From an optimization exercise on the open Yosys and OpenROAD flow, aimed at small area; shortcuts taken in it are not production practice. Where RTL was checked, it was by simulation tests only, not by an equivalence proof against the original. Not every run is shown, and edits may drop behaviour that the tests do not exercise. The RTL of runs 2 to 7 was laid out without a check of its function.

## flow/config.mk

```make
export PLATFORM = sky130hd
export DESIGN_NAME = defog_top
export DESIGN_NICKNAME = defog_top
export VERILOG_FILES = /design/flow/design.v
export SDC_FILE = /design/flow/constraint.sdc
export NUM_CORES = 4
export LEC_CHECK = 0
export CAP_MARGIN = 20
export CORE_MARGIN = 2
export CORE_UTILIZATION = 40
export PLACE_DENSITY = 0.6
export SLEW_MARGIN = 20
```

## flow/run.sh

```bash
#!/bin/bash
# synth_recipe.tcl (not shown) runs the flow's synth.tcl, then flattens the netlist and writes it again
# the make line also repeats each setting of config.mk as NAME=value (left out here)
make -C /OpenROAD-flow-scripts/flow DESIGN_CONFIG=/design/flow/config.mk WORK_HOME=/design/flow/orfs CLKGATE_MAP_FILE= SYNTH_SCRIPT=/design/flow/synth_recipe.tcl finish
```

## flow/constraint.sdc

```tcl
create_clock -name core_clock -period 6.734 [get_ports {clk}]
set_input_delay 1.3468 -clock core_clock [delete_from_list [all_inputs] [get_ports {clk}]]
set_output_delay 1.3468 -clock core_clock [all_outputs]
set_load 0.01 [all_outputs]
```

## flow/design.v

```verilog
module defog_channel(
	input	[7:0]	e,
	input	[7:0]	a,
	input	[4:0]	qd,
	output	[7:0]	out
);
wire [12:0] prod = e * qd;
wire [9:0] y = {2'b00, e} + {1'b0, prod[12:4]};
wire [10:0] v = {3'b000, a} - {1'b0, y};
assign out = v[10] ? 8'd0 : v[7:0];
endmodule
module defog_top(
	input	clk,
	input	nrst,
	input	[7:0]	r,
	input	[7:0]	g,
	input	[7:0]	b,
	input	hsync,
	input	vsync,
	input	en,
	input	frame_done_flag,
	input	[7:0]	atmos,
	output	[7:0]	defogged_r,
	output	[7:0]	defogged_g,
	output	[7:0]	defogged_b,
	output	o_hsync,
	output	o_vsync,
	output	o_en,
	output	reg [7:0]	max_of_dark
);
reg [3:0] cnt;
wire cnt_done = cnt[3] & cnt[2];
always @(posedge clk or negedge nrst) begin
	if (!nrst)
		cnt <= 4'd0;
	else if (!cnt_done)
		cnt <= cnt + 4'd1;
end
wire p2_valid = cnt[3] | cnt[2] | cnt[1];
reg [23:0] p1, p2;
always @(posedge clk) begin
	p1 <= {r, g, b};
	p2 <= p1;
end
wire [7:0] r2 = p2[23:16];
wire [7:0] g2 = p2[15:8];
wire [7:0] b2 = p2[7:0];
wire [7:0] min_rg = (r2 <= g2) ? r2 : g2;
wire [7:0] dark = (min_rg <= b2) ? min_rg : b2;
always @(posedge clk or negedge nrst) begin
	if (!nrst)
		max_of_dark <= 8'd0;
	else if (frame_done_flag)
		max_of_dark <= 8'd0;
	else if (p2_valid && dark > max_of_dark)
		max_of_dark <= dark;
end
function [7:0] defog_diff(input [7:0] a, input [7:0] c);
	reg [8:0] d;
	begin
		d = {1'b0, a} - {1'b0, c};
		defog_diff = d[7:0] | {8{d[8]}};
	end
endfunction
reg [4:0] qd;
always @(*) begin
	case (dark)
		8'd0: qd = 5'd0;
		8'd1: qd = 5'd0;
		8'd2: qd = 5'd0;
		8'd3: qd = 5'd0;
		8'd4: qd = 5'd0;
		8'd5: qd = 5'd0;
		8'd6: qd = 5'd0;
		8'd7: qd = 5'd0;
		8'd8: qd = 5'd0;
		8'd9: qd = 5'd0;
		8'd10: qd = 5'd0;
		8'd11: qd = 5'd0;
		8'd12: qd = 5'd0;
		8'd13: qd = 5'd0;
		8'd14: qd = 5'd0;
		8'd15: qd = 5'd0;
		8'd16: qd = 5'd0;
		8'd17: qd = 5'd0;
		8'd18: qd = 5'd0;
		8'd19: qd = 5'd0;
		8'd20: qd = 5'd0;
		8'd21: qd = 5'd0;
		8'd22: qd = 5'd0;
		8'd23: qd = 5'd1;
		8'd24: qd = 5'd1;
		8'd25: qd = 5'd1;
		8'd26: qd = 5'd1;
		8'd27: qd = 5'd1;
		8'd28: qd = 5'd1;
		8'd29: qd = 5'd1;
		8'd30: qd = 5'd1;
		8'd31: qd = 5'd1;
		8'd32: qd = 5'd1;
		8'd33: qd = 5'd1;
		8'd34: qd = 5'd1;
		8'd35: qd = 5'd1;
		8'd36: qd = 5'd1;
		8'd37: qd = 5'd1;
		8'd38: qd = 5'd1;
		8'd39: qd = 5'd1;
		8'd40: qd = 5'd1;
		8'd41: qd = 5'd1;
		8'd42: qd = 5'd1;
		8'd43: qd = 5'd1;
		8'd44: qd = 5'd1;
		8'd45: qd = 5'd2;
		8'd46: qd = 5'd2;
		8'd47: qd = 5'd2;
		8'd48: qd = 5'd2;
		8'd49: qd = 5'd2;
		8'd50: qd = 5'd2;
		8'd51: qd = 5'd2;
		8'd52: qd = 5'd2;
		8'd53: qd = 5'd2;
		8'd54: qd = 5'd2;
		8'd55: qd = 5'd2;
		8'd56: qd = 5'd2;
		8'd57: qd = 5'd2;
		8'd58: qd = 5'd2;
		8'd59: qd = 5'd2;
		8'd60: qd = 5'd2;
		8'd61: qd = 5'd2;
		8'd62: qd = 5'd2;
		8'd63: qd = 5'd3;
		8'd64: qd = 5'd3;
		8'd65: qd = 5'd3;
		8'd66: qd = 5'd3;
		8'd67: qd = 5'd3;
		8'd68: qd = 5'd3;
		8'd69: qd = 5'd3;
		8'd70: qd = 5'd3;
		8'd71: qd = 5'd3;
		8'd72: qd = 5'd3;
		8'd73: qd = 5'd3;
		8'd74: qd = 5'd3;
		8'd75: qd = 5'd3;
		8'd76: qd = 5'd3;
		8'd77: qd = 5'd3;
		8'd78: qd = 5'd3;
		8'd79: qd = 5'd4;
		8'd80: qd = 5'd4;
		8'd81: qd = 5'd4;
		8'd82: qd = 5'd4;
		8'd83: qd = 5'd4;
		8'd84: qd = 5'd4;
		8'd85: qd = 5'd4;
		8'd86: qd = 5'd4;
		8'd87: qd = 5'd4;
		8'd88: qd = 5'd4;
		8'd89: qd = 5'd4;
		8'd90: qd = 5'd4;
		8'd91: qd = 5'd4;
		8'd92: qd = 5'd4;
		8'd93: qd = 5'd4;
		8'd94: qd = 5'd5;
		8'd95: qd = 5'd5;
		8'd96: qd = 5'd5;
		8'd97: qd = 5'd5;
		8'd98: qd = 5'd5;
		8'd99: qd = 5'd5;
		8'd100: qd = 5'd5;
		8'd101: qd = 5'd5;
		8'd102: qd = 5'd5;
		8'd103: qd = 5'd5;
		8'd104: qd = 5'd5;
		8'd105: qd = 5'd5;
		8'd106: qd = 5'd5;
		8'd107: qd = 5'd5;
		8'd108: qd = 5'd6;
		8'd109: qd = 5'd6;
		8'd110: qd = 5'd6;
		8'd111: qd = 5'd6;
		8'd112: qd = 5'd6;
		8'd113: qd = 5'd6;
		8'd114: qd = 5'd6;
		8'd115: qd = 5'd6;
		8'd116: qd = 5'd6;
		8'd117: qd = 5'd6;
		8'd118: qd = 5'd6;
		8'd119: qd = 5'd6;
		8'd120: qd = 5'd7;
		8'd121: qd = 5'd7;
		8'd122: qd = 5'd7;
		8'd123: qd = 5'd7;
		8'd124: qd = 5'd7;
		8'd125: qd = 5'd7;
		8'd126: qd = 5'd7;
		8'd127: qd = 5'd7;
		8'd128: qd = 5'd7;
		8'd129: qd = 5'd7;
		8'd130: qd = 5'd7;
		8'd131: qd = 5'd8;
		8'd132: qd = 5'd8;
		8'd133: qd = 5'd8;
		8'd134: qd = 5'd8;
		8'd135: qd = 5'd8;
		8'd136: qd = 5'd8;
		8'd137: qd = 5'd8;
		8'd138: qd = 5'd8;
		8'd139: qd = 5'd8;
		8'd140: qd = 5'd8;
		8'd141: qd = 5'd8;
		8'd142: qd = 5'd9;
		8'd143: qd = 5'd9;
		8'd144: qd = 5'd9;
		8'd145: qd = 5'd9;
		8'd146: qd = 5'd9;
		8'd147: qd = 5'd9;
		8'd148: qd = 5'd9;
		8'd149: qd = 5'd9;
		8'd150: qd = 5'd9;
		8'd151: qd = 5'd9;
		8'd152: qd = 5'd10;
		8'd153: qd = 5'd10;
		8'd154: qd = 5'd10;
		8'd155: qd = 5'd10;
		8'd156: qd = 5'd10;
		8'd157: qd = 5'd10;
		8'd158: qd = 5'd10;
		8'd159: qd = 5'd10;
		8'd160: qd = 5'd11;
		8'd161: qd = 5'd11;
		8'd162: qd = 5'd11;
		8'd163: qd = 5'd11;
		8'd164: qd = 5'd11;
		8'd165: qd = 5'd11;
		8'd166: qd = 5'd11;
		8'd167: qd = 5'd11;
		8'd168: qd = 5'd11;
		8'd169: qd = 5'd12;
		8'd170: qd = 5'd12;
		8'd171: qd = 5'd12;
		8'd172: qd = 5'd12;
		8'd173: qd = 5'd12;
		8'd174: qd = 5'd12;
		8'd175: qd = 5'd12;
		8'd176: qd = 5'd12;
		8'd177: qd = 5'd13;
		8'd178: qd = 5'd13;
		8'd179: qd = 5'd13;
		8'd180: qd = 5'd13;
		8'd181: qd = 5'd13;
		8'd182: qd = 5'd13;
		8'd183: qd = 5'd14;
		8'd184: qd = 5'd14;
		8'd185: qd = 5'd14;
		8'd186: qd = 5'd14;
		8'd187: qd = 5'd14;
		8'd188: qd = 5'd14;
		8'd189: qd = 5'd14;
		8'd190: qd = 5'd14;
		8'd191: qd = 5'd15;
		8'd192: qd = 5'd15;
		8'd193: qd = 5'd15;
		8'd194: qd = 5'd15;
		8'd195: qd = 5'd15;
		8'd196: qd = 5'd15;
		8'd197: qd = 5'd16;
		8'd198: qd = 5'd16;
		8'd199: qd = 5'd16;
		8'd200: qd = 5'd16;
		8'd201: qd = 5'd16;
		8'd202: qd = 5'd16;
		8'd203: qd = 5'd17;
		8'd204: qd = 5'd17;
		8'd205: qd = 5'd17;
		8'd206: qd = 5'd17;
		8'd207: qd = 5'd18;
		8'd208: qd = 5'd18;
		8'd209: qd = 5'd18;
		8'd210: qd = 5'd18;
		8'd211: qd = 5'd18;
		8'd212: qd = 5'd18;
		8'd213: qd = 5'd18;
		8'd214: qd = 5'd19;
		8'd215: qd = 5'd19;
		8'd216: qd = 5'd19;
		8'd217: qd = 5'd19;
		8'd218: qd = 5'd20;
		8'd219: qd = 5'd20;
		8'd220: qd = 5'd20;
		8'd221: qd = 5'd20;
		8'd222: qd = 5'd20;
		8'd223: qd = 5'd21;
		8'd224: qd = 5'd21;
		8'd225: qd = 5'd21;
		8'd226: qd = 5'd21;
		8'd227: qd = 5'd22;
		8'd228: qd = 5'd22;
		8'd229: qd = 5'd22;
		8'd230: qd = 5'd22;
		8'd231: qd = 5'd22;
		8'd232: qd = 5'd23;
		8'd233: qd = 5'd23;
		8'd234: qd = 5'd23;
		8'd235: qd = 5'd24;
		8'd236: qd = 5'd24;
		8'd237: qd = 5'd24;
		8'd238: qd = 5'd24;
		8'd239: qd = 5'd24;
		8'd240: qd = 5'd25;
		8'd241: qd = 5'd25;
		8'd242: qd = 5'd25;
		8'd243: qd = 5'd26;
		8'd244: qd = 5'd26;
		8'd245: qd = 5'd26;
		8'd246: qd = 5'd26;
		8'd247: qd = 5'd27;
		8'd248: qd = 5'd27;
		8'd249: qd = 5'd27;
		8'd250: qd = 5'd28;
		8'd251: qd = 5'd28;
		8'd252: qd = 5'd28;
		8'd253: qd = 5'd29;
		8'd254: qd = 5'd29;
		8'd255: qd = 5'd29;
		default: qd = 5'd0;
	endcase
end
reg [4:0] qd3;
reg [23:0] e3;
always @(posedge clk) begin
	qd3 <= qd;
	e3 <= {defog_diff(atmos, r2), defog_diff(atmos, g2), defog_diff(atmos, b2)};
end
wire [23:0] res;
defog_channel ur(.e(e3[23:16]), .a(atmos), .qd(qd3), .out(res[23:16]));
defog_channel ug(.e(e3[15:8]), .a(atmos), .qd(qd3), .out(res[15:8]));
defog_channel ub(.e(e3[7:0]), .a(atmos), .qd(qd3), .out(res[7:0]));
reg [23:0] d4, d5, d6, d7, d8, d9, d10, d11, d12;
always @(posedge clk) begin
	d4 <= res;
	d5 <= d4;
	d6 <= d5;
	d7 <= d6;
	d8 <= d7;
	d9 <= d8;
	d10 <= d9;
	d11 <= d10;
	d12 <= d11;
end
assign defogged_r = d12[23:16];
assign defogged_g = d12[15:8];
assign defogged_b = d12[7:0];
reg [2:0] s1, s2, s3, s4, s5, s6, s7, s8, s9, s10, s11, s12;
always @(posedge clk) begin
	s1 <= {hsync, vsync, en};
	s2 <= s1;
	s3 <= s2;
	s4 <= s3;
	s5 <= s4;
	s6 <= s5;
	s7 <= s6;
	s8 <= s7;
	s9 <= s8;
	s10 <= s9;
	s11 <= s10;
	s12 <= s11;
end
assign {o_hsync, o_vsync, o_en} = s12 & {3{cnt_done}};
endmodule
```

==> impl_metrics.env, run 1 <==
export IMPL_ys_top_cells_by_area="dfxtp_1 46%, ha_1 12%, fa_1 11%, inv_1 4.8%, and2_1 2.8%"
export IMPL_n_antenna_cell=0
export IMPL_synth_cell_types=66
export IMPL_overflow=0
export IMPL_drt_vias_per_instance=4.61
export IMPL_start_util_pct=40.2
export IMPL_status="timing/DRC/antenna clean"
export IMPL_die_area_um2=37000
export IMPL_hold_path_class="reg -> reg"
export IMPL_avgSynthCellArea_um2=11.0
export IMPL_finalWirelength_um=26200
export IMPL_syn_inst=1296
export IMPL_cp_arrival_ns=6.35
export IMPL_final_cell_mix="329 x dfxtp_1, 180 x inv_1, 132 x ha_1"
export IMPL_path_cells="inv_1 > ha_1 > nor2b_1 > o211a_1 > o31ai_2 > o21ai_0 > nand2_1 > ha_1 > and3_4 > a221o_1 > a22oi_4 > mux2i_1 > inv_1 > ha_1 > o21ai_0 > nand2b_1 > o41ai_4 > mux2i_1 > nor2_1"
export IMPL_cp_top_family="compound AO/OA/AOI/OAI gates"
export IMPL_fin_crit_ns=5.96
export IMPL_nNetsFinal=1643
export IMPL_maxSlewViolCount=0
export IMPL_grt_pass1_wl_um=43400
export IMPL_slew_headroom_pct=50.2
export IMPL_synth_top_area_share_pct=46.4
export IMPL_synth_nets=1544
export IMPL_post_cts_buffers=0
export IMPL_drive_above_1_share_pct=6.27
export IMPL_cts_buffers=35
export IMPL_first_iter_violations=307
export IMPL_area_delta_synth_final_pct=17.1
export IMPL_synth_seq_cells=341
export IMPL_fmax_mhz=168
export IMPL_finalClockSkew_ns=0.0150
export IMPL_drcViolationCount=0
export IMPL_worst_ep_required_time_ns=7.13
export IMPL_rsz0062_at_grt="false"
export IMPL_grt_max_degree=20
export IMPL_dr_total_vias=8675
export IMPL_clk_pin_slew_ns=0.06
export IMPL_synth_edf_count=0
export IMPL_grt_pass1_vias=8782
export IMPL_setup_viol=0
export IMPL_setup_slack_ns=0.778
export IMPL_reg2reg_depth=19
export IMPL_coreArea_um2=35300
export IMPL_worstSkewPairLatency_ns=0.52
export IMPL_yosysWarningCount=1
## run 1: registers in the layout, summed over array words and instances, names as in the netlist, 4 cells and up
register and count:
cnt 4, d10 24, d11 24, d12 24
d4 24, d5 24, d6 24, d7 24
d8 24, d9 24, e3 24, max_of_dark 8
p1 24, p2 24, qd3 5
## run 1: metal layers
metal | up-vias | part of all wire, % | global-route usage (%) | routed length, µm
li1 | 4395 | - | - | -
met5 | - | 0 | 0 | 0
met3 | 58 | 4.0 | 3.02 | 1050
met1 | 4050 | 44 | 17.7 | 11500
met4 | 0 | 3.7 | 6.58 | 977
met2 | 172 | 48 | 26.5 | 12700
## run 1: worst register-to-register path: cells and delay by family (launching register included)
| kind | cells | cell delay, ns |
|---|---|---|
| buf+inv | 2 | 0.39 |
| mux | 2 | 0.96 |
| fa+ha+maj | 3 | 0.90 |
| flops | 1 | 0.44 |
| simple gates | 5 | 0.62 |
| compound gates | 7 | 2.51 |
## run 1: area by class of cell
class	count	area, µm²	share of cell area [%]
Clock inverter	10	113	0.677
Clock buffer	52	1040	6.25
Timing Repair Buffer	83	803	4.83
Multi-Input combinational cell	750	6530	39.3
Sequential cell	341	6890	41.4
Inverter	184	691	4.15
Tap cell	461	577	3.47
## run 1: stage by stage
stage,util (%),hold WS [ns],instances,area (µm²)
floorplan,-,0.310,1296,14200
CTS,47.1,0.321,1881,16600
finish,47.1,0.323,1881,16600
global placement,43.9,0.310,1819,15500
detailed placement,43.9,0.312,1819,15500
global route,47.1,0.327,1881,16600
## run 1: how the worst max path moves through the flow
stage,startpoint,endpoint,slack [ns],cells past startpoint
floorplan,qd3[4],d4[2],1.16,24
global placement,p2[9],max_of_dark[7],0.85,19
detailed placement,p2[9],max_of_dark[2],0.80,19
CTS,p2[9],max_of_dark[2],0.77,19
global route,p2[9],max_of_dark[6],0.39,19
finish,p2[9],max_of_dark[2],0.78,19
## run 1: cell families after synthesis
family,Yosys count,share of synthesized area (%)
AO/OA/AOI/OAI,184,8.52
flip-flops,341,48.5
AND/OR/NAND/NOR,286,10.3
buffers and inverters,205,5.54
adder cells (fa/ha/maj),212,22.8
multiplexers,15,1.09
XOR/XNOR,53,3.27
**Run 1: track usage over the die**

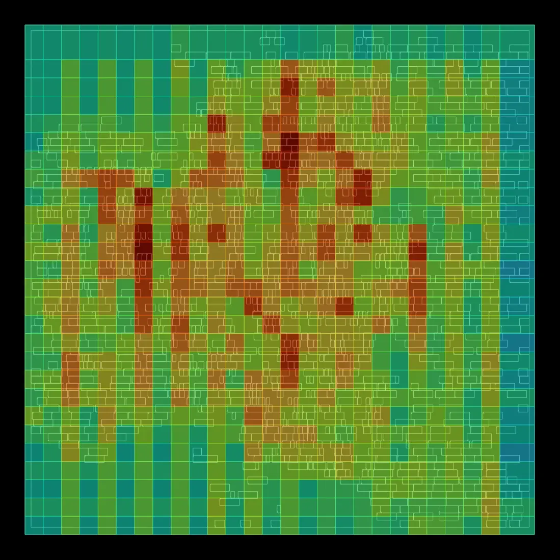
GR Layer Usage met2: 26.5%
Wirelength per Cell: 13.9 µm
M3 GR Usage: 3.02%
GRT busiest layer: met2

**Run 1: clock network drawn from the DEF**

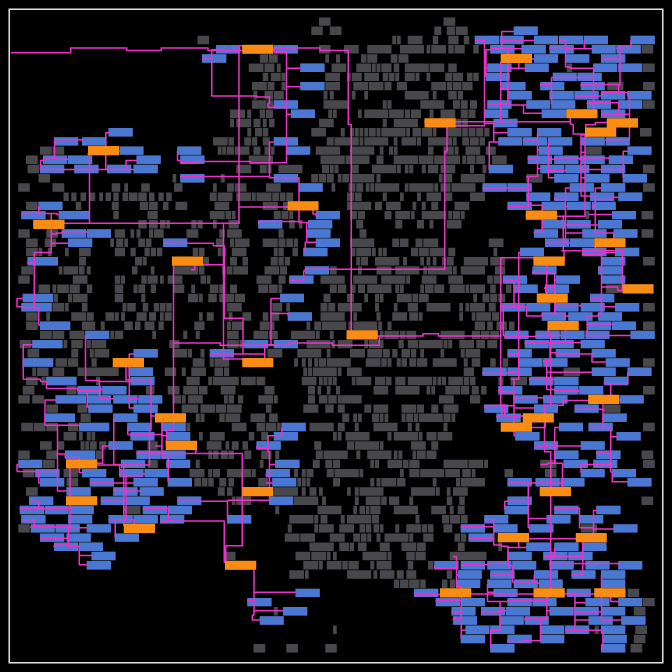
[clock drivers] orange | count: 35
[clock wires] magenta | length: 3,820 µm
[flip-flops] blue | count: 341
flops lie	spread over the die
routed clock nets	36

**Run 1: the metal 1 layer**

Supply wires on this layer in gray.
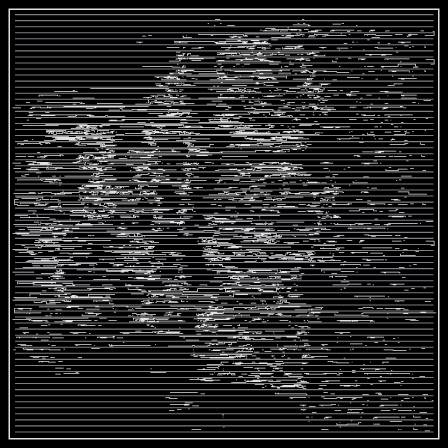
nets with wire on the layer	1,530
longest straight run	52.9 µm
main direction	horizontal

**Run 1: I/O pins on the die edge**

The bar under the picture is 50 µm long. Pins as bars across the die edge, other pins in gray.
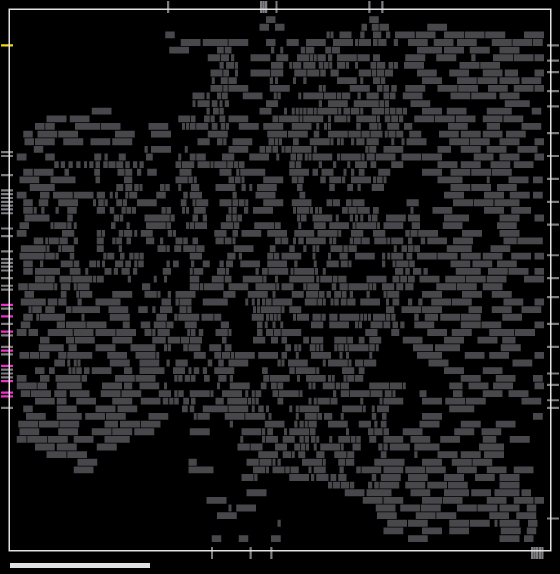
port	color	pins	direction	edge
b	magenta	8	input	left
clk	yellow	1	input	left
all pins by edge	38 left, 20 right, 8 bottom, 7 top

**Run 1: signal wires by layer**

The bar under the picture is 50 µm long.
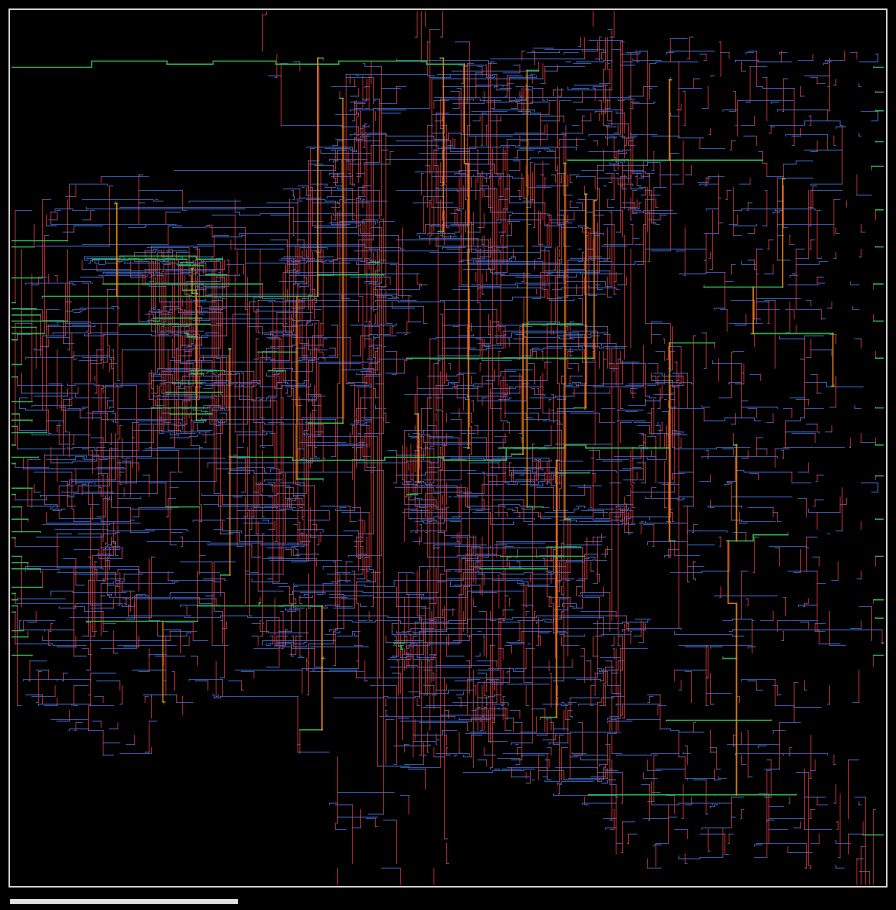

==> inputs of run 2 (changes only) <==
--- a/flow/design.v
+++ b/flow/design.v
@@ -1,13 +1,13 @@
 module defog_channel(
-	input	[7:0]	e,
+	input	[7:0]	c,
 	input	[7:0]	a,
 	input	[4:0]	qd,
 	output	[7:0]	out
 );
-wire [12:0] prod = e * qd;
-wire [9:0] y = {2'b00, e} + {1'b0, prod[12:4]};
-wire [10:0] v = {3'b000, a} - {1'b0, y};
-assign out = v[10] ? 8'd0 : v[7:0];
+wire [8:0] e = {1'b0, a} - {1'b0, c};
+wire [12:0] prod = e[7:0] * qd;
+wire [9:0] v = {2'b00, c} - {1'b0, prod[12:4]};
+assign out = (e[8] | v[9]) ? 8'd0 : v[7:0];
 endmodule
 module defog_top(
 	input	clk,
@@ -55,13 +55,6 @@
 	else if (p2_valid && dark > max_of_dark)
 		max_of_dark <= dark;
 end
-function [7:0] defog_diff(input [7:0] a, input [7:0] c);
-	reg [8:0] d;
-	begin
-		d = {1'b0, a} - {1'b0, c};
-		defog_diff = d[7:0] | {8{d[8]}};
-	end
-endfunction
 reg [4:0] qd;
 always @(*) begin
 	case (dark)
@@ -324,19 +317,14 @@
 		default: qd = 5'd0;
 	endcase
 end
-reg [4:0] qd3;
-reg [23:0] e3;
-always @(posedge clk) begin
-	qd3 <= qd;
-	e3 <= {defog_diff(atmos, r2), defog_diff(atmos, g2), defog_diff(atmos, b2)};
-end
 wire [23:0] res;
-defog_channel ur(.e(e3[23:16]), .a(atmos), .qd(qd3), .out(res[23:16]));
-defog_channel ug(.e(e3[15:8]), .a(atmos), .qd(qd3), .out(res[15:8]));
-defog_channel ub(.e(e3[7:0]), .a(atmos), .qd(qd3), .out(res[7:0]));
-reg [23:0] d4, d5, d6, d7, d8, d9, d10, d11, d12;
+defog_channel ur(.c(r2), .a(atmos), .qd(qd), .out(res[23:16]));
+defog_channel ug(.c(g2), .a(atmos), .qd(qd), .out(res[15:8]));
+defog_channel ub(.c(b2), .a(atmos), .qd(qd), .out(res[7:0]));
+reg [23:0] d3, d4, d5, d6, d7, d8, d9, d10, d11, d12;
 always @(posedge clk) begin
-	d4 <= res;
+	d3 <= res;
+	d4 <= d3;
 	d5 <= d4;
 	d6 <= d5;
 	d7 <= d6;
**Run 2: signal wires by layer**

The bar under the picture is 50 µm long.
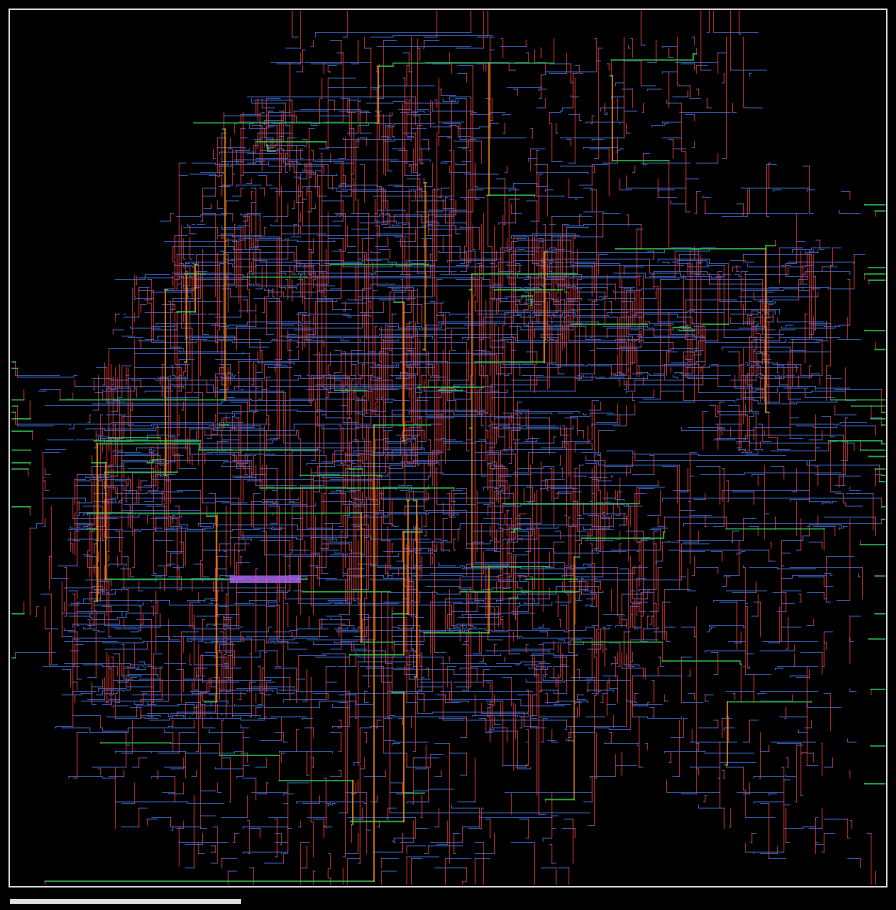
layer	color	wire length
metal 5	purple	13.8 µm
metal 1	blue	13,800 µm
metal 3	green	1,160 µm
metal 2	red	13,600 µm
metal 4	orange	807 µm

**Run 2: track usage over the die**

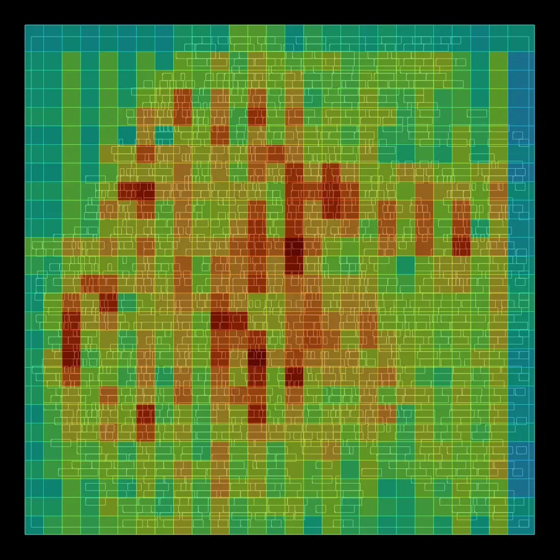
Wirelength per Cell: 14.3 µm
final core utilization: 55.8%
M3 GR Usage: 2.80%
GR Util All Layers: 17.1%

==> impl_metrics.env, run 2 <==
export IMPL_dr_total_vias=9610
export IMPL_setup_viol=24
export IMPL_drt_vias_per_instance=4.65
export IMPL_drcViolationCount=0
export IMPL_holdWs_ns=0.316
export IMPL_ys_top_cells_by_area="dfxtp_1 47%, ha_1 12%, fa_1 8.3%, inv_1 3.4%, nor2_1 3.2%"
export IMPL_synth_edf_count=0
export IMPL_overflow=0
export IMPL_drive_above_1_share_pct=30.5
export IMPL_yosysWarningCount=1
export IMPL_design_area_um2=18800
export IMPL_area_delta_synth_final_pct=36.9
export IMPL_avgSynthCellArea_um2=11.1
export IMPL_finalClockSkew_ns=0.0292
export IMPL_die_area_um2=35800
export IMPL_coreArea_um2=33700
export IMPL_maxSlewViolCount=0
export IMPL_grt_pass1_wl_um=48900
export IMPL_nNetsFinal=1820
export IMPL_finalWirelength_um=29400
export IMPL_clk_pin_slew_ns=0.06
export IMPL_setup_slack_ns=-1.88
export IMPL_status="finished with violations"
export IMPL_syn_inst=1234
export IMPL_grt_max_degree=17
export IMPL_synth_seq_cells=336
export IMPL_rsz0062_at_grt="true"
export IMPL_cp_arrival_ns=9.02
export IMPL_start_util_pct=40.8
export IMPL_fmax_mhz=116
export IMPL_post_dp_cell_area_um2=16900
export IMPL_synth_cell_types=80
export IMPL_synth_most_common_cell="dfxtp_1"
export IMPL_so_faults="negative setup slack"
export IMPL_cts_buffers=34
export IMPL_synth_top_area_share_pct=47.2
export IMPL_final_cell_mix="318 x dfxtp_1, 257 x buf_4, 117 x ha_1"
export IMPL_first_iter_violations=450
export IMPL_hold_path_class="reg -> reg"
export IMPL_n_antenna_cell=0
export IMPL_slew_headroom_pct=45.8
export IMPL_worstSkewPairLatency_ns=0.53
==> run 2: cell types whose count changed after synthesis, sizes merged, moves of 8 or more <==
cell    previous run  this run
fa                78        57
mux2               1         9
mux2i             14         1
or2                5        19
nor2              31       118
nor3              25        12
a21o              23        41
inv              181       130
a211oi             5        20
and2              64         5
nand2             88        42
o21ai             45        36
==> run 2: how the worst max path moves through the flow <==
stage	slack (ns)	endpoint	from	cells after the start
finish	-1.88	d3[19]	p2[9]	45
global route	-2.29	d3[19]	p2[9]	46
CTS	-1.85	d3[19]	p2[9]	44
detailed placement	-2.33	d3[17]	p2[9]	46
global placement	-2.20	d3[16]	p2[9]	45
floorplan	-1.60	d3[16]	p2[9]	42
==> run 2: critical path: cells and delay by family (launching register included) <==
kind | cells | cell delay [ns]
DFF | 1 | 0.35
buffers and inverters | 9 | 0.99
xor gates and xnor gates | 1 | 0.15
adders and majority gates | 7 | 2.48
and+or+nand+nor | 10 | 1.06
AOI/OAI and AO/OA | 18 | 3.42
==> run 2: cell families after synthesis <==
logic type               share of synthesized area (%)
adder cells (fa/ha/maj)                           20.4
AND/OR/NAND/NOR                                   10.2
multiplexers                                     0.811
XOR/XNOR                                          3.51
buffers and inverters                             4.46
AO/OA/AOI/OAI                                     11.2
flip-flops                                        49.4
==> run 2: layer usage <==
metal	track usage, %	part of all wire (%)	vias up
li1	-	-	4844
met1	22.8	47	4537
met2	28.1	46	171
met3	2.80	3.9	56
met4	6.08	2.7	2
met5	0	0.044	-
==> run 2: area by class of cell <==
cell class                      instances  area (µm²)
Multi-Input combinational cell        746        6960
Sequential cell                       336        6790
Timing Repair Buffer                  345        2870
Tap cell                              448         561
Clock inverter                         16         180
Clock buffer                           44         950
Inverter                              130         490
Fill cell                            2932       14900
==> run 2: stage by stage <==
| step | std cells |
|---|---|
| 6_report | 2065 |
| 3_5_place_dp | 1968 |
| 2_1_floorplan | 1234 |
| 5_1_grt | 2065 |
| 3_3_place_gp | 1968 |
| 4_1_cts | 2058 |
==> run 2: timing repair <==
item,CTS,global route
pin swaps,67,29
buffers inserted,29,7
endpoints found under the setup margin,24,24
resized for setup,80,27
cloned,1,0
**Run 2: the metal 1 layer**

Supply wires on this layer in gray.
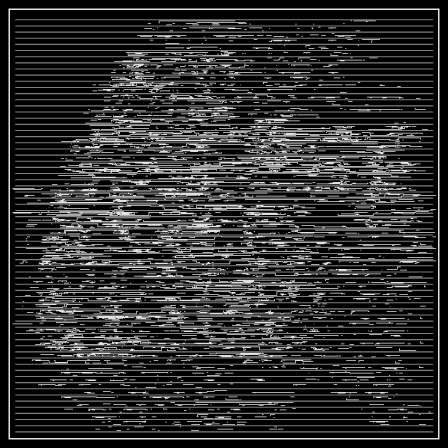

==> inputs of run 3 (changes only) <==
--- a/flow/design.v
+++ b/flow/design.v
@@ -1,13 +1,123 @@
 module defog_channel(
-	input	[7:0]	c,
-	input	[7:0]	a,
-	input	[4:0]	qd,
+	input	[7:0]	f,
+	input	[4:0]	qdn,
+	input	[7:0]	an,
+	input	z,
 	output	[7:0]	out
 );
-wire [8:0] e = {1'b0, a} - {1'b0, c};
-wire [12:0] prod = e[7:0] * qd;
-wire [9:0] v = {2'b00, c} - {1'b0, prod[12:4]};
-assign out = (e[8] | v[9]) ? 8'd0 : v[7:0];
+wire [7:0] e = ~f;
+wire [7:0] pp0 = ~(f | {8{qdn[0]}});
+wire [7:0] pp1 = ~(f | {8{qdn[1]}});
+wire [7:0] pp2 = ~(f | {8{qdn[2]}});
+wire [7:0] pp3 = ~(f | {8{qdn[3]}});
+wire [7:0] pp4 = ~(f | {8{qdn[4]}});
+wire t_1, t_2;
+defog_fa t_fa2(.a(pp0[2]), .b(pp1[1]), .ci(pp2[0]), .s(t_1), .co(t_2));
+wire t_3, t_4;
+defog_fa t_fa4(.a(pp0[3]), .b(pp1[2]), .ci(pp2[1]), .s(t_3), .co(t_4));
+wire t_5, t_6;
+defog_fa t_fa6(.a(pp3[0]), .b(t_2), .ci(t_3), .s(t_5), .co(t_6));
+wire t_7, t_8;
+defog_fa t_fa8(.a(e[0]), .b(pp0[4]), .ci(pp1[3]), .s(t_7), .co(t_8));
+wire t_9, t_10;
+defog_fa t_fa10(.a(pp2[2]), .b(pp3[1]), .ci(pp4[0]), .s(t_9), .co(t_10));
+wire t_11, t_12;
+defog_fa t_fa12(.a(an[0]), .b(t_4), .ci(t_7), .s(t_11), .co(t_12));
+wire t_13, t_14;
+defog_fa t_fa14(.a(t_9), .b(t_11), .ci(t_6), .s(t_13), .co(t_14));
+wire t_15, t_16;
+defog_fa t_fa16(.a(e[1]), .b(pp0[5]), .ci(pp1[4]), .s(t_15), .co(t_16));
+wire t_17, t_18;
+defog_fa t_fa18(.a(pp2[3]), .b(pp3[2]), .ci(pp4[1]), .s(t_17), .co(t_18));
+wire t_19, t_20;
+defog_fa t_fa20(.a(an[1]), .b(t_10), .ci(t_15), .s(t_19), .co(t_20));
+wire t_21, t_22;
+defog_fa t_fa22(.a(t_17), .b(t_8), .ci(t_12), .s(t_21), .co(t_22));
+wire t_23, t_24;
+defog_fa t_fa24(.a(t_19), .b(t_14), .ci(t_21), .s(t_23), .co(t_24));
+wire t_25, t_26;
+defog_fa t_fa26(.a(e[2]), .b(pp0[6]), .ci(pp1[5]), .s(t_25), .co(t_26));
+wire t_27, t_28;
+defog_fa t_fa28(.a(pp2[4]), .b(pp3[3]), .ci(pp4[2]), .s(t_27), .co(t_28));
+wire t_29, t_30;
+defog_fa t_fa30(.a(an[2]), .b(t_16), .ci(t_18), .s(t_29), .co(t_30));
+wire t_31, t_32;
+defog_fa t_fa32(.a(t_25), .b(t_27), .ci(t_20), .s(t_31), .co(t_32));
+wire t_33, t_34;
+defog_fa t_fa34(.a(t_29), .b(t_22), .ci(t_31), .s(t_33), .co(t_34));
+wire t_35, t_36;
+defog_fa t_fa36(.a(e[3]), .b(pp0[7]), .ci(pp1[6]), .s(t_35), .co(t_36));
+wire t_37, t_38;
+defog_fa t_fa38(.a(pp2[5]), .b(pp3[4]), .ci(pp4[3]), .s(t_37), .co(t_38));
+wire t_39, t_40;
+defog_fa t_fa40(.a(an[3]), .b(t_26), .ci(t_28), .s(t_39), .co(t_40));
+wire t_41, t_42;
+defog_fa t_fa42(.a(t_35), .b(t_37), .ci(t_30), .s(t_41), .co(t_42));
+wire t_43, t_44;
+defog_fa t_fa44(.a(t_39), .b(t_32), .ci(t_41), .s(t_43), .co(t_44));
+wire t_45, t_46;
+defog_fa t_fa46(.a(e[4]), .b(pp1[7]), .ci(pp2[6]), .s(t_45), .co(t_46));
+wire t_47, t_48;
+defog_fa t_fa48(.a(pp3[5]), .b(pp4[4]), .ci(an[4]), .s(t_47), .co(t_48));
+wire t_49, t_50;
+defog_fa t_fa50(.a(t_36), .b(t_38), .ci(t_45), .s(t_49), .co(t_50));
+wire t_51, t_52;
+defog_fa t_fa52(.a(t_40), .b(t_47), .ci(t_49), .s(t_51), .co(t_52));
+wire t_53, t_54;
+defog_fa t_fa54(.a(t_42), .b(t_51), .ci(t_44), .s(t_53), .co(t_54));
+wire t_55, t_56;
+defog_fa t_fa56(.a(e[5]), .b(pp2[7]), .ci(pp3[6]), .s(t_55), .co(t_56));
+wire t_57, t_58;
+defog_fa t_fa58(.a(pp4[5]), .b(an[5]), .ci(t_46), .s(t_57), .co(t_58));
+wire t_59, t_60;
+defog_fa t_fa60(.a(t_55), .b(t_48), .ci(t_50), .s(t_59), .co(t_60));
+wire t_61, t_62;
+defog_fa t_fa62(.a(t_57), .b(t_52), .ci(t_59), .s(t_61), .co(t_62));
+wire t_63, t_64;
+defog_fa t_fa64(.a(e[6]), .b(pp3[7]), .ci(pp4[6]), .s(t_63), .co(t_64));
+wire t_65, t_66;
+defog_fa t_fa66(.a(an[6]), .b(t_56), .ci(t_63), .s(t_65), .co(t_66));
+wire t_67, t_68;
+defog_fa t_fa68(.a(t_58), .b(t_65), .ci(t_60), .s(t_67), .co(t_68));
+wire t_69, t_70;
+defog_fa t_fa70(.a(e[7]), .b(pp4[7]), .ci(an[7]), .s(t_69), .co(t_70));
+wire t_71, t_72;
+defog_fa t_fa72(.a(t_64), .b(t_66), .ci(t_69), .s(t_71), .co(t_72));
+wire t_73, t_74;
+defog_ha t_ha74(.a(pp0[1]), .b(pp1[0]), .s(t_73), .co(t_74));
+wire t_75, t_76;
+defog_ha t_ha76(.a(t_1), .b(t_74), .s(t_75), .co(t_76));
+wire t_77, t_78;
+defog_ha t_ha78(.a(t_5), .b(t_76), .s(t_77), .co(t_78));
+wire t_79, t_80;
+defog_ha t_ha80(.a(t_13), .b(t_78), .s(t_79), .co(t_80));
+wire t_81, t_82;
+defog_ha t_ha82(.a(t_23), .b(t_80), .s(t_81), .co(t_82));
+wire t_83, t_84;
+defog_fa t_fa84(.a(t_24), .b(t_33), .ci(t_82), .s(t_83), .co(t_84));
+wire t_85, t_86;
+defog_fa t_fa86(.a(t_34), .b(t_43), .ci(t_84), .s(t_85), .co(t_86));
+wire t_87, t_88;
+defog_ha t_ha88(.a(t_53), .b(t_86), .s(t_87), .co(t_88));
+wire t_89, t_90;
+defog_fa t_fa90(.a(t_61), .b(t_54), .ci(t_88), .s(t_89), .co(t_90));
+wire t_91, t_92;
+defog_fa t_fa92(.a(t_62), .b(t_67), .ci(t_90), .s(t_91), .co(t_92));
+wire t_93, t_94;
+defog_fa t_fa94(.a(t_71), .b(t_68), .ci(t_92), .s(t_93), .co(t_94));
+wire t_95, t_96;
+defog_fa t_fa96(.a(t_70), .b(t_72), .ci(t_94), .s(t_95), .co(t_96));
+wire [9:0] w = {t_96, t_95, t_93, t_91, t_89, t_87, t_85, t_83, t_81, t_79};
+wire zero = w[9] | w[8] | z;
+assign out = ~(w[7:0] | {8{zero}});
+endmodule
+module defog_fa(input a, input b, input ci, output s, output co);
+assign s = a ^ b ^ ci;
+assign co = (a & b) | (a & ci) | (b & ci);
+endmodule
+module defog_ha(input a, input b, output s, output co);
+assign s = a ^ b;
+assign co = a & b;
 endmodule
 module defog_top(
 	input	clk,
@@ -317,14 +427,27 @@
 		default: qd = 5'd0;
 	endcase
 end
+wire [7:0] an = ~atmos;
+wire [7:0] fr, fg, fb;
+wire zr, zg, zb;
+defog_sub sr(.an(an), .c(r2), .f(fr), .z(zr));
+defog_sub sg(.an(an), .c(g2), .f(fg), .z(zg));
+defog_sub sb(.an(an), .c(b2), .f(fb), .z(zb));
+reg [4:0] qdn3;
+reg [23:0] f3;
+reg [2:0] z3;
+always @(posedge clk) begin
+	qdn3 <= ~qd;
+	f3 <= {fr, fg, fb};
+	z3 <= {zr, zg, zb};
+end
 wire [23:0] res;
-defog_channel ur(.c(r2), .a(atmos), .qd(qd), .out(res[23:16]));
-defog_channel ug(.c(g2), .a(atmos), .qd(qd), .out(res[15:8]));
-defog_channel ub(.c(b2), .a(atmos), .qd(qd), .out(res[7:0]));
-reg [23:0] d3, d4, d5, d6, d7, d8, d9, d10, d11, d12;
+defog_channel ur(.f(f3[23:16]), .qdn(qdn3), .an(an), .z(z3[2]), .out(res[23:16]));
+defog_channel ug(.f(f3[15:8]), .qdn(qdn3), .an(an), .z(z3[1]), .out(res[15:8]));
+defog_channel ub(.f(f3[7:0]), .qdn(qdn3), .an(an), .z(z3[0]), .out(res[7:0]));
+reg [23:0] d4, d5, d6, d7, d8, d9, d10, d11, d12;
 always @(posedge clk) begin
-	d3 <= res;
-	d4 <= d3;
+	d4 <= res;
 	d5 <= d4;
 	d6 <= d5;
 	d7 <= d6;
@@ -354,3 +477,17 @@
 end
 assign {o_hsync, o_vsync, o_en} = s12 & {3{cnt_done}};
 endmodule
+module defog_sub(
+	input	[7:0]	an,
+	input	[7:0]	c,
+	output	[7:0]	f,
+	output	z
+);
+wire [8:0] cy;
+defog_ha h0(.a(an[0]), .b(c[0]), .s(f[0]), .co(cy[1]));
+genvar i;
+generate for (i = 1; i < 8; i = i + 1) begin : gsub
+	defog_fa fa(.a(an[i]), .b(c[i]), .ci(cy[i]), .s(f[i]), .co(cy[i+1]));
+end endgenerate
+assign z = cy[8];
+endmodule
--- a/flow/config.mk
+++ b/flow/config.mk
@@ -5,6 +5,7 @@
 export SDC_FILE = /design/flow/constraint.sdc
 export NUM_CORES = 4
 export LEC_CHECK = 0
+export ABC_AREA = 1
 export CAP_MARGIN = 20
 export CORE_MARGIN = 2
 export CORE_UTILIZATION = 40
**Run 3: the metal 1 layer**

Supply wires on this layer in gray.
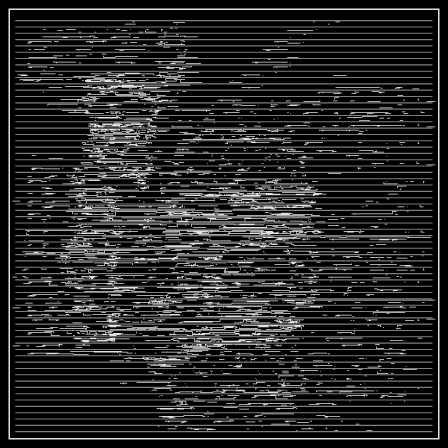
nets with wire on the layer	1,359
main direction	horizontal
wire length on this layer	9,520 µm
share of all routed wire	45%
longest straight run	56.1 µm

==> impl_metrics.env, run 3 <==
export IMPL_n_antenna_cell=0
export IMPL_setup_viol=0
export IMPL_postLayoutCoreUtil_pct=48.9
export IMPL_dr_total_vias=7282
export IMPL_synth_cell_types=42
export IMPL_first_iter_violations=272
export IMPL_synth_seq_cells=344
export IMPL_setup_slack_ns=0.299
export IMPL_synth_nets=1366
export IMPL_cp_top_family="adder cells"
export IMPL_fmax_mhz=155
export IMPL_avgSynthCellArea_um2=11.3
export IMPL_start_util_pct=40.9
export IMPL_ctsResizeCount=0
export IMPL_ys_top_cells_by_area="dfxtp_1 51%, fa_1 22%, inv_1 6.4%, ha_1 3.9%, nand2_1 3.5%"
export IMPL_status="timing/DRC/antenna clean"
export IMPL_path_cells="clkdlybuf4s50_1 > fa_1 > fa_1 > fa_1 > inv_1 > ha_1 > fa_1 > inv_1 > fa_1 > inv_1 > ha_1 > inv_1 > fa_1 > fa_1 > fa_1 > inv_1 > fa_1 > or3_1 > nor2_1"
export IMPL_reg2reg_depth=21
export IMPL_drive_above_1_share_pct=9.66
export IMPL_drt_vias_per_instance=4.32
export IMPL_coreArea_um2=31700
export IMPL_yosysWarningCount=1
export IMPL_final_cell_mix="331 x dfxtp_1, 221 x inv_1, 141 x fa_1"
export IMPL_synth_top_area_share_pct=51.2
export IMPL_holdWs_ns=0.317
export IMPL_hold_path_class="reg -> reg"
export IMPL_wl_met2_um=9930
export IMPL_wl_met1_um=9520
export IMPL_post_cts_buffers=0
**Run 3: track usage over the die**

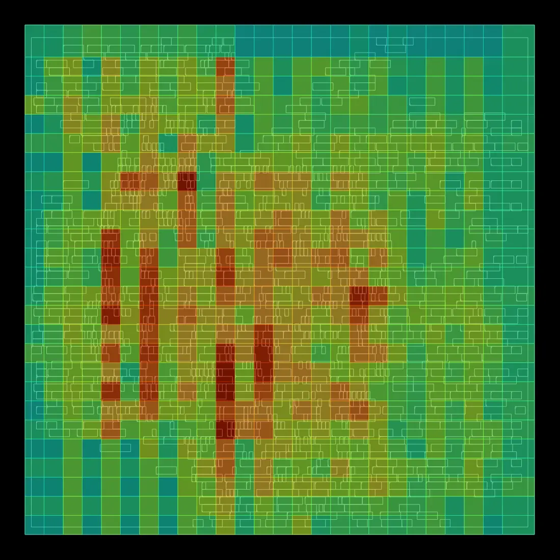
GR Layer Usage met2: 22.2%
GR Util All Layers: 13.3%

## run 3: cell count changes after synthesis, moves of 28 or more
cell,change
nand2_1,+82
inv_1,+95
fa_1,+84
a21oi_1,-28
a21o_1,-39
xnor2_1,-32
ha_1,-92
## run 3: worst register-to-register path: stages (launching register included)
cell and delay [ns]:
dfxtp_1 0.64, nor2_1 0.15, fa_1 0.50, inv_1 0.05, fa_1 0.47, fa_1 0.43, fa_1 0.46, inv_1 0.06
ha_1 0.17, fa_1 0.18, inv_1 0.05, fa_1 0.41, inv_1 0.06, ha_1 0.14, inv_1 0.06, fa_1 0.45
fa_1 0.46, fa_1 0.42, inv_1 0.08, fa_1 0.37, or3_1 0.51, nor2_1 0.14
## run 3: worst max path at each step
stage	start	endpoint	slack, ns	cells after the start
3_3_place_gp	atmos[0]	d4[9]	-0.19	19
4_1_cts	atmos[0]	d4[15]	0.26	19
3_5_place_dp	atmos[0]	d4[15]	-0.28	19
2_1_floorplan	atmos[1]	d4[10]	0.46	20
5_1_grt	atmos[0]	d4[15]	0.001	19
6_report	atmos[0]	d4[15]	0.30	19
## run 3: cells by family (layout without fill, tap and decap cells)
| logic type | after synthesis | after routing | synth area share (%) |
|---|---|---|---|
| compound gates | 55 | 55 | 2.54 |
| xor+xnor | 5 | 5 | 0.338 |
| fa+ha+maj | 181 | 181 | 25.6 |
| buf+inv | 246 | 382 | 7.24 |
| flops | 344 | 344 | 53.5 |
| mux | 1 | 1 | 0.0868 |
| simple gates | 315 | 315 | 10.6 |
## run 3: final cells by class
| type | instances | area [µm²] |
|---|---|---|
| sequential | 344 | 6950 |
| fill | 2829 | 16200 |
| tap | 402 | 503 |
| clock buffer | 48 | 1020 |
| timing repair buffer | 88 | 841 |
| clock inverter | 18 | 269 |
| multi-input combinational | 557 | 5090 |
| inverter | 228 | 858 |
## run 3: routing by layer
layer / GRT usage (%) / vias to the layer above
met5: 0 / -
met4: 5.47 / 0
met3: 2.91 / 52
met2: 22.2 / 156
li1: - / 3621
met1: 16.9 / 3453
## run 3: per-stage QoR
step,instances,cell area (µm²)
after floorplan,1147,13000
after global placement,1619,14200
after detailed placement,1619,14200
after CTS,1685,15500
after global routing,1685,15500
final,1685,15500
**Run 3: clock network drawn from the DEF**

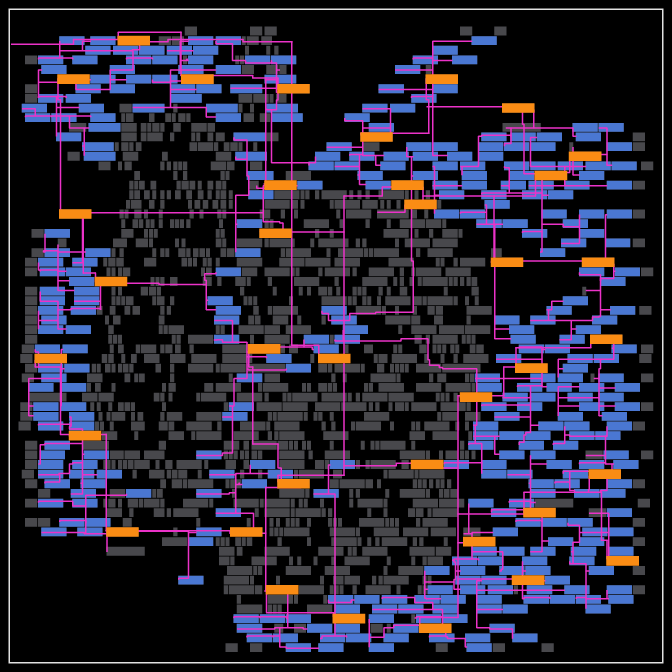

==> inputs of run 4 (changes only) <==
--- a/flow/config.mk
+++ b/flow/config.mk
@@ -5,7 +5,6 @@
 export SDC_FILE = /design/flow/constraint.sdc
 export NUM_CORES = 4
 export LEC_CHECK = 0
-export ABC_AREA = 1
 export CAP_MARGIN = 20
 export CORE_MARGIN = 2
 export CORE_UTILIZATION = 40
**Run 4: clock network drawn from the DEF**

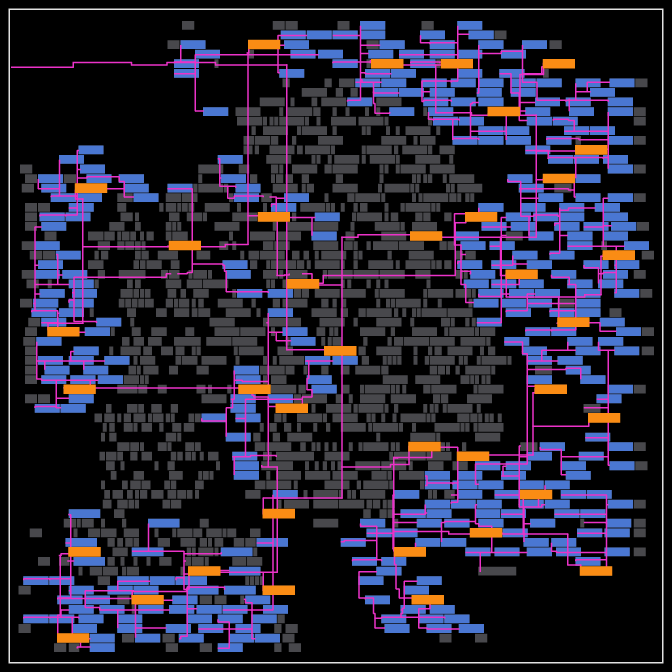
[clock drivers] orange | count: 36
[clock wires] magenta | length: 3,730 µm
[flip-flops] blue | count: 344
routed clock nets	37

==> impl_metrics.env, run 4 <==
export IMPL_status="timing/DRC/antenna clean"
export IMPL_clk_pin_slew_ns=0.06
export IMPL_yosysWarningCount=1
export IMPL_avgSynthCellArea_um2=12.1
export IMPL_ys_top_cells_by_area="dfxtp_1 51%, fa_1 21%, inv_1 5.3%, ha_1 3.8%, nor2_1 3.0%"
export IMPL_area_delta_synth_final_pct=19.2
export IMPL_worst_ep_required_time_ns=7.17
export IMPL_syn_inst=1082
export IMPL_drcViolationCount=0
export IMPL_ctsResizeCount=0
export IMPL_setup_slack_ns=0.360
export IMPL_synth_cell_types=70
export IMPL_n_antenna_cell=0
export IMPL_hold_path_class="reg -> reg"
export IMPL_setup_viol=0
export IMPL_worstSkewPairLatency_ns=0.52
export IMPL_die_area_um2=34300
export IMPL_wl_met3_um=1180
export IMPL_synth_edf_count=0
export IMPL_rsz0062_at_grt="false"
export IMPL_fmax_mhz=157
export IMPL_maxSlewViolCount=0
export IMPL_grt_pass1_wl_um=36400
export IMPL_synth_top_area_share_pct=50.6
export IMPL_synth_seq_cells=344
**Run 4: signal wires by layer**

The bar under the picture is 50 µm long.
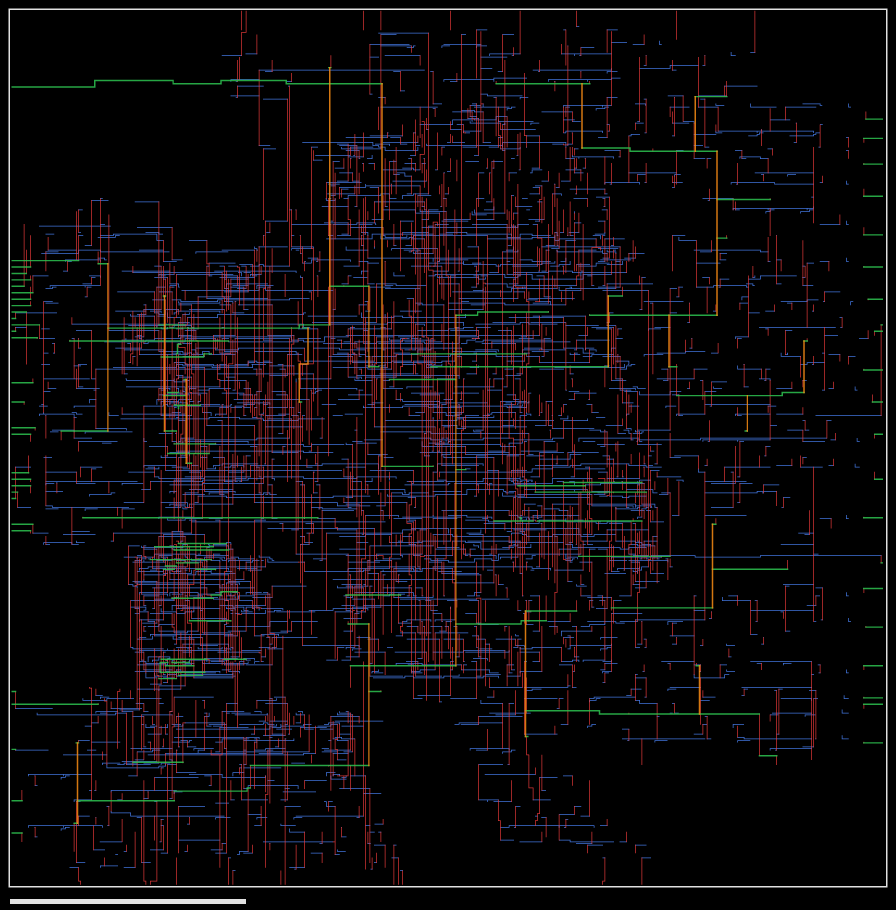
GR Util All Layers: 13.4%
drt total wl: 21,400 µm
Vias: 7,294
Wirelength per Cell: 12.9 µm

## run 4: cell count changes in the layout (fill, tap and decap cells not counted), sizes merged, moves of 6 or more
cell / change
o22ai: -6
nand2b: +6
o21ai: -7
nand3: -19
nand2: -116
or2: +28
mux2i: +10
nor2: -13
o211ai: +6
a21o: +8
and2: +15
inv: -39
## run 4: per-layer routing
metal	track usage, %	vias to the layer above
met4	4.86	0
met5	0	-
met1	17.2	3510
met2	22.3	185
li1	-	3548
met3	2.71	51
## run 4: final timing paths
kind / startpoint / endpoint / cells after the start
max in group asynchronous: nrst / max_of_dark[1] / 1
worst max-delay path: atmos[0] / d4[12] / 19
worst min register to register: d5[10] / d6[10] / 0
worst min-delay path: d5[10] / d6[10] / 0
worst max register to register: qdn3[1] / d4[12] / 22
min in group asynchronous: nrst / max_of_dark[3] / 1
## run 4: cell families after synthesis
| group | Yosys count | synth area share, % |
|---|---|---|
| DFF | 344 | 52.9 |
| adders and majority gates | 181 | 25.3 |
| xor gates and xnor gates | 7 | 0.467 |
| AOI/OAI and AO/OA | 91 | 5.39 |
| and+or+nand+nor | 235 | 8.80 |
| buffers and inverters | 211 | 6.18 |
| muxes | 13 | 1.02 |
## run 4: per-stage QoR
stage | utilization (%) | cells | hold WS [ns] | setup TNS, ns
3_3_place_gp | 44.4 | 1590 | 0.310 | -0.420
5_1_grt | 48.3 | 1656 | 0.315 | 0
6_report | 48.3 | 1656 | 0.317 | 0
4_1_cts | 48.3 | 1656 | 0.316 | 0
3_5_place_dp | 44.4 | 1590 | 0.312 | -2.05
2_1_floorplan | - | 1082 | 0.310 | 0
## run 4: area by class of cell
type	count	area, µm²
Fill cell	2925	16800
Sequential cell	344	6950
Multi-Input combinational cell	527	5380
Clock buffer	51	1060
Timing Repair Buffer	86	826
Inverter	191	717
Tap cell	442	553
Clock inverter	15	184
**Run 4: I/O pins on the die edge**

The bar under the picture is 50 µm long. Pins as bars across the die edge, other pins in gray.
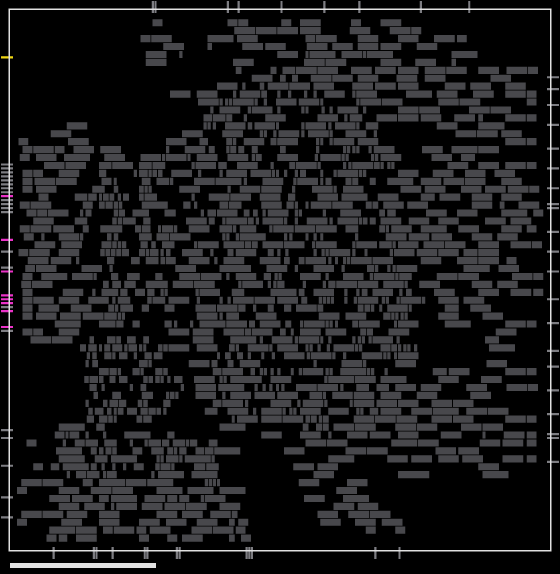

==> inputs of run 5 (changes only) <==
--- a/flow/config.mk
+++ b/flow/config.mk
@@ -5,8 +5,9 @@
 export SDC_FILE = /design/flow/constraint.sdc
 export NUM_CORES = 4
 export LEC_CHECK = 0
+export ABC_AREA = 1
 export CAP_MARGIN = 20
 export CORE_MARGIN = 2
-export CORE_UTILIZATION = 40
-export PLACE_DENSITY = 0.6
+export CORE_UTILIZATION = 70
+export PLACE_DENSITY = 0.8
 export SLEW_MARGIN = 20
**Run 5: I/O pins on the die edge**

The bar under the picture is 50 µm long. Pins as bars across the die edge, other pins in gray.
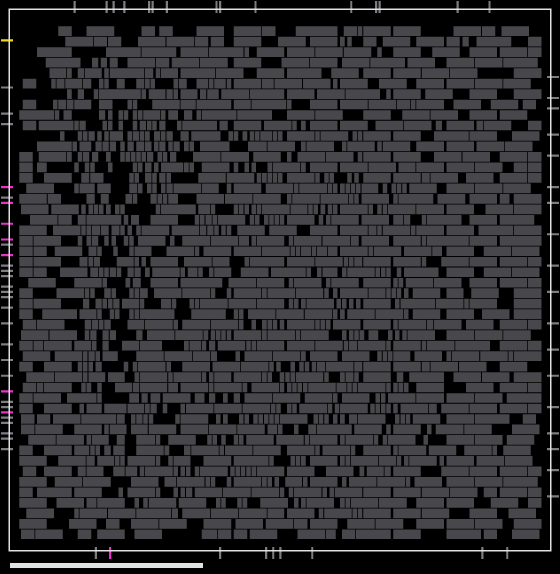
port	color	pins	direction	edge
b	magenta	8	input	7 left, 1 bottom
clk	yellow	1	input	left

==> impl_metrics.env, run 5 <==
export IMPL_first_iter_violations=594
export IMPL_syn_inst=1147
export IMPL_die_area_um2=19600
export IMPL_status="timing/DRC/antenna clean"
export IMPL_cp_top_family="adder cells"
export IMPL_stdcell_count=1505
export IMPL_wl_per_cell_um=16.8
export IMPL_hold_path_class="reg -> reg"
export IMPL_area_delta_synth_final_pct=17.1
export IMPL_n_antenna_cell=0
export IMPL_rsz0062_at_grt="false"
export IMPL_cp_buffers_inverters=7
export IMPL_cp_arrival_ns=6.87
export IMPL_fin_crit_ns=6.44
export IMPL_clk_pin_slew_ns=0.07
export IMPL_cts_buffers=34
export IMPL_yosysWarningCount=1
export IMPL_nNetsFinal=1470
export IMPL_whs_endpoint="d8[23]"
export IMPL_start_util_pct=71.7
export IMPL_setup_viol=0
export IMPL_worst_ep_required_time_ns=7.17
export IMPL_maxSlewViolCount=0
export IMPL_fmax_mhz=155
export IMPL_postLayoutCoreUtil_pct=84.0
export IMPL_ys_top_cells_by_area="dfxtp_1 51%, fa_1 22%, inv_1 6.4%, ha_1 3.9%, nand2_1 3.5%"
export IMPL_setup_slack_ns=0.295
export IMPL_dp_cells=1444
**Run 5: clock network drawn from the DEF**

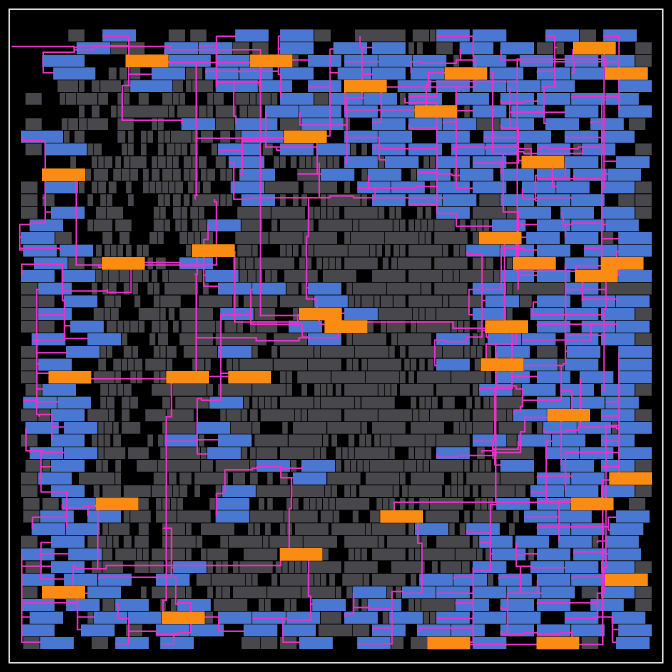
[clock drivers] orange | count: 34
[flip-flops] blue | count: 344
[clock wires] magenta | length: 3,510 µm
flops lie	spread over the die
routed clock nets	35

run 5: through the flow:
step | setup TNS, ns
after floorplan | 0
after global placement | -2.39
after detailed placement | -5.06
after CTS | 0
after global routing | 0
final | 0
run 5: cell type report:
cell class	instances	area, µm²
Sequential cell	344	6950
Multi-Input combinational cell	557	5100
Fill cell	906	2890
Clock buffer	43	926
Inverter	228	858
Timing Repair Buffer	86	828
Tap cell	229	287
Clock inverter	18	251
run 5: worst max path at each step:
stage	from	end	depth (start not counted)
finish	qdn3[1]	d4[3]	22
global route	qdn3[1]	d4[6]	22
floorplan	atmos[1]	d4[10]	20
detailed placement	atmos[0]	d4[2]	19
CTS	atmos[0]	d4[6]	19
global placement	atmos[0]	d4[10]	19
run 5: logic make-up after synthesis:
| logic type | synth area share, % |
|---|---|
| DFF | 53.5 |
| buffers and inverters | 7.24 |
| muxes | 0.0868 |
| xor gates and xnor gates | 0.338 |
| AOI/OAI and AO/OA | 2.54 |
| adders and majority gates | 25.6 |
| and+or+nand+nor | 10.6 |
run 5: layer usage:
metal / wire length, µm / track usage, %
met1: 9190 / 30.8
met2: 13000 / 48.4
met3: 1740 / 6.09
met4: 1360 / 15.2
met5: 0 / 0
**Run 5: track usage over the die**

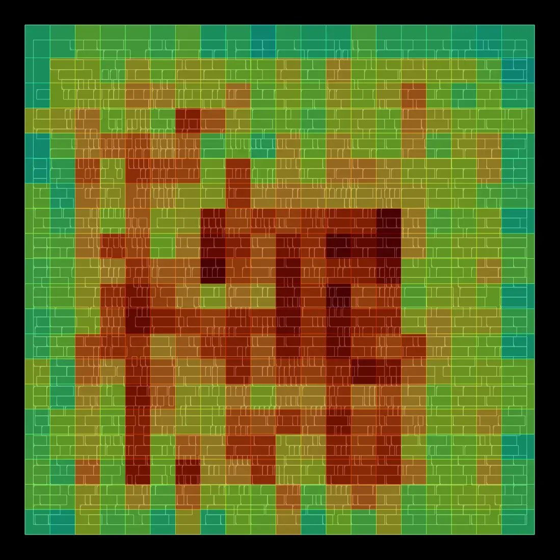

==> inputs of run 6 (changes only) <==
--- a/flow/config.mk
+++ b/flow/config.mk
@@ -9,5 +9,8 @@
 export CAP_MARGIN = 20
 export CORE_MARGIN = 2
 export CORE_UTILIZATION = 70
+export CTS_BUF_LIST = sky130_fd_sc_hd__clkbuf_8
+export CTS_CLUSTER_DIAMETER = 60
+export CTS_CLUSTER_SIZE = 20
 export PLACE_DENSITY = 0.8
 export SLEW_MARGIN = 20
**Run 6: track usage over the die**

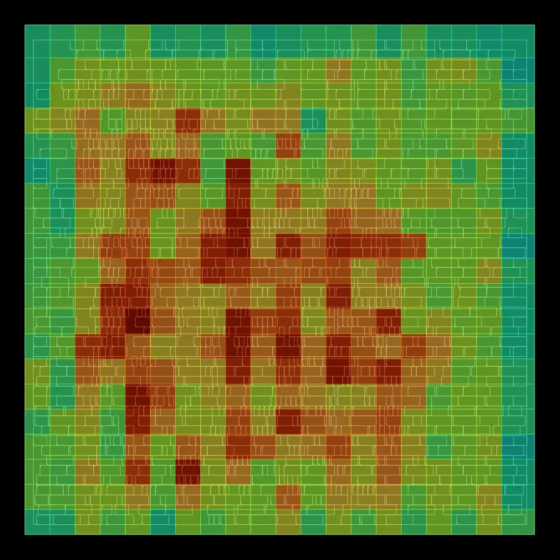
met1 GRT Util: 28.0%
GR Layer Usage met2: 42.7%
Wirelength per Cell: 14.6 µm

==> impl_metrics.env, run 6 <==
export IMPL_cp_top_family="adder cells"
export IMPL_nNetsFinal=1458
export IMPL_r2r_end="d4[3]"
export IMPL_synth_edf_count=0
export IMPL_first_iter_violations=488
export IMPL_n_antenna_cell=0
export IMPL_worstHoldStart="s6[0]"
export IMPL_synth_seq_cells=344
export IMPL_fin_setup_tns_ns=0
export IMPL_whs_endpoint="s7[0]"
export IMPL_clk_pin_slew_ns=0.12
export IMPL_avgSynthCellArea_um2=11.3
export IMPL_finalWirelength_um=21600
export IMPL_worst_ep_required_time_ns=7.21
export IMPL_setup_viol=0
export IMPL_status="timing/DRC/antenna clean"
export IMPL_ctsResizeCount=0
export IMPL_design_area_um2=14400
export IMPL_crit_start="atmos[0]"
export IMPL_cp_buffers_inverters=6
export IMPL_hold_depth=0
export IMPL_slew_headroom_pct=52.8
export IMPL_overflow=0
export IMPL_dr_total_vias=7427
export IMPL_finalClockSkew_ns=0.0204
export IMPL_maxSlewViolCount=0
export IMPL_synth_cell_types=42
export IMPL_ys_top_cells_by_area="dfxtp_1 51%, fa_1 22%, inv_1 6.4%, ha_1 3.9%, nand2_1 3.5%"
export IMPL_syn_inst=1147
export IMPL_grt_pass1_wl_um=36800
export IMPL_hold_path_class="reg -> reg"
export IMPL_start_util_pct=71.7
export IMPL_grt_use_total_pct=23.6
export IMPL_grt_max_degree=22
export IMPL_wl_met1_um=8570
export IMPL_fmax_mhz=155
export IMPL_synth_most_common_cell="dfxtp_1"
export IMPL_cp_arrival_ns=6.94
export IMPL_fin_crit_ns=6.46
export IMPL_wl_met2_um=11100
export IMPL_postLayoutCoreUtil_pct=79.7
export IMPL_post_cts_buffers=0
export IMPL_wl_met3_um=1270
export IMPL_coreArea_um2=18100
export IMPL_grt_pass1_vias=8081
export IMPL_drive_above_1_share_pct=7.30
export IMPL_post_dp_cell_area_um2=14000
export IMPL_synth_nets=1366
export IMPL_rsz0062_at_grt="false"
export IMPL_yosysWarningCount=1
**Run 6: signal wires by layer**

The bar under the picture is 50 µm long.
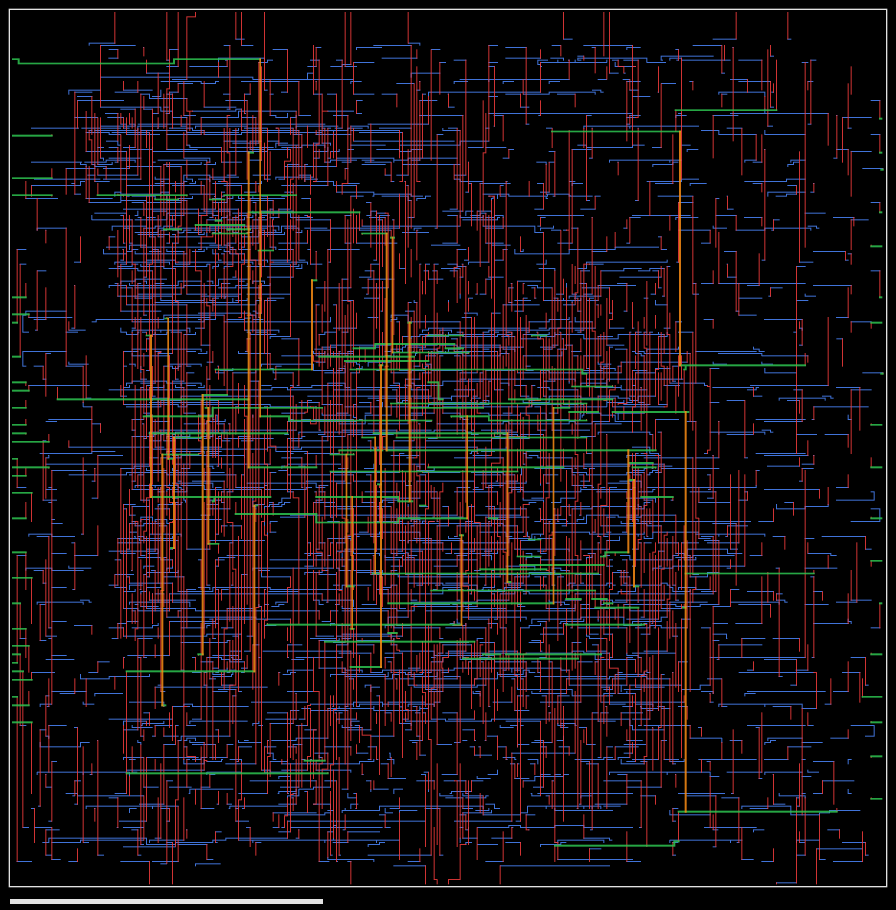
layer	color	wire length
metal 4	orange	732 µm
metal 3	green	1,270 µm
metal 1	blue	8,570 µm
metal 2	red	11,100 µm

-- run 6: cell count changes in the layout (fill, tap and decap cells not counted), moves of 3 or more --
cell / previous run / this run
bufinv_16: 5 / 2
clkbuf_8: 2 / 22
clkbuf_1: 6 / 0
inv_1: 221 / 224
clkbuf_16: 35 / 0
clkinvlp_4: 4 / 0
clkinv_2: 6 / 2
-- run 6: cells by family after synthesis --
kind of cell	Yosys count	share of synthesized area [%]
xor gates and xnor gates	5	0.338
muxes	1	0.0868
and+or+nand+nor	315	10.6
adders and majority gates	181	25.6
AOI/OAI and AO/OA	55	2.54
DFF	344	53.5
buffers and inverters	246	7.24
-- run 6: layout make-up --
type,count,area (µm²)
clock buffer,22,303
clock inverter,10,115
sequential,344,6950
fill,1063,3660
multi-input combinational,557,5090
inverter,228,858
tap,229,287
timing repair buffer,86,826
-- run 6: metal layers --
metal	vias to the layer above	global-route usage [%]
met4	0	9.57
met2	234	42.7
li1	3565	-
met3	55	4.51
met1	3573	28.0
met5	-	0
-- run 6: worst max path at each step --
| stage | endpoint | slack [ns] | cells past startpoint |
|---|---|---|---|
| after floorplan | d4[10] | 0.46 | 20 |
| after global placement | d4[10] | -0.18 | 19 |
| after detailed placement | d4[2] | -0.27 | 19 |
| after CTS | d4[3] | 0.28 | 22 |
| after global routing | d4[9] | 0.03 | 21 |
| final | d4[3] | 0.27 | 19 |
-- run 6: worst register-to-register path: cells and delay by family (launching register included) --
kind                     cells  cell delay, ns
adder cells (fa/ha/maj)     12            4.50
flip-flops                   1            0.59
AND/OR/NAND/NOR              3            0.76
buffers and inverters        6            0.40
-- run 6: per-stage QoR --
stage,hold WS [ns],instances
finish,0.330,1476
global route,0.327,1476
CTS,0.329,1476
detailed placement,0.312,1444
global placement,0.309,1444
floorplan,0.310,1147
**Run 6: clock network drawn from the DEF**

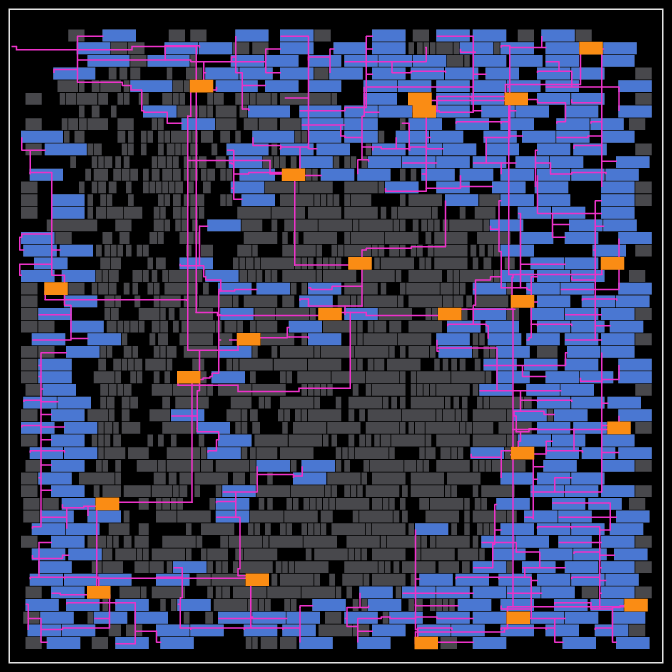

==> inputs of run 7 (changes only) <==
--- a/flow/config.mk
+++ b/flow/config.mk
@@ -9,8 +9,8 @@
 export CAP_MARGIN = 20
 export CORE_MARGIN = 2
 export CORE_UTILIZATION = 70
-export CTS_BUF_LIST = sky130_fd_sc_hd__clkbuf_8
-export CTS_CLUSTER_DIAMETER = 60
-export CTS_CLUSTER_SIZE = 20
+export CTS_BUF_LIST = sky130_fd_sc_hd__clkbuf_16
+export CTS_CLUSTER_DIAMETER = 80
+export CTS_CLUSTER_SIZE = 30
 export PLACE_DENSITY = 0.8
 export SLEW_MARGIN = 20
**Run 7: clock network drawn from the DEF**

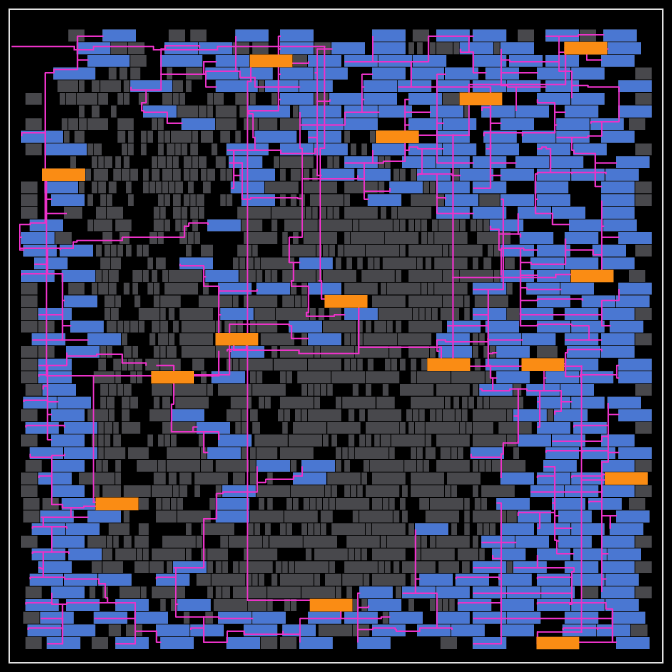
[flip-flops] blue | count: 344
[clock drivers] orange | count: 15
[clock wires] magenta | length: 2,980 µm
routed clock nets	16
flops lie	spread over the die

==> impl_metrics.env, run 7 <==
export IMPL_synth_edf_count=0
export IMPL_slew_headroom_pct=55.2
export IMPL_cts_buffers=15
export IMPL_r2r_end="d4[6]"
export IMPL_drt_vias_per_instance=5.12
export IMPL_synth_top_area_share_pct=51.2
export IMPL_finalWirelength_um=22000
export IMPL_worstSkewPairLatency_ns=0.51
export IMPL_status="timing/DRC/antenna clean"
export IMPL_worstHoldStart="d7[16]"
export IMPL_finalClockSkew_ns=0.0109
export IMPL_coreArea_um2=18100
export IMPL_yosysWarningCount=1
export IMPL_die_area_um2=19600
export IMPL_hold_depth=0
export IMPL_grt_max_degree=32
export IMPL_synth_seq_cells=344
export IMPL_setup_viol=0
export IMPL_post_cts_buffers=0
export IMPL_n_antenna_cell=0
export IMPL_drcViolationCount=0
export IMPL_gp_congestion=0.947
export IMPL_ctsResizeCount=0
export IMPL_grt_pass1_vias=8114
export IMPL_reg2reg_depth=21
export IMPL_final_cell_mix="331 x dfxtp_1, 223 x inv_1, 141 x fa_1"
export IMPL_maxSlewViolCount=0
export IMPL_synth_nets=1366
export IMPL_synth_cell_types=42
export IMPL_nNetsFinal=1451
export IMPL_grt_pass1_wl_um=37500
export IMPL_whs_endpoint="d8[16]"
export IMPL_first_iter_violations=441
export IMPL_cp_arrival_ns=6.96
export IMPL_fin_crit_ns=6.52
export IMPL_wl_per_cell_um=15.0
export IMPL_drive_above_1_share_pct=6.64
export IMPL_ys_top_cells_by_area="dfxtp_1 51%, fa_1 22%, inv_1 6.4%, ha_1 3.9%, nand2_1 3.5%"
export IMPL_crit_start="atmos[0]"
export IMPL_synth_most_common_cell="dfxtp_1"
export IMPL_hold_path_class="reg -> reg"
export IMPL_design_area_um2=14400
export IMPL_rsz0062_at_grt="false"
export IMPL_overflow=0
**Run 7: the metal 1 layer**

Supply wires on this layer in gray.
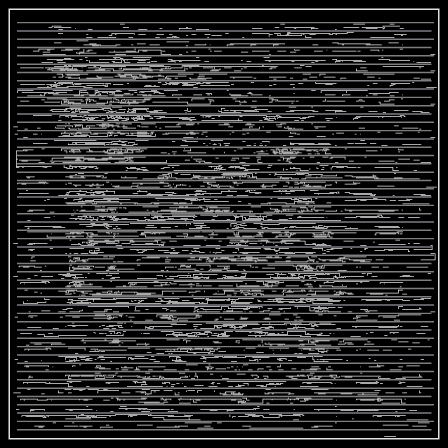
wire length on this layer	8,540 µm
nets with wire on the layer	1,353
share of all routed wire	39%
main direction	horizontal

==> run 7: changes by cell type in the layout (fill, tap and decap cells not counted) <==
cell       delta
inv_6         +1
bufinv_16     -2
or3_1         -2
clkinv_2      -2
clkbuf_8     -22
inv_12        -1
inv_1         -1
or3_4         +2
inv_8         +1
clkbuf_16    +15
clkinv_4      -1
==> run 7: cell families after synthesis <==
family          share of synthesized area (%)
simple gates                             10.6
xor+xnor                                0.338
fa+ha+maj                                25.6
mux                                    0.0868
compound gates                           2.54
flops                                    53.5
buf+inv                                  7.24
==> run 7: critical path: stages <==
cell	delay, ns
clkdlybuf4s50_1	0.53
fa_1	0.56
fa_1	0.44
fa_1	0.46
inv_1	0.07
ha_1	0.18
fa_1	0.18
inv_1	0.06
fa_1	0.43
inv_1	0.09
ha_1	0.15
inv_1	0.06
fa_1	0.46
fa_1	0.46
fa_1	0.43
inv_1	0.09
fa_1	0.40
or3_4	0.43
nor2_1	0.14
==> run 7: per-layer routing <==
| metal | vias to the layer above | GRT usage [%] | wire length (µm) |
|---|---|---|---|
| met4 | 0 | 11.2 | 986 |
| li1 | 3553 | - | - |
| met5 | - | 0 | 0 |
| met3 | 73 | 4.27 | 1290 |
| met2 | 253 | 43.4 | 11200 |
| met1 | 3616 | 28.5 | 8540 |
==> run 7: worst max-delay path by stage <==
stage                        end  slack, ns  depth (start not counted)
after floorplan           d4[10]       0.46                         20
after global placement    d4[10]      -0.18                         19
after detailed placement   d4[2]      -0.27                         19
after CTS                  d4[6]       0.16                         19
after global routing      d4[14]       0.05                         21
final                      d4[6]       0.22                         19
==> run 7: per-stage QoR <==
step	hold slack (ns)	utilization, %	TNS, ns	instances	worst slack, ns
after floorplan	0.310	-	0	1147	0.458
after global placement	0.309	77.4	-2.39	1444	-0.177
after detailed placement	0.312	77.4	-5.06	1444	-0.272
after CTS	0.335	79.7	0	1464	0.163
after global routing	0.340	79.8	0	1464	0.0513
final	0.332	79.8	0	1464	0.216
==> run 7: cell type report <==
cell class                      count  area [µm²]
Sequential cell                   344        6950
Multi-Input combinational cell    557        5100
Fill cell                        1059        3660
Inverter                          228         858
Timing Repair Buffer               86         826
Clock buffer                       15         375
Tap cell                          229         287
Clock inverter                      5        36.3
**Run 7: signal wires by layer**

The bar under the picture is 50 µm long.
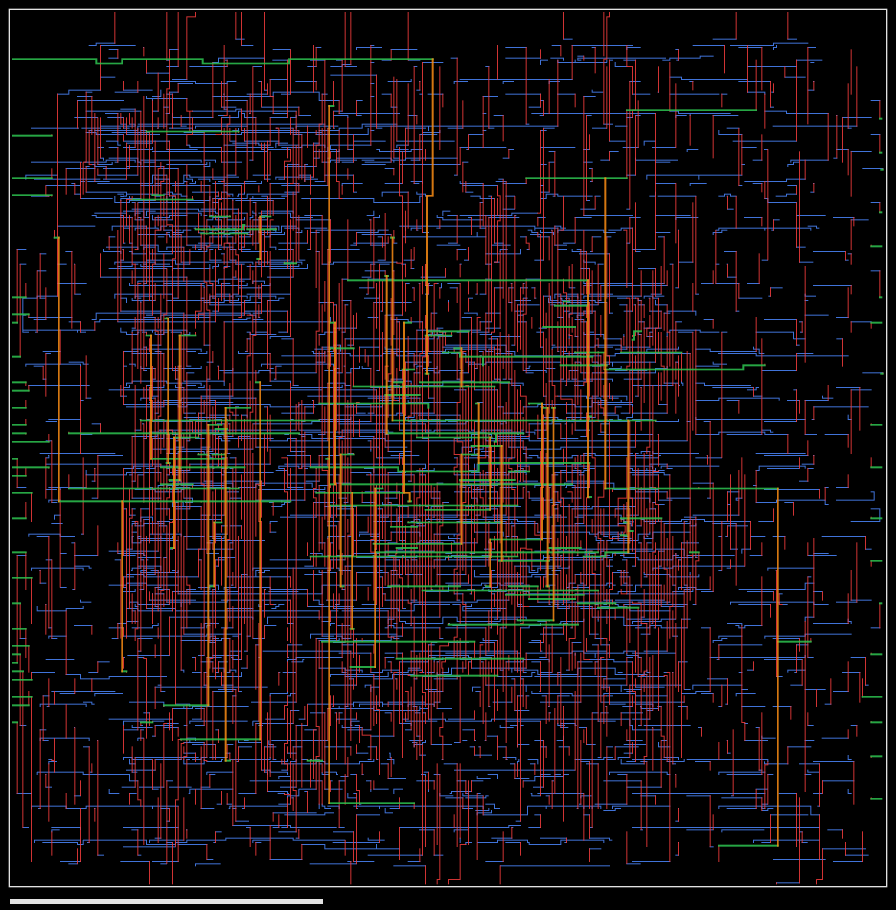

==> inputs of run 8 (changes only) <==
--- a/flow/design.v
+++ b/flow/design.v
@@ -155,14 +155,30 @@
 wire [7:0] r2 = p2[23:16];
 wire [7:0] g2 = p2[15:8];
 wire [7:0] b2 = p2[7:0];
-wire [7:0] min_rg = (r2 <= g2) ? r2 : g2;
-wire [7:0] dark = (min_rg <= b2) ? min_rg : b2;
+wire [8:0] ar, ag, ab;
+wire [7:0] dark;
+assign ar[8] = 1'b1;
+assign ag[8] = 1'b1;
+assign ab[8] = 1'b1;
+genvar k;
+generate for (k = 7; k >= 0; k = k - 1) begin : gmin
+	assign dark[k] = ~((ar[k+1] & ~r2[k]) | (ag[k+1] & ~g2[k]) | (ab[k+1] & ~b2[k]));
+	assign ar[k] = ar[k+1] & ~(r2[k] & ~dark[k]);
+	assign ag[k] = ag[k+1] & ~(g2[k] & ~dark[k]);
+	assign ab[k] = ab[k+1] & ~(b2[k] & ~dark[k]);
+end endgenerate
+wire [8:0] gt;
+assign gt[0] = 1'b0;
+generate for (k = 0; k < 8; k = k + 1) begin : ggt
+	assign gt[k+1] = (dark[k] & ~max_of_dark[k]) | (dark[k] & gt[k]) | (~max_of_dark[k] & gt[k]);
+end endgenerate
+wire dark_gt = gt[8];
 always @(posedge clk or negedge nrst) begin
 	if (!nrst)
 		max_of_dark <= 8'd0;
 	else if (frame_done_flag)
 		max_of_dark <= 8'd0;
-	else if (p2_valid && dark > max_of_dark)
+	else if (p2_valid && dark_gt)
 		max_of_dark <= dark;
 end
 reg [4:0] qd;
**Run 8: signal wires by layer**

The bar under the picture is 50 µm long.
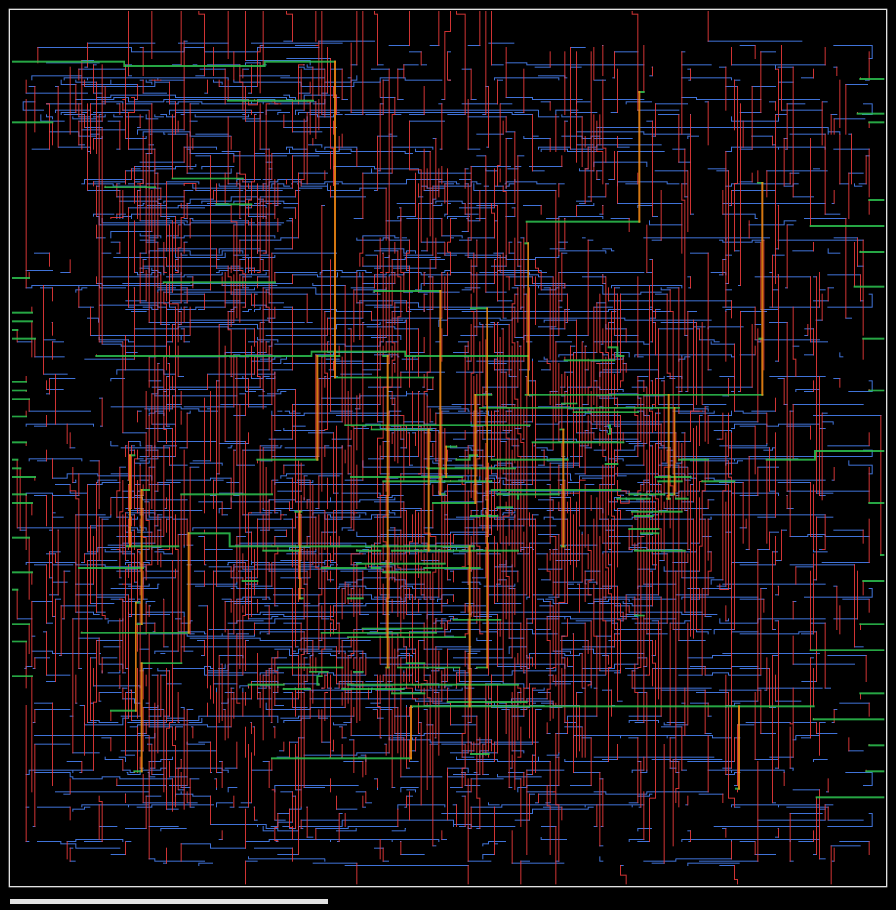
layer	color	wire length
metal 4	orange	515 µm
metal 3	green	1,140 µm
metal 1	blue	8,990 µm
metal 2	red	11,600 µm

==> impl_metrics.env, run 8 <==
export IMPL_status="timing/DRC/antenna clean"
export IMPL_synth_nets=1261
export IMPL_stdcell_count=1383
export IMPL_overflow=0
export IMPL_setup_slack_ns=0.552
export IMPL_grt_use_total_pct=25.2
export IMPL_setup_viol=0
export IMPL_coreArea_um2=17400
export IMPL_die_area_um2=18900
export IMPL_fin_crit_ns=6.18
export IMPL_syn_inst=1066
export IMPL_drt_vias_per_instance=5.10
export IMPL_fmax_mhz=162
export IMPL_worst_ep_required_time_ns=7.17
export IMPL_ctsResizeCount=0
export IMPL_post_cts_buffers=0
export IMPL_gp_congestion=0.869
export IMPL_wl_per_cell_um=16.1
export IMPL_final_cell_mix="332 x dfxtp_1, 190 x inv_1, 141 x fa_1"
export IMPL_maxSlewViolCount=0
export IMPL_synth_top_area_share_pct=53.2
export IMPL_cp_arrival_ns=6.62
export IMPL_slew_headroom_pct=60.6
export IMPL_drive_above_1_share_pct=6.91
export IMPL_grt_pass1_vias=7423
export IMPL_area_delta_synth_final_pct=12.0
**Run 8: clock network drawn from the DEF**

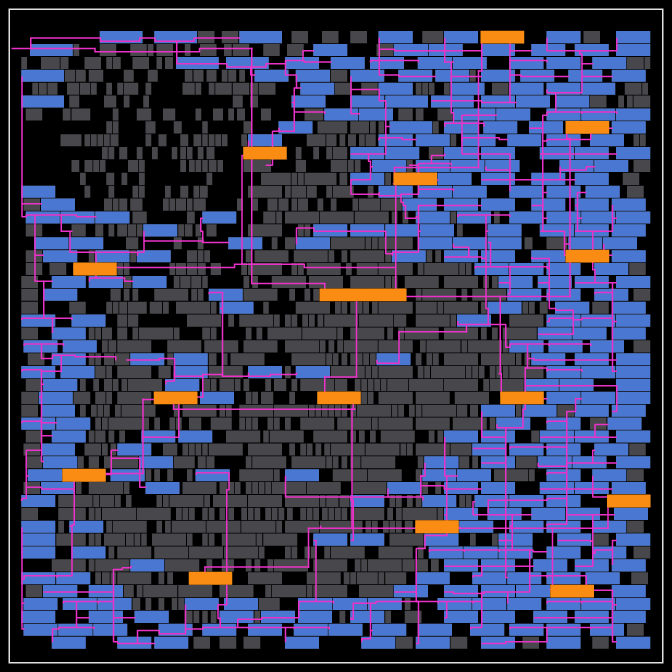
clk_skew: 0.0229 ns
worst skew pair latency: 0.51 ns

==> run 8: final cells by class <==
type / count / area [µm²]
multi-input combinational: 513 / 4760
clock inverter: 8 / 66.3
clock buffer: 17 / 425
sequential: 344 / 6950
tap: 225 / 282
timing repair buffer: 84 / 811
inverter: 192 / 721
fill: 995 / 3350
==> run 8: path summary, 6_finish.rpt <==
| check | to | slack (ns) | cells after the start | start |
|---|---|---|---|---|
| max in group asynchronous | max_of_dark[5] | 5.14 | 1 | nrst |
| worst min-delay path | d8[7] | 0.32 | 0 | d7[7] |
| min in group asynchronous | cnt[2] | 1.21 | 1 | nrst |
| worst max-delay path | d4[17] | 0.55 | 20 | qdn3[0] |
| worst min register to register | d8[7] | 0.32 | 0 | d7[7] |
| worst max register to register | d4[17] | 0.55 | 20 | qdn3[0] |
==> run 8: logic make-up after synthesis <==
kind of cell | after synthesis | synth area share [%]
and+or+nand+nor | 306 | 11.1
adders and majority gates | 157 | 24.2
DFF | 344 | 55.6
xor gates and xnor gates | 5 | 0.350
buffers and inverters | 209 | 6.39
AOI/OAI and AO/OA | 45 | 2.42
==> run 8: metal layers <==
metal / share of wire (%) / track usage, %
met1: 40 / 32.3
met2: 52 / 45.8
met3: 5.1 / 3.13
met4: 2.3 / 6.19
met5: 0 / 0
==> run 8: critical path, cell delays in order (launching register included) <==
cell and delay [ns]:
dfxtp_1 0.66, inv_1 0.12, buf_4 0.21, nand2_1 0.12, fa_1 0.44, fa_1 0.49
inv_1 0.05, fa_1 0.43, fa_1 0.53, ha_1 0.17, fa_1 0.20, fa_1 0.17
ha_1 0.16, inv_1 0.06, fa_1 0.39, fa_1 0.39, fa_1 0.37, inv_1 0.07
fa_1 0.40, or3_1 0.51, nor2_1 0.17
**Run 8: the metal 1 layer**

Supply wires on this layer in gray.
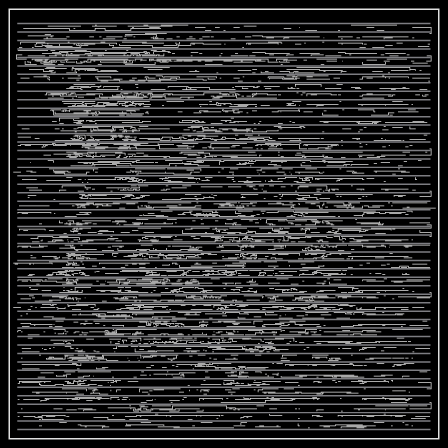

==> inputs of run 9 (changes only) <==
==> flow/flow/run.sh (new file) <==
#!/bin/bash
# The standard layout (standard.sh, unchanged synthesis), with two settings:
# - port buffers: every input and output port still gets its own buffer,
#   but the small sky130_fd_sc_hd__buf_1 instead of the default choice;
# - clock tree: sink clustering into fewer, larger clusters, no dummy loads.
set -euo pipefail
export BUFFER_PORTS_ARGS="-buffer_cell sky130_fd_sc_hd__buf_1"
export CTS_ARGS="-sink_clustering_enable -repair_clock_nets -sink_clustering_size 30 -sink_clustering_max_diameter 80 -buf_list sky130_fd_sc_hd__clkbuf_16 -dont_use_dummy_load"
bash standard.sh > standard.log 2>&1
==> flow/standard.sh (new file) <==
#!/bin/bash
# synth_recipe.tcl (not shown) runs the flow's synth.tcl, then flattens the netlist and writes it again
# the make line also repeats each setting of config.mk as NAME=value (left out here)
make -C /OpenROAD-flow-scripts/flow DESIGN_CONFIG=/design/flow/config.mk WORK_HOME=/design/flow/orfs CLKGATE_MAP_FILE= SYNTH_SCRIPT=/design/flow/synth_recipe.tcl "${@:-finish}"
--- a/flow/config.mk
+++ b/flow/config.mk
@@ -9,8 +9,5 @@
 export CAP_MARGIN = 20
 export CORE_MARGIN = 2
 export CORE_UTILIZATION = 70
-export CTS_BUF_LIST = sky130_fd_sc_hd__clkbuf_16
-export CTS_CLUSTER_DIAMETER = 80
-export CTS_CLUSTER_SIZE = 30
 export PLACE_DENSITY = 0.8
 export SLEW_MARGIN = 20
removed: flow/run.sh
**Run 9: the metal 1 layer**

Supply wires on this layer in gray.
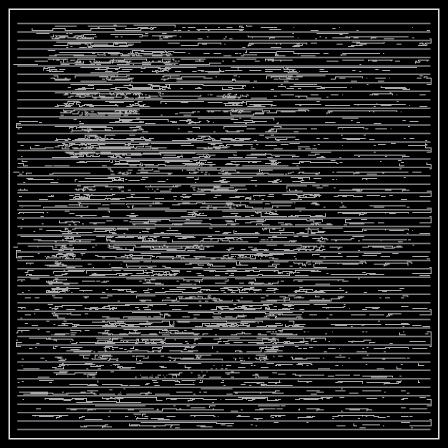
met1 GRT Util: 29.3%
Vias: 6,958
drt total wl: 20,100 µm

**Run 9: track usage over the die**

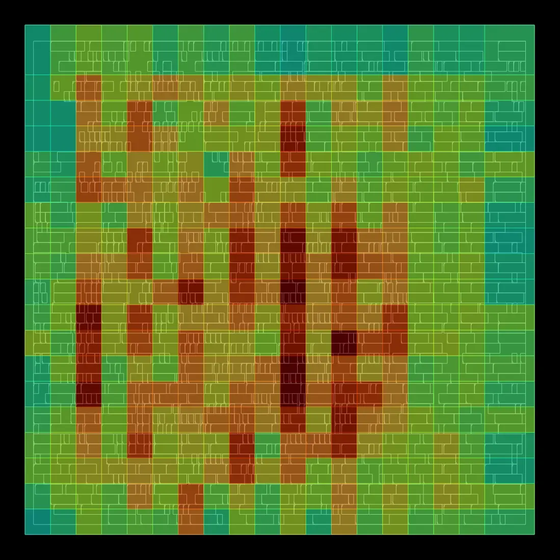
M3 GR Usage: 3.13%
Wirelength per Cell: 14.7 µm
GR Util All Layers: 22.7%

==> impl_metrics.env, run 9 <==
export IMPL_worstSkewPairLatency_ns=0.50
export IMPL_holdWs_ns=0.308
export IMPL_start_util_pct=72.0
export IMPL_synth_edf_count=0
export IMPL_synth_cell_types=45
export IMPL_postLayoutCoreUtil_pct=77.4
export IMPL_fin_setup_tns_ns=0
export IMPL_cp_arrival_ns=6.62
export IMPL_drt_vias_per_instance=5.08
export IMPL_yosysWarningCount=1
export IMPL_status="timing/DRC/antenna clean"
export IMPL_final_cell_mix="332 x dfxtp_1, 188 x inv_1, 141 x fa_1"
export IMPL_cts_buffers=16
export IMPL_stdcell_count=1369
export IMPL_grt_max_degree=31
export IMPL_finalClockSkew_ns=0.0338
export IMPL_cp_top_family="adder cells"
export IMPL_worst_ep_required_time_ns=7.14
export IMPL_crit_path_top_delay_cell="dfxtp_1"
export IMPL_cp_buffers_inverters=5
export IMPL_setup_viol=0
export IMPL_maxSlewViolCount=0
export IMPL_dp_cells=1353
export IMPL_overflow=0
export IMPL_synth_seq_cells=344
export IMPL_slew_headroom_pct=50.8
export IMPL_coreArea_um2=17400
export IMPL_syn_inst=1066
export IMPL_first_iter_violations=354
export IMPL_cp_common_cell="fa_1"
export IMPL_grt_pass1_wl_um=33200
-- run 9: final cells by class --
| class | count | area [µm²] | share of cell area (%) |
|---|---|---|---|
| tap | 225 | 282 | 2.10 |
| timing repair buffer | 79 | 323 | 2.40 |
| sequential | 344 | 6950 | 51.7 |
| clock buffer | 16 | 400 | 2.98 |
| multi-input combinational | 513 | 4760 | 35.4 |
| inverter | 192 | 721 | 5.37 |
-- run 9: path summary, 6_finish.rpt --
| path | start | endpoint | slack (ns) | cells after the start |
|---|---|---|---|---|
| min reg2reg | p1[13] | p2[13] | 0.31 | 0 |
| max | qdn3[0] | d4[18] | 0.52 | 20 |
| max in group asynchronous | nrst | max_of_dark[7] | 5.37 | 1 |
| min | p1[13] | p2[13] | 0.31 | 0 |
| min in group asynchronous | nrst | cnt[0] | 0.87 | 1 |
| max reg2reg | qdn3[0] | d4[18] | 0.52 | 20 |
-- run 9: layer usage --
metal / vias to the layer above / wire (µm)
li1: 3306 / -
met1: 3389 / 8280
met2: 222 / 10200
met3: 41 / 1090
met4: 0 / 515
met5: - / 0
-- run 9: stage by stage --
| step | instance area (µm²) | worst slack (ns) |
|---|---|---|
| 2_1_floorplan | 12500 | 0.771 |
| 3_3_place_gp | 13000 | 0.412 |
| 3_5_place_dp | 13000 | 0.232 |
| 4_1_cts | 13400 | 0.531 |
| 5_1_grt | 13400 | 0.274 |
| 6_report | 13400 | 0.517 |
-- run 9: worst register-to-register path, delay by kind of cell (launching register included) --
kind / cells / cell delay [ns]
adder cells (fa/ha/maj): 12 / 4.12
AND/OR/NAND/NOR: 3 / 0.83
flip-flops: 1 / 0.63
buffers and inverters: 5 / 0.55
-- run 9: cells by family after synthesis --
kind of cell / synth area share, %
compound gates: 2.42
xor+xnor: 0.350
fa+ha+maj: 24.2
buf+inv: 6.39
flops: 55.6
simple gates: 11.1
**Run 9: I/O pins on the die edge**

The bar under the picture is 50 µm long. Pins as bars across the die edge, other pins in gray.
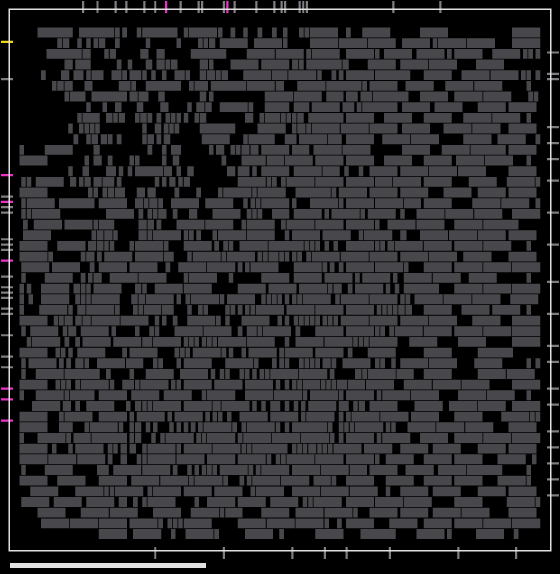

==> inputs of run 10 (changes only) <==
==> flow/flow/run.sh (replaced) <==
#!/bin/bash
# The standard layout (standard.sh, with its synthesis unchanged), with:
# - full-adder polarity: after synthesis, flow/fapol.py flips full-adder
#   cells (FA is self-dual) to need fewer inverters; registers untouched;
# - port buffers: every input and output port still gets its own buffer,
#   the small sky130_fd_sc_hd__buf_1 instead of the default choice;
# - clock tree: sinks clustered into fewer, larger clusters, no dummy loads.
set -euo pipefail
export BUFFER_PORTS_ARGS="-buffer_cell sky130_fd_sc_hd__buf_1"
export CTS_ARGS="-sink_clustering_enable -repair_clock_nets -sink_clustering_size 30 -sink_clustering_max_diameter 80 -buf_list sky130_fd_sc_hd__clkbuf_16 -dont_use_dummy_load"
bash standard.sh synth > synth.log 2>&1
R=orfs/results/${FLOW_PLATFORM}/defog_top/base
cp $R/1_2_yosys.v yosys_netlist.v
if python3 flow/fapol.py yosys_netlist.v fapol_netlist.v > fapol.log 2>&1; then
  cp fapol_netlist.v $R/1_2_yosys.v
  touch $R/1_2_yosys.v
fi
bash standard.sh > layout.log 2>&1
==> flow/flow/fapol.py (new file) <==
#!/usr/bin/env python3
"""Re-assigns the polarity of full-adder cells in a flat gate-level netlist
(written by Yosys) to cut inverters.  A full adder is self-dual:
FA(~a, ~b, ~c) = (~sum, ~cout), so each FA may be "flipped" (all inputs and
both outputs complemented) without changing the function.  All inverter
cells are taken out, the flips are chosen greedily to need the fewest
inverters, and one inverter is put back for each signal that is needed in
the polarity its driver does not give.

usage: fapol.py IN.v OUT.v
"""
import re, sys
from collections import defaultdict

src = open(sys.argv[1]).read()
m = re.search(r"^module\s+(\w+)", src, re.M)
# split into header (module ... up to first cell), cells, footer
cell_re = re.compile(r"^(\s*)(sky130_fd_sc_hd__\w+)\s+(\S+)\s*\((.*?)\);\s*$", re.S | re.M)
pin_re = re.compile(r"\.(\w+)\(([^()]*)\)")
OUT = {"X", "Y", "Q", "Q_N", "SUM", "COUT", "HI", "LO"}

cells = []  # [type, name, {pin: net}, span]
for mm in cell_re.finditer(src):
    pins = {p: n.strip() for p, n in pin_re.findall(mm.group(4))}
    cells.append([mm.group(2), mm.group(3), pins, mm.span()])

def is_inv(t):
    return re.fullmatch(r"sky130_fd_sc_hd__(inv|clkinv)_\d+", t) is not None

def is_fa(t):
    return re.fullmatch(r"sky130_fd_sc_hd__fa_\d+", t) is not None

# inverter graph: net -> (root, pol)
inv_of = {}  # output net -> input net
for t, n, p, _ in cells:
    if is_inv(t):
        inv_of[p["Y"]] = p["A"]

def root(net):
    pol = 0
    seen = 0
    while net in inv_of:
        net = inv_of[net]
        pol ^= 1
        seen += 1
        if seen > 100:
            raise SystemExit("inverter loop")
    return net, pol

# nets that must stay as they are: ports (outputs) and anything named like a clock
port_nets = set()
for mm in re.finditer(r"^\s*(input|output|inout)\s+(\[[^\]]*\]\s*)?([^;]+);", src, re.M):
    for nm in mm.group(3).split(","):
        port_nets.add(nm.strip())
outputs = set()
for mm in re.finditer(r"^\s*output\s+(\[[^\]]*\]\s*)?([^;]+);", src, re.M):
    for nm in mm.group(2).split(","):
        outputs.add(nm.strip())

# consumers: list of (cellidx, pin, root, pol)
cons = []
fa_idx = []
for i, (t, n, p, _) in enumerate(cells):
    if is_inv(t):
        continue
    if is_fa(t):
        fa_idx.append(i)
    for pin, net in p.items():
        if pin in OUT:
            continue
        r, pol = root(net)
        cons.append((i, pin, r, pol))
# output ports that are driven through inverters count as consumers too
assigns = re.findall(r"^\s*assign\s+(.+?)\s*=\s*(.+?)\s*;", src, re.M)
if any(re.search(r"\S", a[1]) for a in assigns):
    pass
port_cons = []
for net in outputs:
    if net in inv_of:
        r, pol = root(net)
        port_cons.append((net, r, pol))

# which cell drives each root net, and via which pin
drv = {}
for i, (t, n, p, _) in enumerate(cells):
    if is_inv(t):
        continue
    for pin, net in p.items():
        if pin in OUT:
            drv[net] = (i, pin)

flip = defaultdict(int)  # cell index -> 0/1

def need_sets():
    need = defaultdict(set)  # root -> set of physical polarities needed
    for i, pin, r, pol in cons:
        need[r].add(pol ^ flip[i] if is_fa(cells[i][0]) else pol)
    for net, r, pol in port_cons:
        need[r].add(pol)
    return need

def produced(r):
    d = drv.get(r)
    if d is None:
        return 0
    return flip[d[0]]

def cost():
    need = need_sets()
    c = 0
    for r, s in need.items():
        pr = produced(r)
        if (pr ^ 1) in s:
            c += 1
    return c

fa_roots = {}
root_users = defaultdict(list)
for k, (i, pin, r, pol) in enumerate(cons):
    root_users[r].append(k)
for i in fa_idx:
    rs = set()
    for pin, net in cells[i][2].items():
        if pin in OUT:
            rs.add(net)
        else:
            rs.add(root(net)[0])
    fa_roots[i] = rs

port_by_root = defaultdict(list)
for net, r, pol in port_cons:
    port_by_root[r].append(pol)

def root_cost(r):
    s = set()
    for k in root_users[r]:
        i, pin, _, pol = cons[k]
        s.add(pol ^ flip[i] if is_fa(cells[i][0]) else pol)
    for pol in port_by_root[r]:
        s.add(pol)
    return 1 if (produced(r) ^ 1) in s else 0

def local(i):
    return sum(root_cost(r) for r in fa_roots[i])

for i in list(fa_idx):
    if any(net in port_nets for pin, net in cells[i][2].items() if pin in OUT):
        fa_idx.remove(i)
before = cost()
changed = True
it = 0
while changed and it < 50:
    changed = False
    it += 1
    for i in fa_idx:
        c0 = local(i)
        flip[i] ^= 1
        c1 = local(i)
        if c1 < c0:
            changed = True
        else:
            flip[i] ^= 1
import random
random.seed(1)
best = cost(); bestflip = dict(flip)
T = 1.0
for step in range(20000):
    i = random.choice(fa_idx)
    c0 = local(i)
    flip[i] ^= 1
    c1 = local(i)
    d = c1 - c0
    if d <= 0 or random.random() < pow(2.718, -d / T):
        pass
    else:
        flip[i] ^= 1
    T = max(0.05, T * 0.9997)
    if step % 500 == 0:
        c = cost()
        if c < best:
            best = c; bestflip = dict(flip)
c = cost()
if c < best:
    best = c; bestflip = dict(flip)
flip.clear(); flip.update(bestflip)
changed = True
while changed:
    changed = False
    for i in fa_idx:
        c0 = local(i)
        flip[i] ^= 1
        c1 = local(i)
        if c1 < c0:
            changed = True
        else:
            flip[i] ^= 1
after = cost()
n_inv_before = sum(1 for c in cells if is_inv(c[0]))
sys.stderr.write("fapol: %d inverters in; polarity cost %d -> %d; %d of %d full adders flipped\n"
                 % (n_inv_before, before, after, sum(flip[i] for i in fa_idx), len(fa_idx)))

# rebuild: every root r gets net r with produced polarity; if the other polarity
# is needed, one inverter drives net "r_fapoln" (or reuse an existing output port name)
need = need_sets()
newname = {}
extra = []
k = 0
def esc(net):
    return net
def inv_net(r):
    return newname[r]
for r, s in need.items():
    pr = produced(r)
    if (pr ^ 1) in s:
        k += 1
        nn = "fapol_n%d" % k
        newname[r] = nn
        extra.append((r, nn))

# physical net for (root, wanted polarity)
def phys(r, want):
    return r if produced(r) == want else newname[r]

# output ports driven through inverters: keep the port name as the net of the
# wanted polarity, via a buffer-free route: we drive the port with an inverter
# or assign statement
out_lines = []
pieces = []
last = 0
for i, (t, n, p, span) in enumerate(cells):
    pieces.append(src[last:span[0]])
    last = span[1]
    if is_inv(t):
        continue
    newp = {}
    for pin, net in p.items():
        if pin in OUT:
            newp[pin] = net
        else:
            r, pol = root(net)
            want = pol ^ flip[i] if is_fa(t) else pol
            newp[pin] = phys(r, want)
    indent = re.match(r"\s*", src[span[0]:span[1]]).group(0)
    pins = ",\n".join("%s    .%s(%s)" % (indent, pin, net + (" " if net.startswith("\\") else "")) for pin, net in newp.items())
    pieces.append("%s%s %s (\n%s);" % (indent, t, n, pins))
pieces.append(src[last:])
body = "".join(pieces)
# declarations and new inverters before endmodule
add = []
for r, nn in extra:
    add.append("  wire %s;" % nn)
for j, (r, nn) in enumerate(extra):
    if produced(r) == 0:
        add.append("  sky130_fd_sc_hd__inv_1 fapol_inv%d (\n    .A(%s),\n    .Y(%s));" % (j, r + (" " if r.startswith("\\") else ""), nn))
    else:
        add.append("  sky130_fd_sc_hd__inv_1 fapol_inv%d (\n    .A(%s),\n    .Y(%s));" % (j, r + (" " if r.startswith("\\") else ""), nn))
# output ports that were driven by inverters: now drive them from the right polarity
for net, r, pol in port_cons:
    pn = phys(r, pol)
    add.append("  assign %s = %s;" % (net, pn + (" " if pn.startswith("\\") else "")))
idx = body.rindex("endmodule")
body = body[:idx] + "\n".join(add) + "\n" + body[idx:]
open(sys.argv[2], "w").write(body)
**Run 10: I/O pins on the die edge**

The bar under the picture is 50 µm long. Pins as bars across the die edge, other pins in gray.
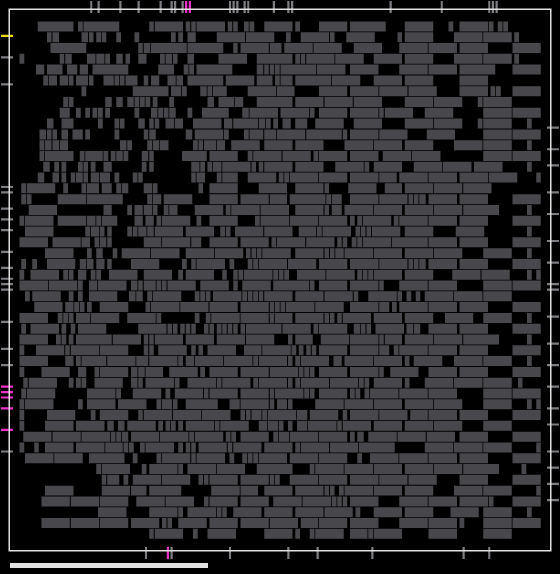
port	color	pins	direction	edge
b	magenta	8	input	5 left, 2 top, 1 bottom
clk	yellow	1	input	left
all pins by edge	23 top, 22 left, 19 right, 9 bottom

==> impl_metrics.env, run 10 <==
export IMPL_overflow=0
export IMPL_first_iter_violations=506
export IMPL_gp_congestion=0.877
export IMPL_drive_above_1_share_pct=6.91
export IMPL_holdWs_ns=0.314
export IMPL_start_util_pct=71.1
export IMPL_status="timing/DRC/antenna clean"
export IMPL_die_area_um2=18500
export IMPL_dr_total_vias=6992
export IMPL_fin_crit_ns=6.49
export IMPL_worstSkewPairLatency_ns=0.52
export IMPL_grt_use_total_pct=27.2
export IMPL_yosysWarningCount=1
export IMPL_area_delta_synth_final_pct=8.04
export IMPL_clk_pin_slew_ns=0.11
export IMPL_nNetsFinal=1268
export IMPL_setup_viol=0
export IMPL_finalClockSkew_ns=0.0537
export IMPL_syn_inst=987
export IMPL_maxSlewViolCount=0
export IMPL_finalWirelength_um=23900
export IMPL_worst_ep_required_time_ns=7.17
export IMPL_synth_nets=1182
export IMPL_fillers=1002
export IMPL_final_common_cell="dfxtp_1"
export IMPL_cp_arrival_ns=6.93
export IMPL_grt_max_degree=31
export IMPL_coreArea_um2=17200
export IMPL_rsz0062_at_grt="false"
export IMPL_fmax_mhz=154
export IMPL_ctsResizeCount=0
export IMPL_drt_vias_per_instance=5.40
export IMPL_drcViolationCount=0
export IMPL_avgSynthCellArea_um2=12.4
export IMPL_hold_path_class="reg -> reg"
export IMPL_post_cts_buffers=0
export IMPL_final_cell_mix="332 x dfxtp_1, 139 x fa_1, 114 x nor2_1"
export IMPL_slew_headroom_pct=53.5
export IMPL_setup_slack_ns=0.240
export IMPL_grt_pass1_vias=7453
export IMPL_cts_buffers=16
export IMPL_clk_path_buf_depth=3
export IMPL_grt_pass1_wl_um=37900
**Run 10: track usage over the die**

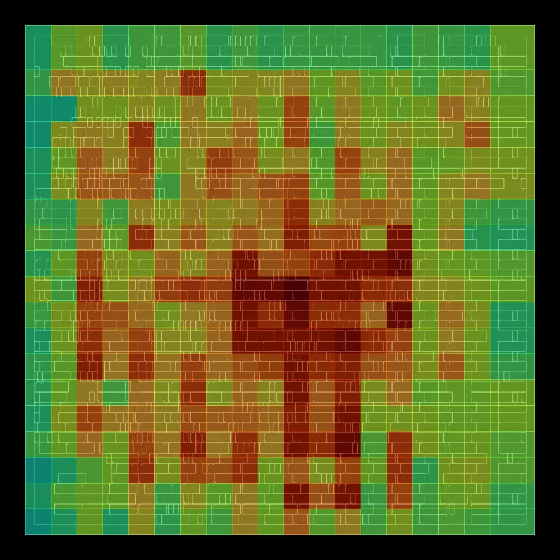
met1 GRT Util: 32.5%
M3 GR Usage: 4.51%
Wirelength per Cell: 18.4 µm
final core utilization: 76.8%
GR Layer Usage met2: 47.8%

[run 10: changes by cell type in the layout (fill, tap and decap cells not counted), sizes merged]
cell	before	now
buf	79	85
inv	192	113
[run 10: per-layer routing]
metal	global-route usage (%)	wire [µm]	vias to the layer above	part of all wire [%]
li1	-	-	3162	-
met1	32.5	8850	3416	37
met5	0	0	-	0
met4	13.5	1300	0	5.4
met3	4.51	1460	108	6.1
met2	47.8	12300	306	51
[run 10: critical path: stages, from the launching register on]
cell	delay, ns
dfxtp_1	0.32
or2_2	0.32
fa_1	0.54
inv_1	0.09
fa_1	0.43
fa_1	0.53
fa_1	0.50
ha_1	0.22
fa_1	0.46
fa_1	0.44
ha_1	0.25
fa_2	0.42
fa_2	0.41
fa_1	0.47
fa_1	0.48
or3_4	0.43
nor2_1	0.11
[run 10: path summary, 6_finish.rpt]
kind                          from  slack, ns  endpoint  depth (start not counted)
setup reg to reg           qdn3[1]       0.24     d4[4]                         16
min in group asynchronous     nrst       0.86    cnt[3]                          1
setup / recovery           qdn3[1]       0.24     d4[4]                         16
hold reg to reg             d6[14]       0.31    d7[14]                          0
hold / removal              d6[14]       0.31    d7[14]                          0
max in group asynchronous     nrst       5.41    cnt[0]                          1
[run 10: stage by stage]
step	cell area [µm²]	instances	setup TNS, ns	util, %
floorplan	12200	987	0	-
global placement	12800	1280	-1.32	74.4
detailed placement	12800	1280	-2.70	74.4
CTS	13200	1296	0	76.7
global route	13200	1296	0	76.8
finish	13200	1296	0	76.8
[run 10: final cells by class]
cell class              count  area, µm²  area share, %
clock buffers              16        400           3.04
inverters                 113        424           3.22
multi-input cells         513       4770           36.2
flip-flops and latches    344       6950           52.7
well taps                 225        282           2.13
repair buffers             85        368           2.79

## Gallery

I/O pins on the die edge.
The bar under the picture is 50 µm long. Pins as bars across the die edge, other pins in gray.
panel A
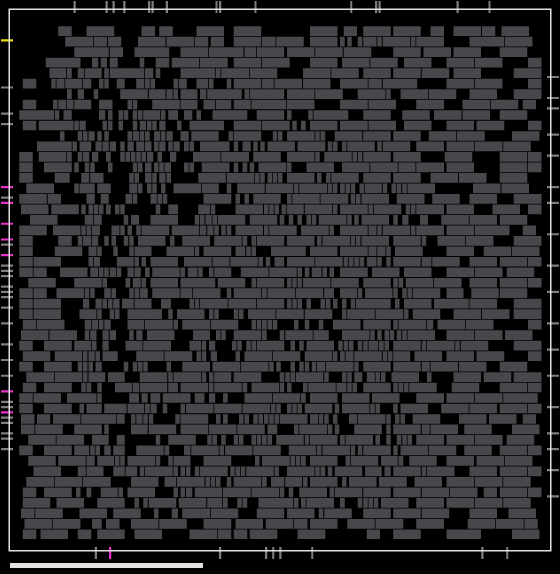
panel B
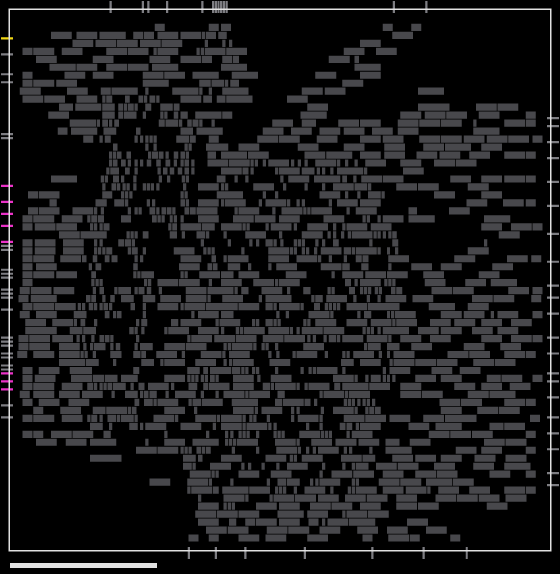
panel C
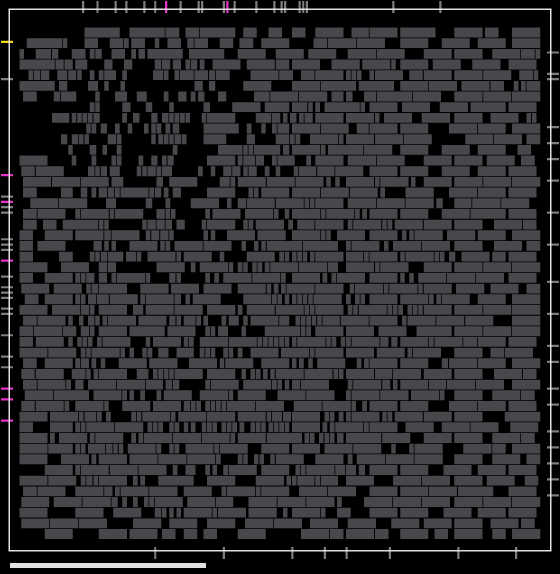
panel D
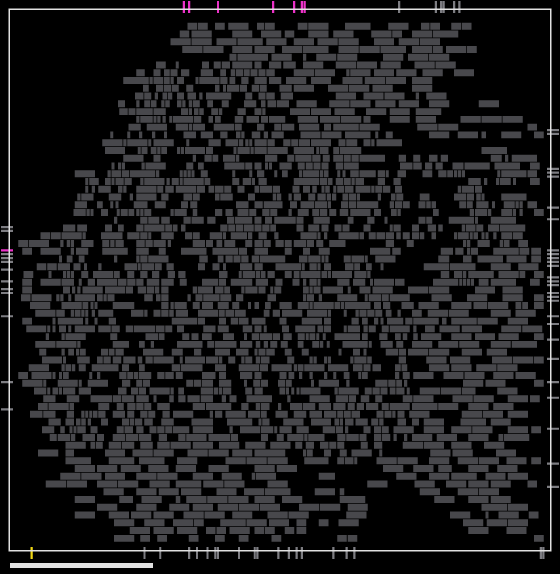
run 3: panel B
run 8: panel C
run 2: panel D
run 7: panel A


==> gallery <==
Clock network drawn from the DEF.
(a)
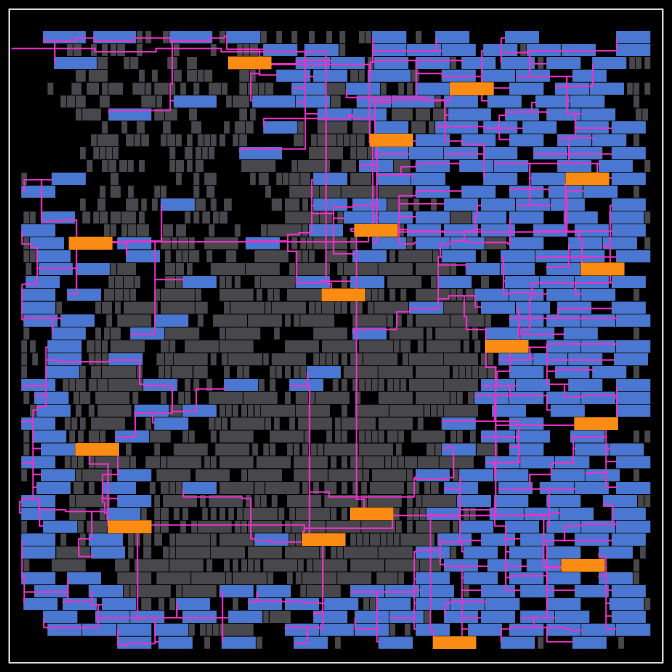
(b)
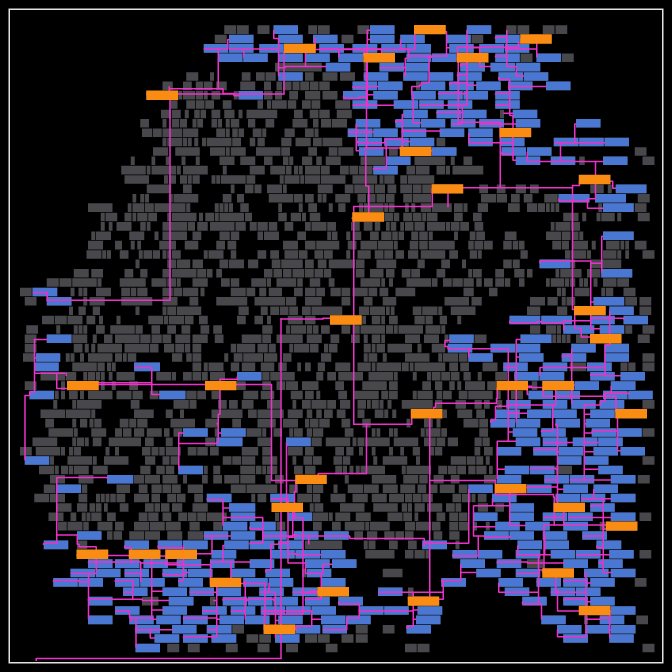
(b) comes from run 2.
(a) comes from run 9.

[afterwards: timing with drivers on the ports]
How much do the figures lean on ideal ports? The routed layouts below were timed once more, with nothing changed but the port constraints.
Step 1 (the two cells are an assumption about what drives the block):
set clk [get_ports {clk}]
set_driving_cell -lib_cell sky130_fd_sc_hd__clkbuf_16 $clk
set_driving_cell -lib_cell sky130_fd_sc_hd__buf_2 [delete_from_list [all_inputs] $clk]
Step 2 times the ports against the registers' clock, not the clock port: input delays grow and output delays shrink by t, the midpoint of the rising clock arrivals with the driver on.
Three values: ideal, step 1, step 2; two values: the first two.
| run | t, ns | setup slack, ns | worst slew at a driven data input, ns | pins driven straight from the clock port |
|---|---|---|---|---|
| run 1 | 0.569 | 0.778 / 0.778 / 0.778 | 0.04 | 1 |
| run 2 | 0.557 | -1.885 / -1.885 / -1.885 | 0.07 | 1 |
| run 3 | 0.554 | 0.299 / 0.283 / -0.271 | 0.07 | 1 |
| run 4 | 0.556 | 0.360 / 0.362 / -0.195 | 0.06 | 1 |
| run 5 | 0.547 | 0.295 / 0.295 / -0.160 | 0.05 | 1 |
| run 6 | 0.594 | 0.275 / 0.290 / -0.304 | 0.04 | 1 |
| run 7 | 0.543 | 0.216 / 0.229 / -0.314 | 0.04 | 1 |
| run 8 | 0.538 | 0.552 / 0.552 / 0.049 | 0.04 | 1 |
| run 9 | 0.530 | 0.517 / 0.517 / 0.285 | 0.05 | 1 |
| run 10 | 0.536 | 0.240 / 0.240 / -0.111 | 0.04 | 1 |
With both steps, setup timing fails in 6 of these runs, where it was met with ideal ports. For run 6, which loses most, drivers alone change the setup slack by +0.015 ns; drivers and shift together by -0.579 ns.
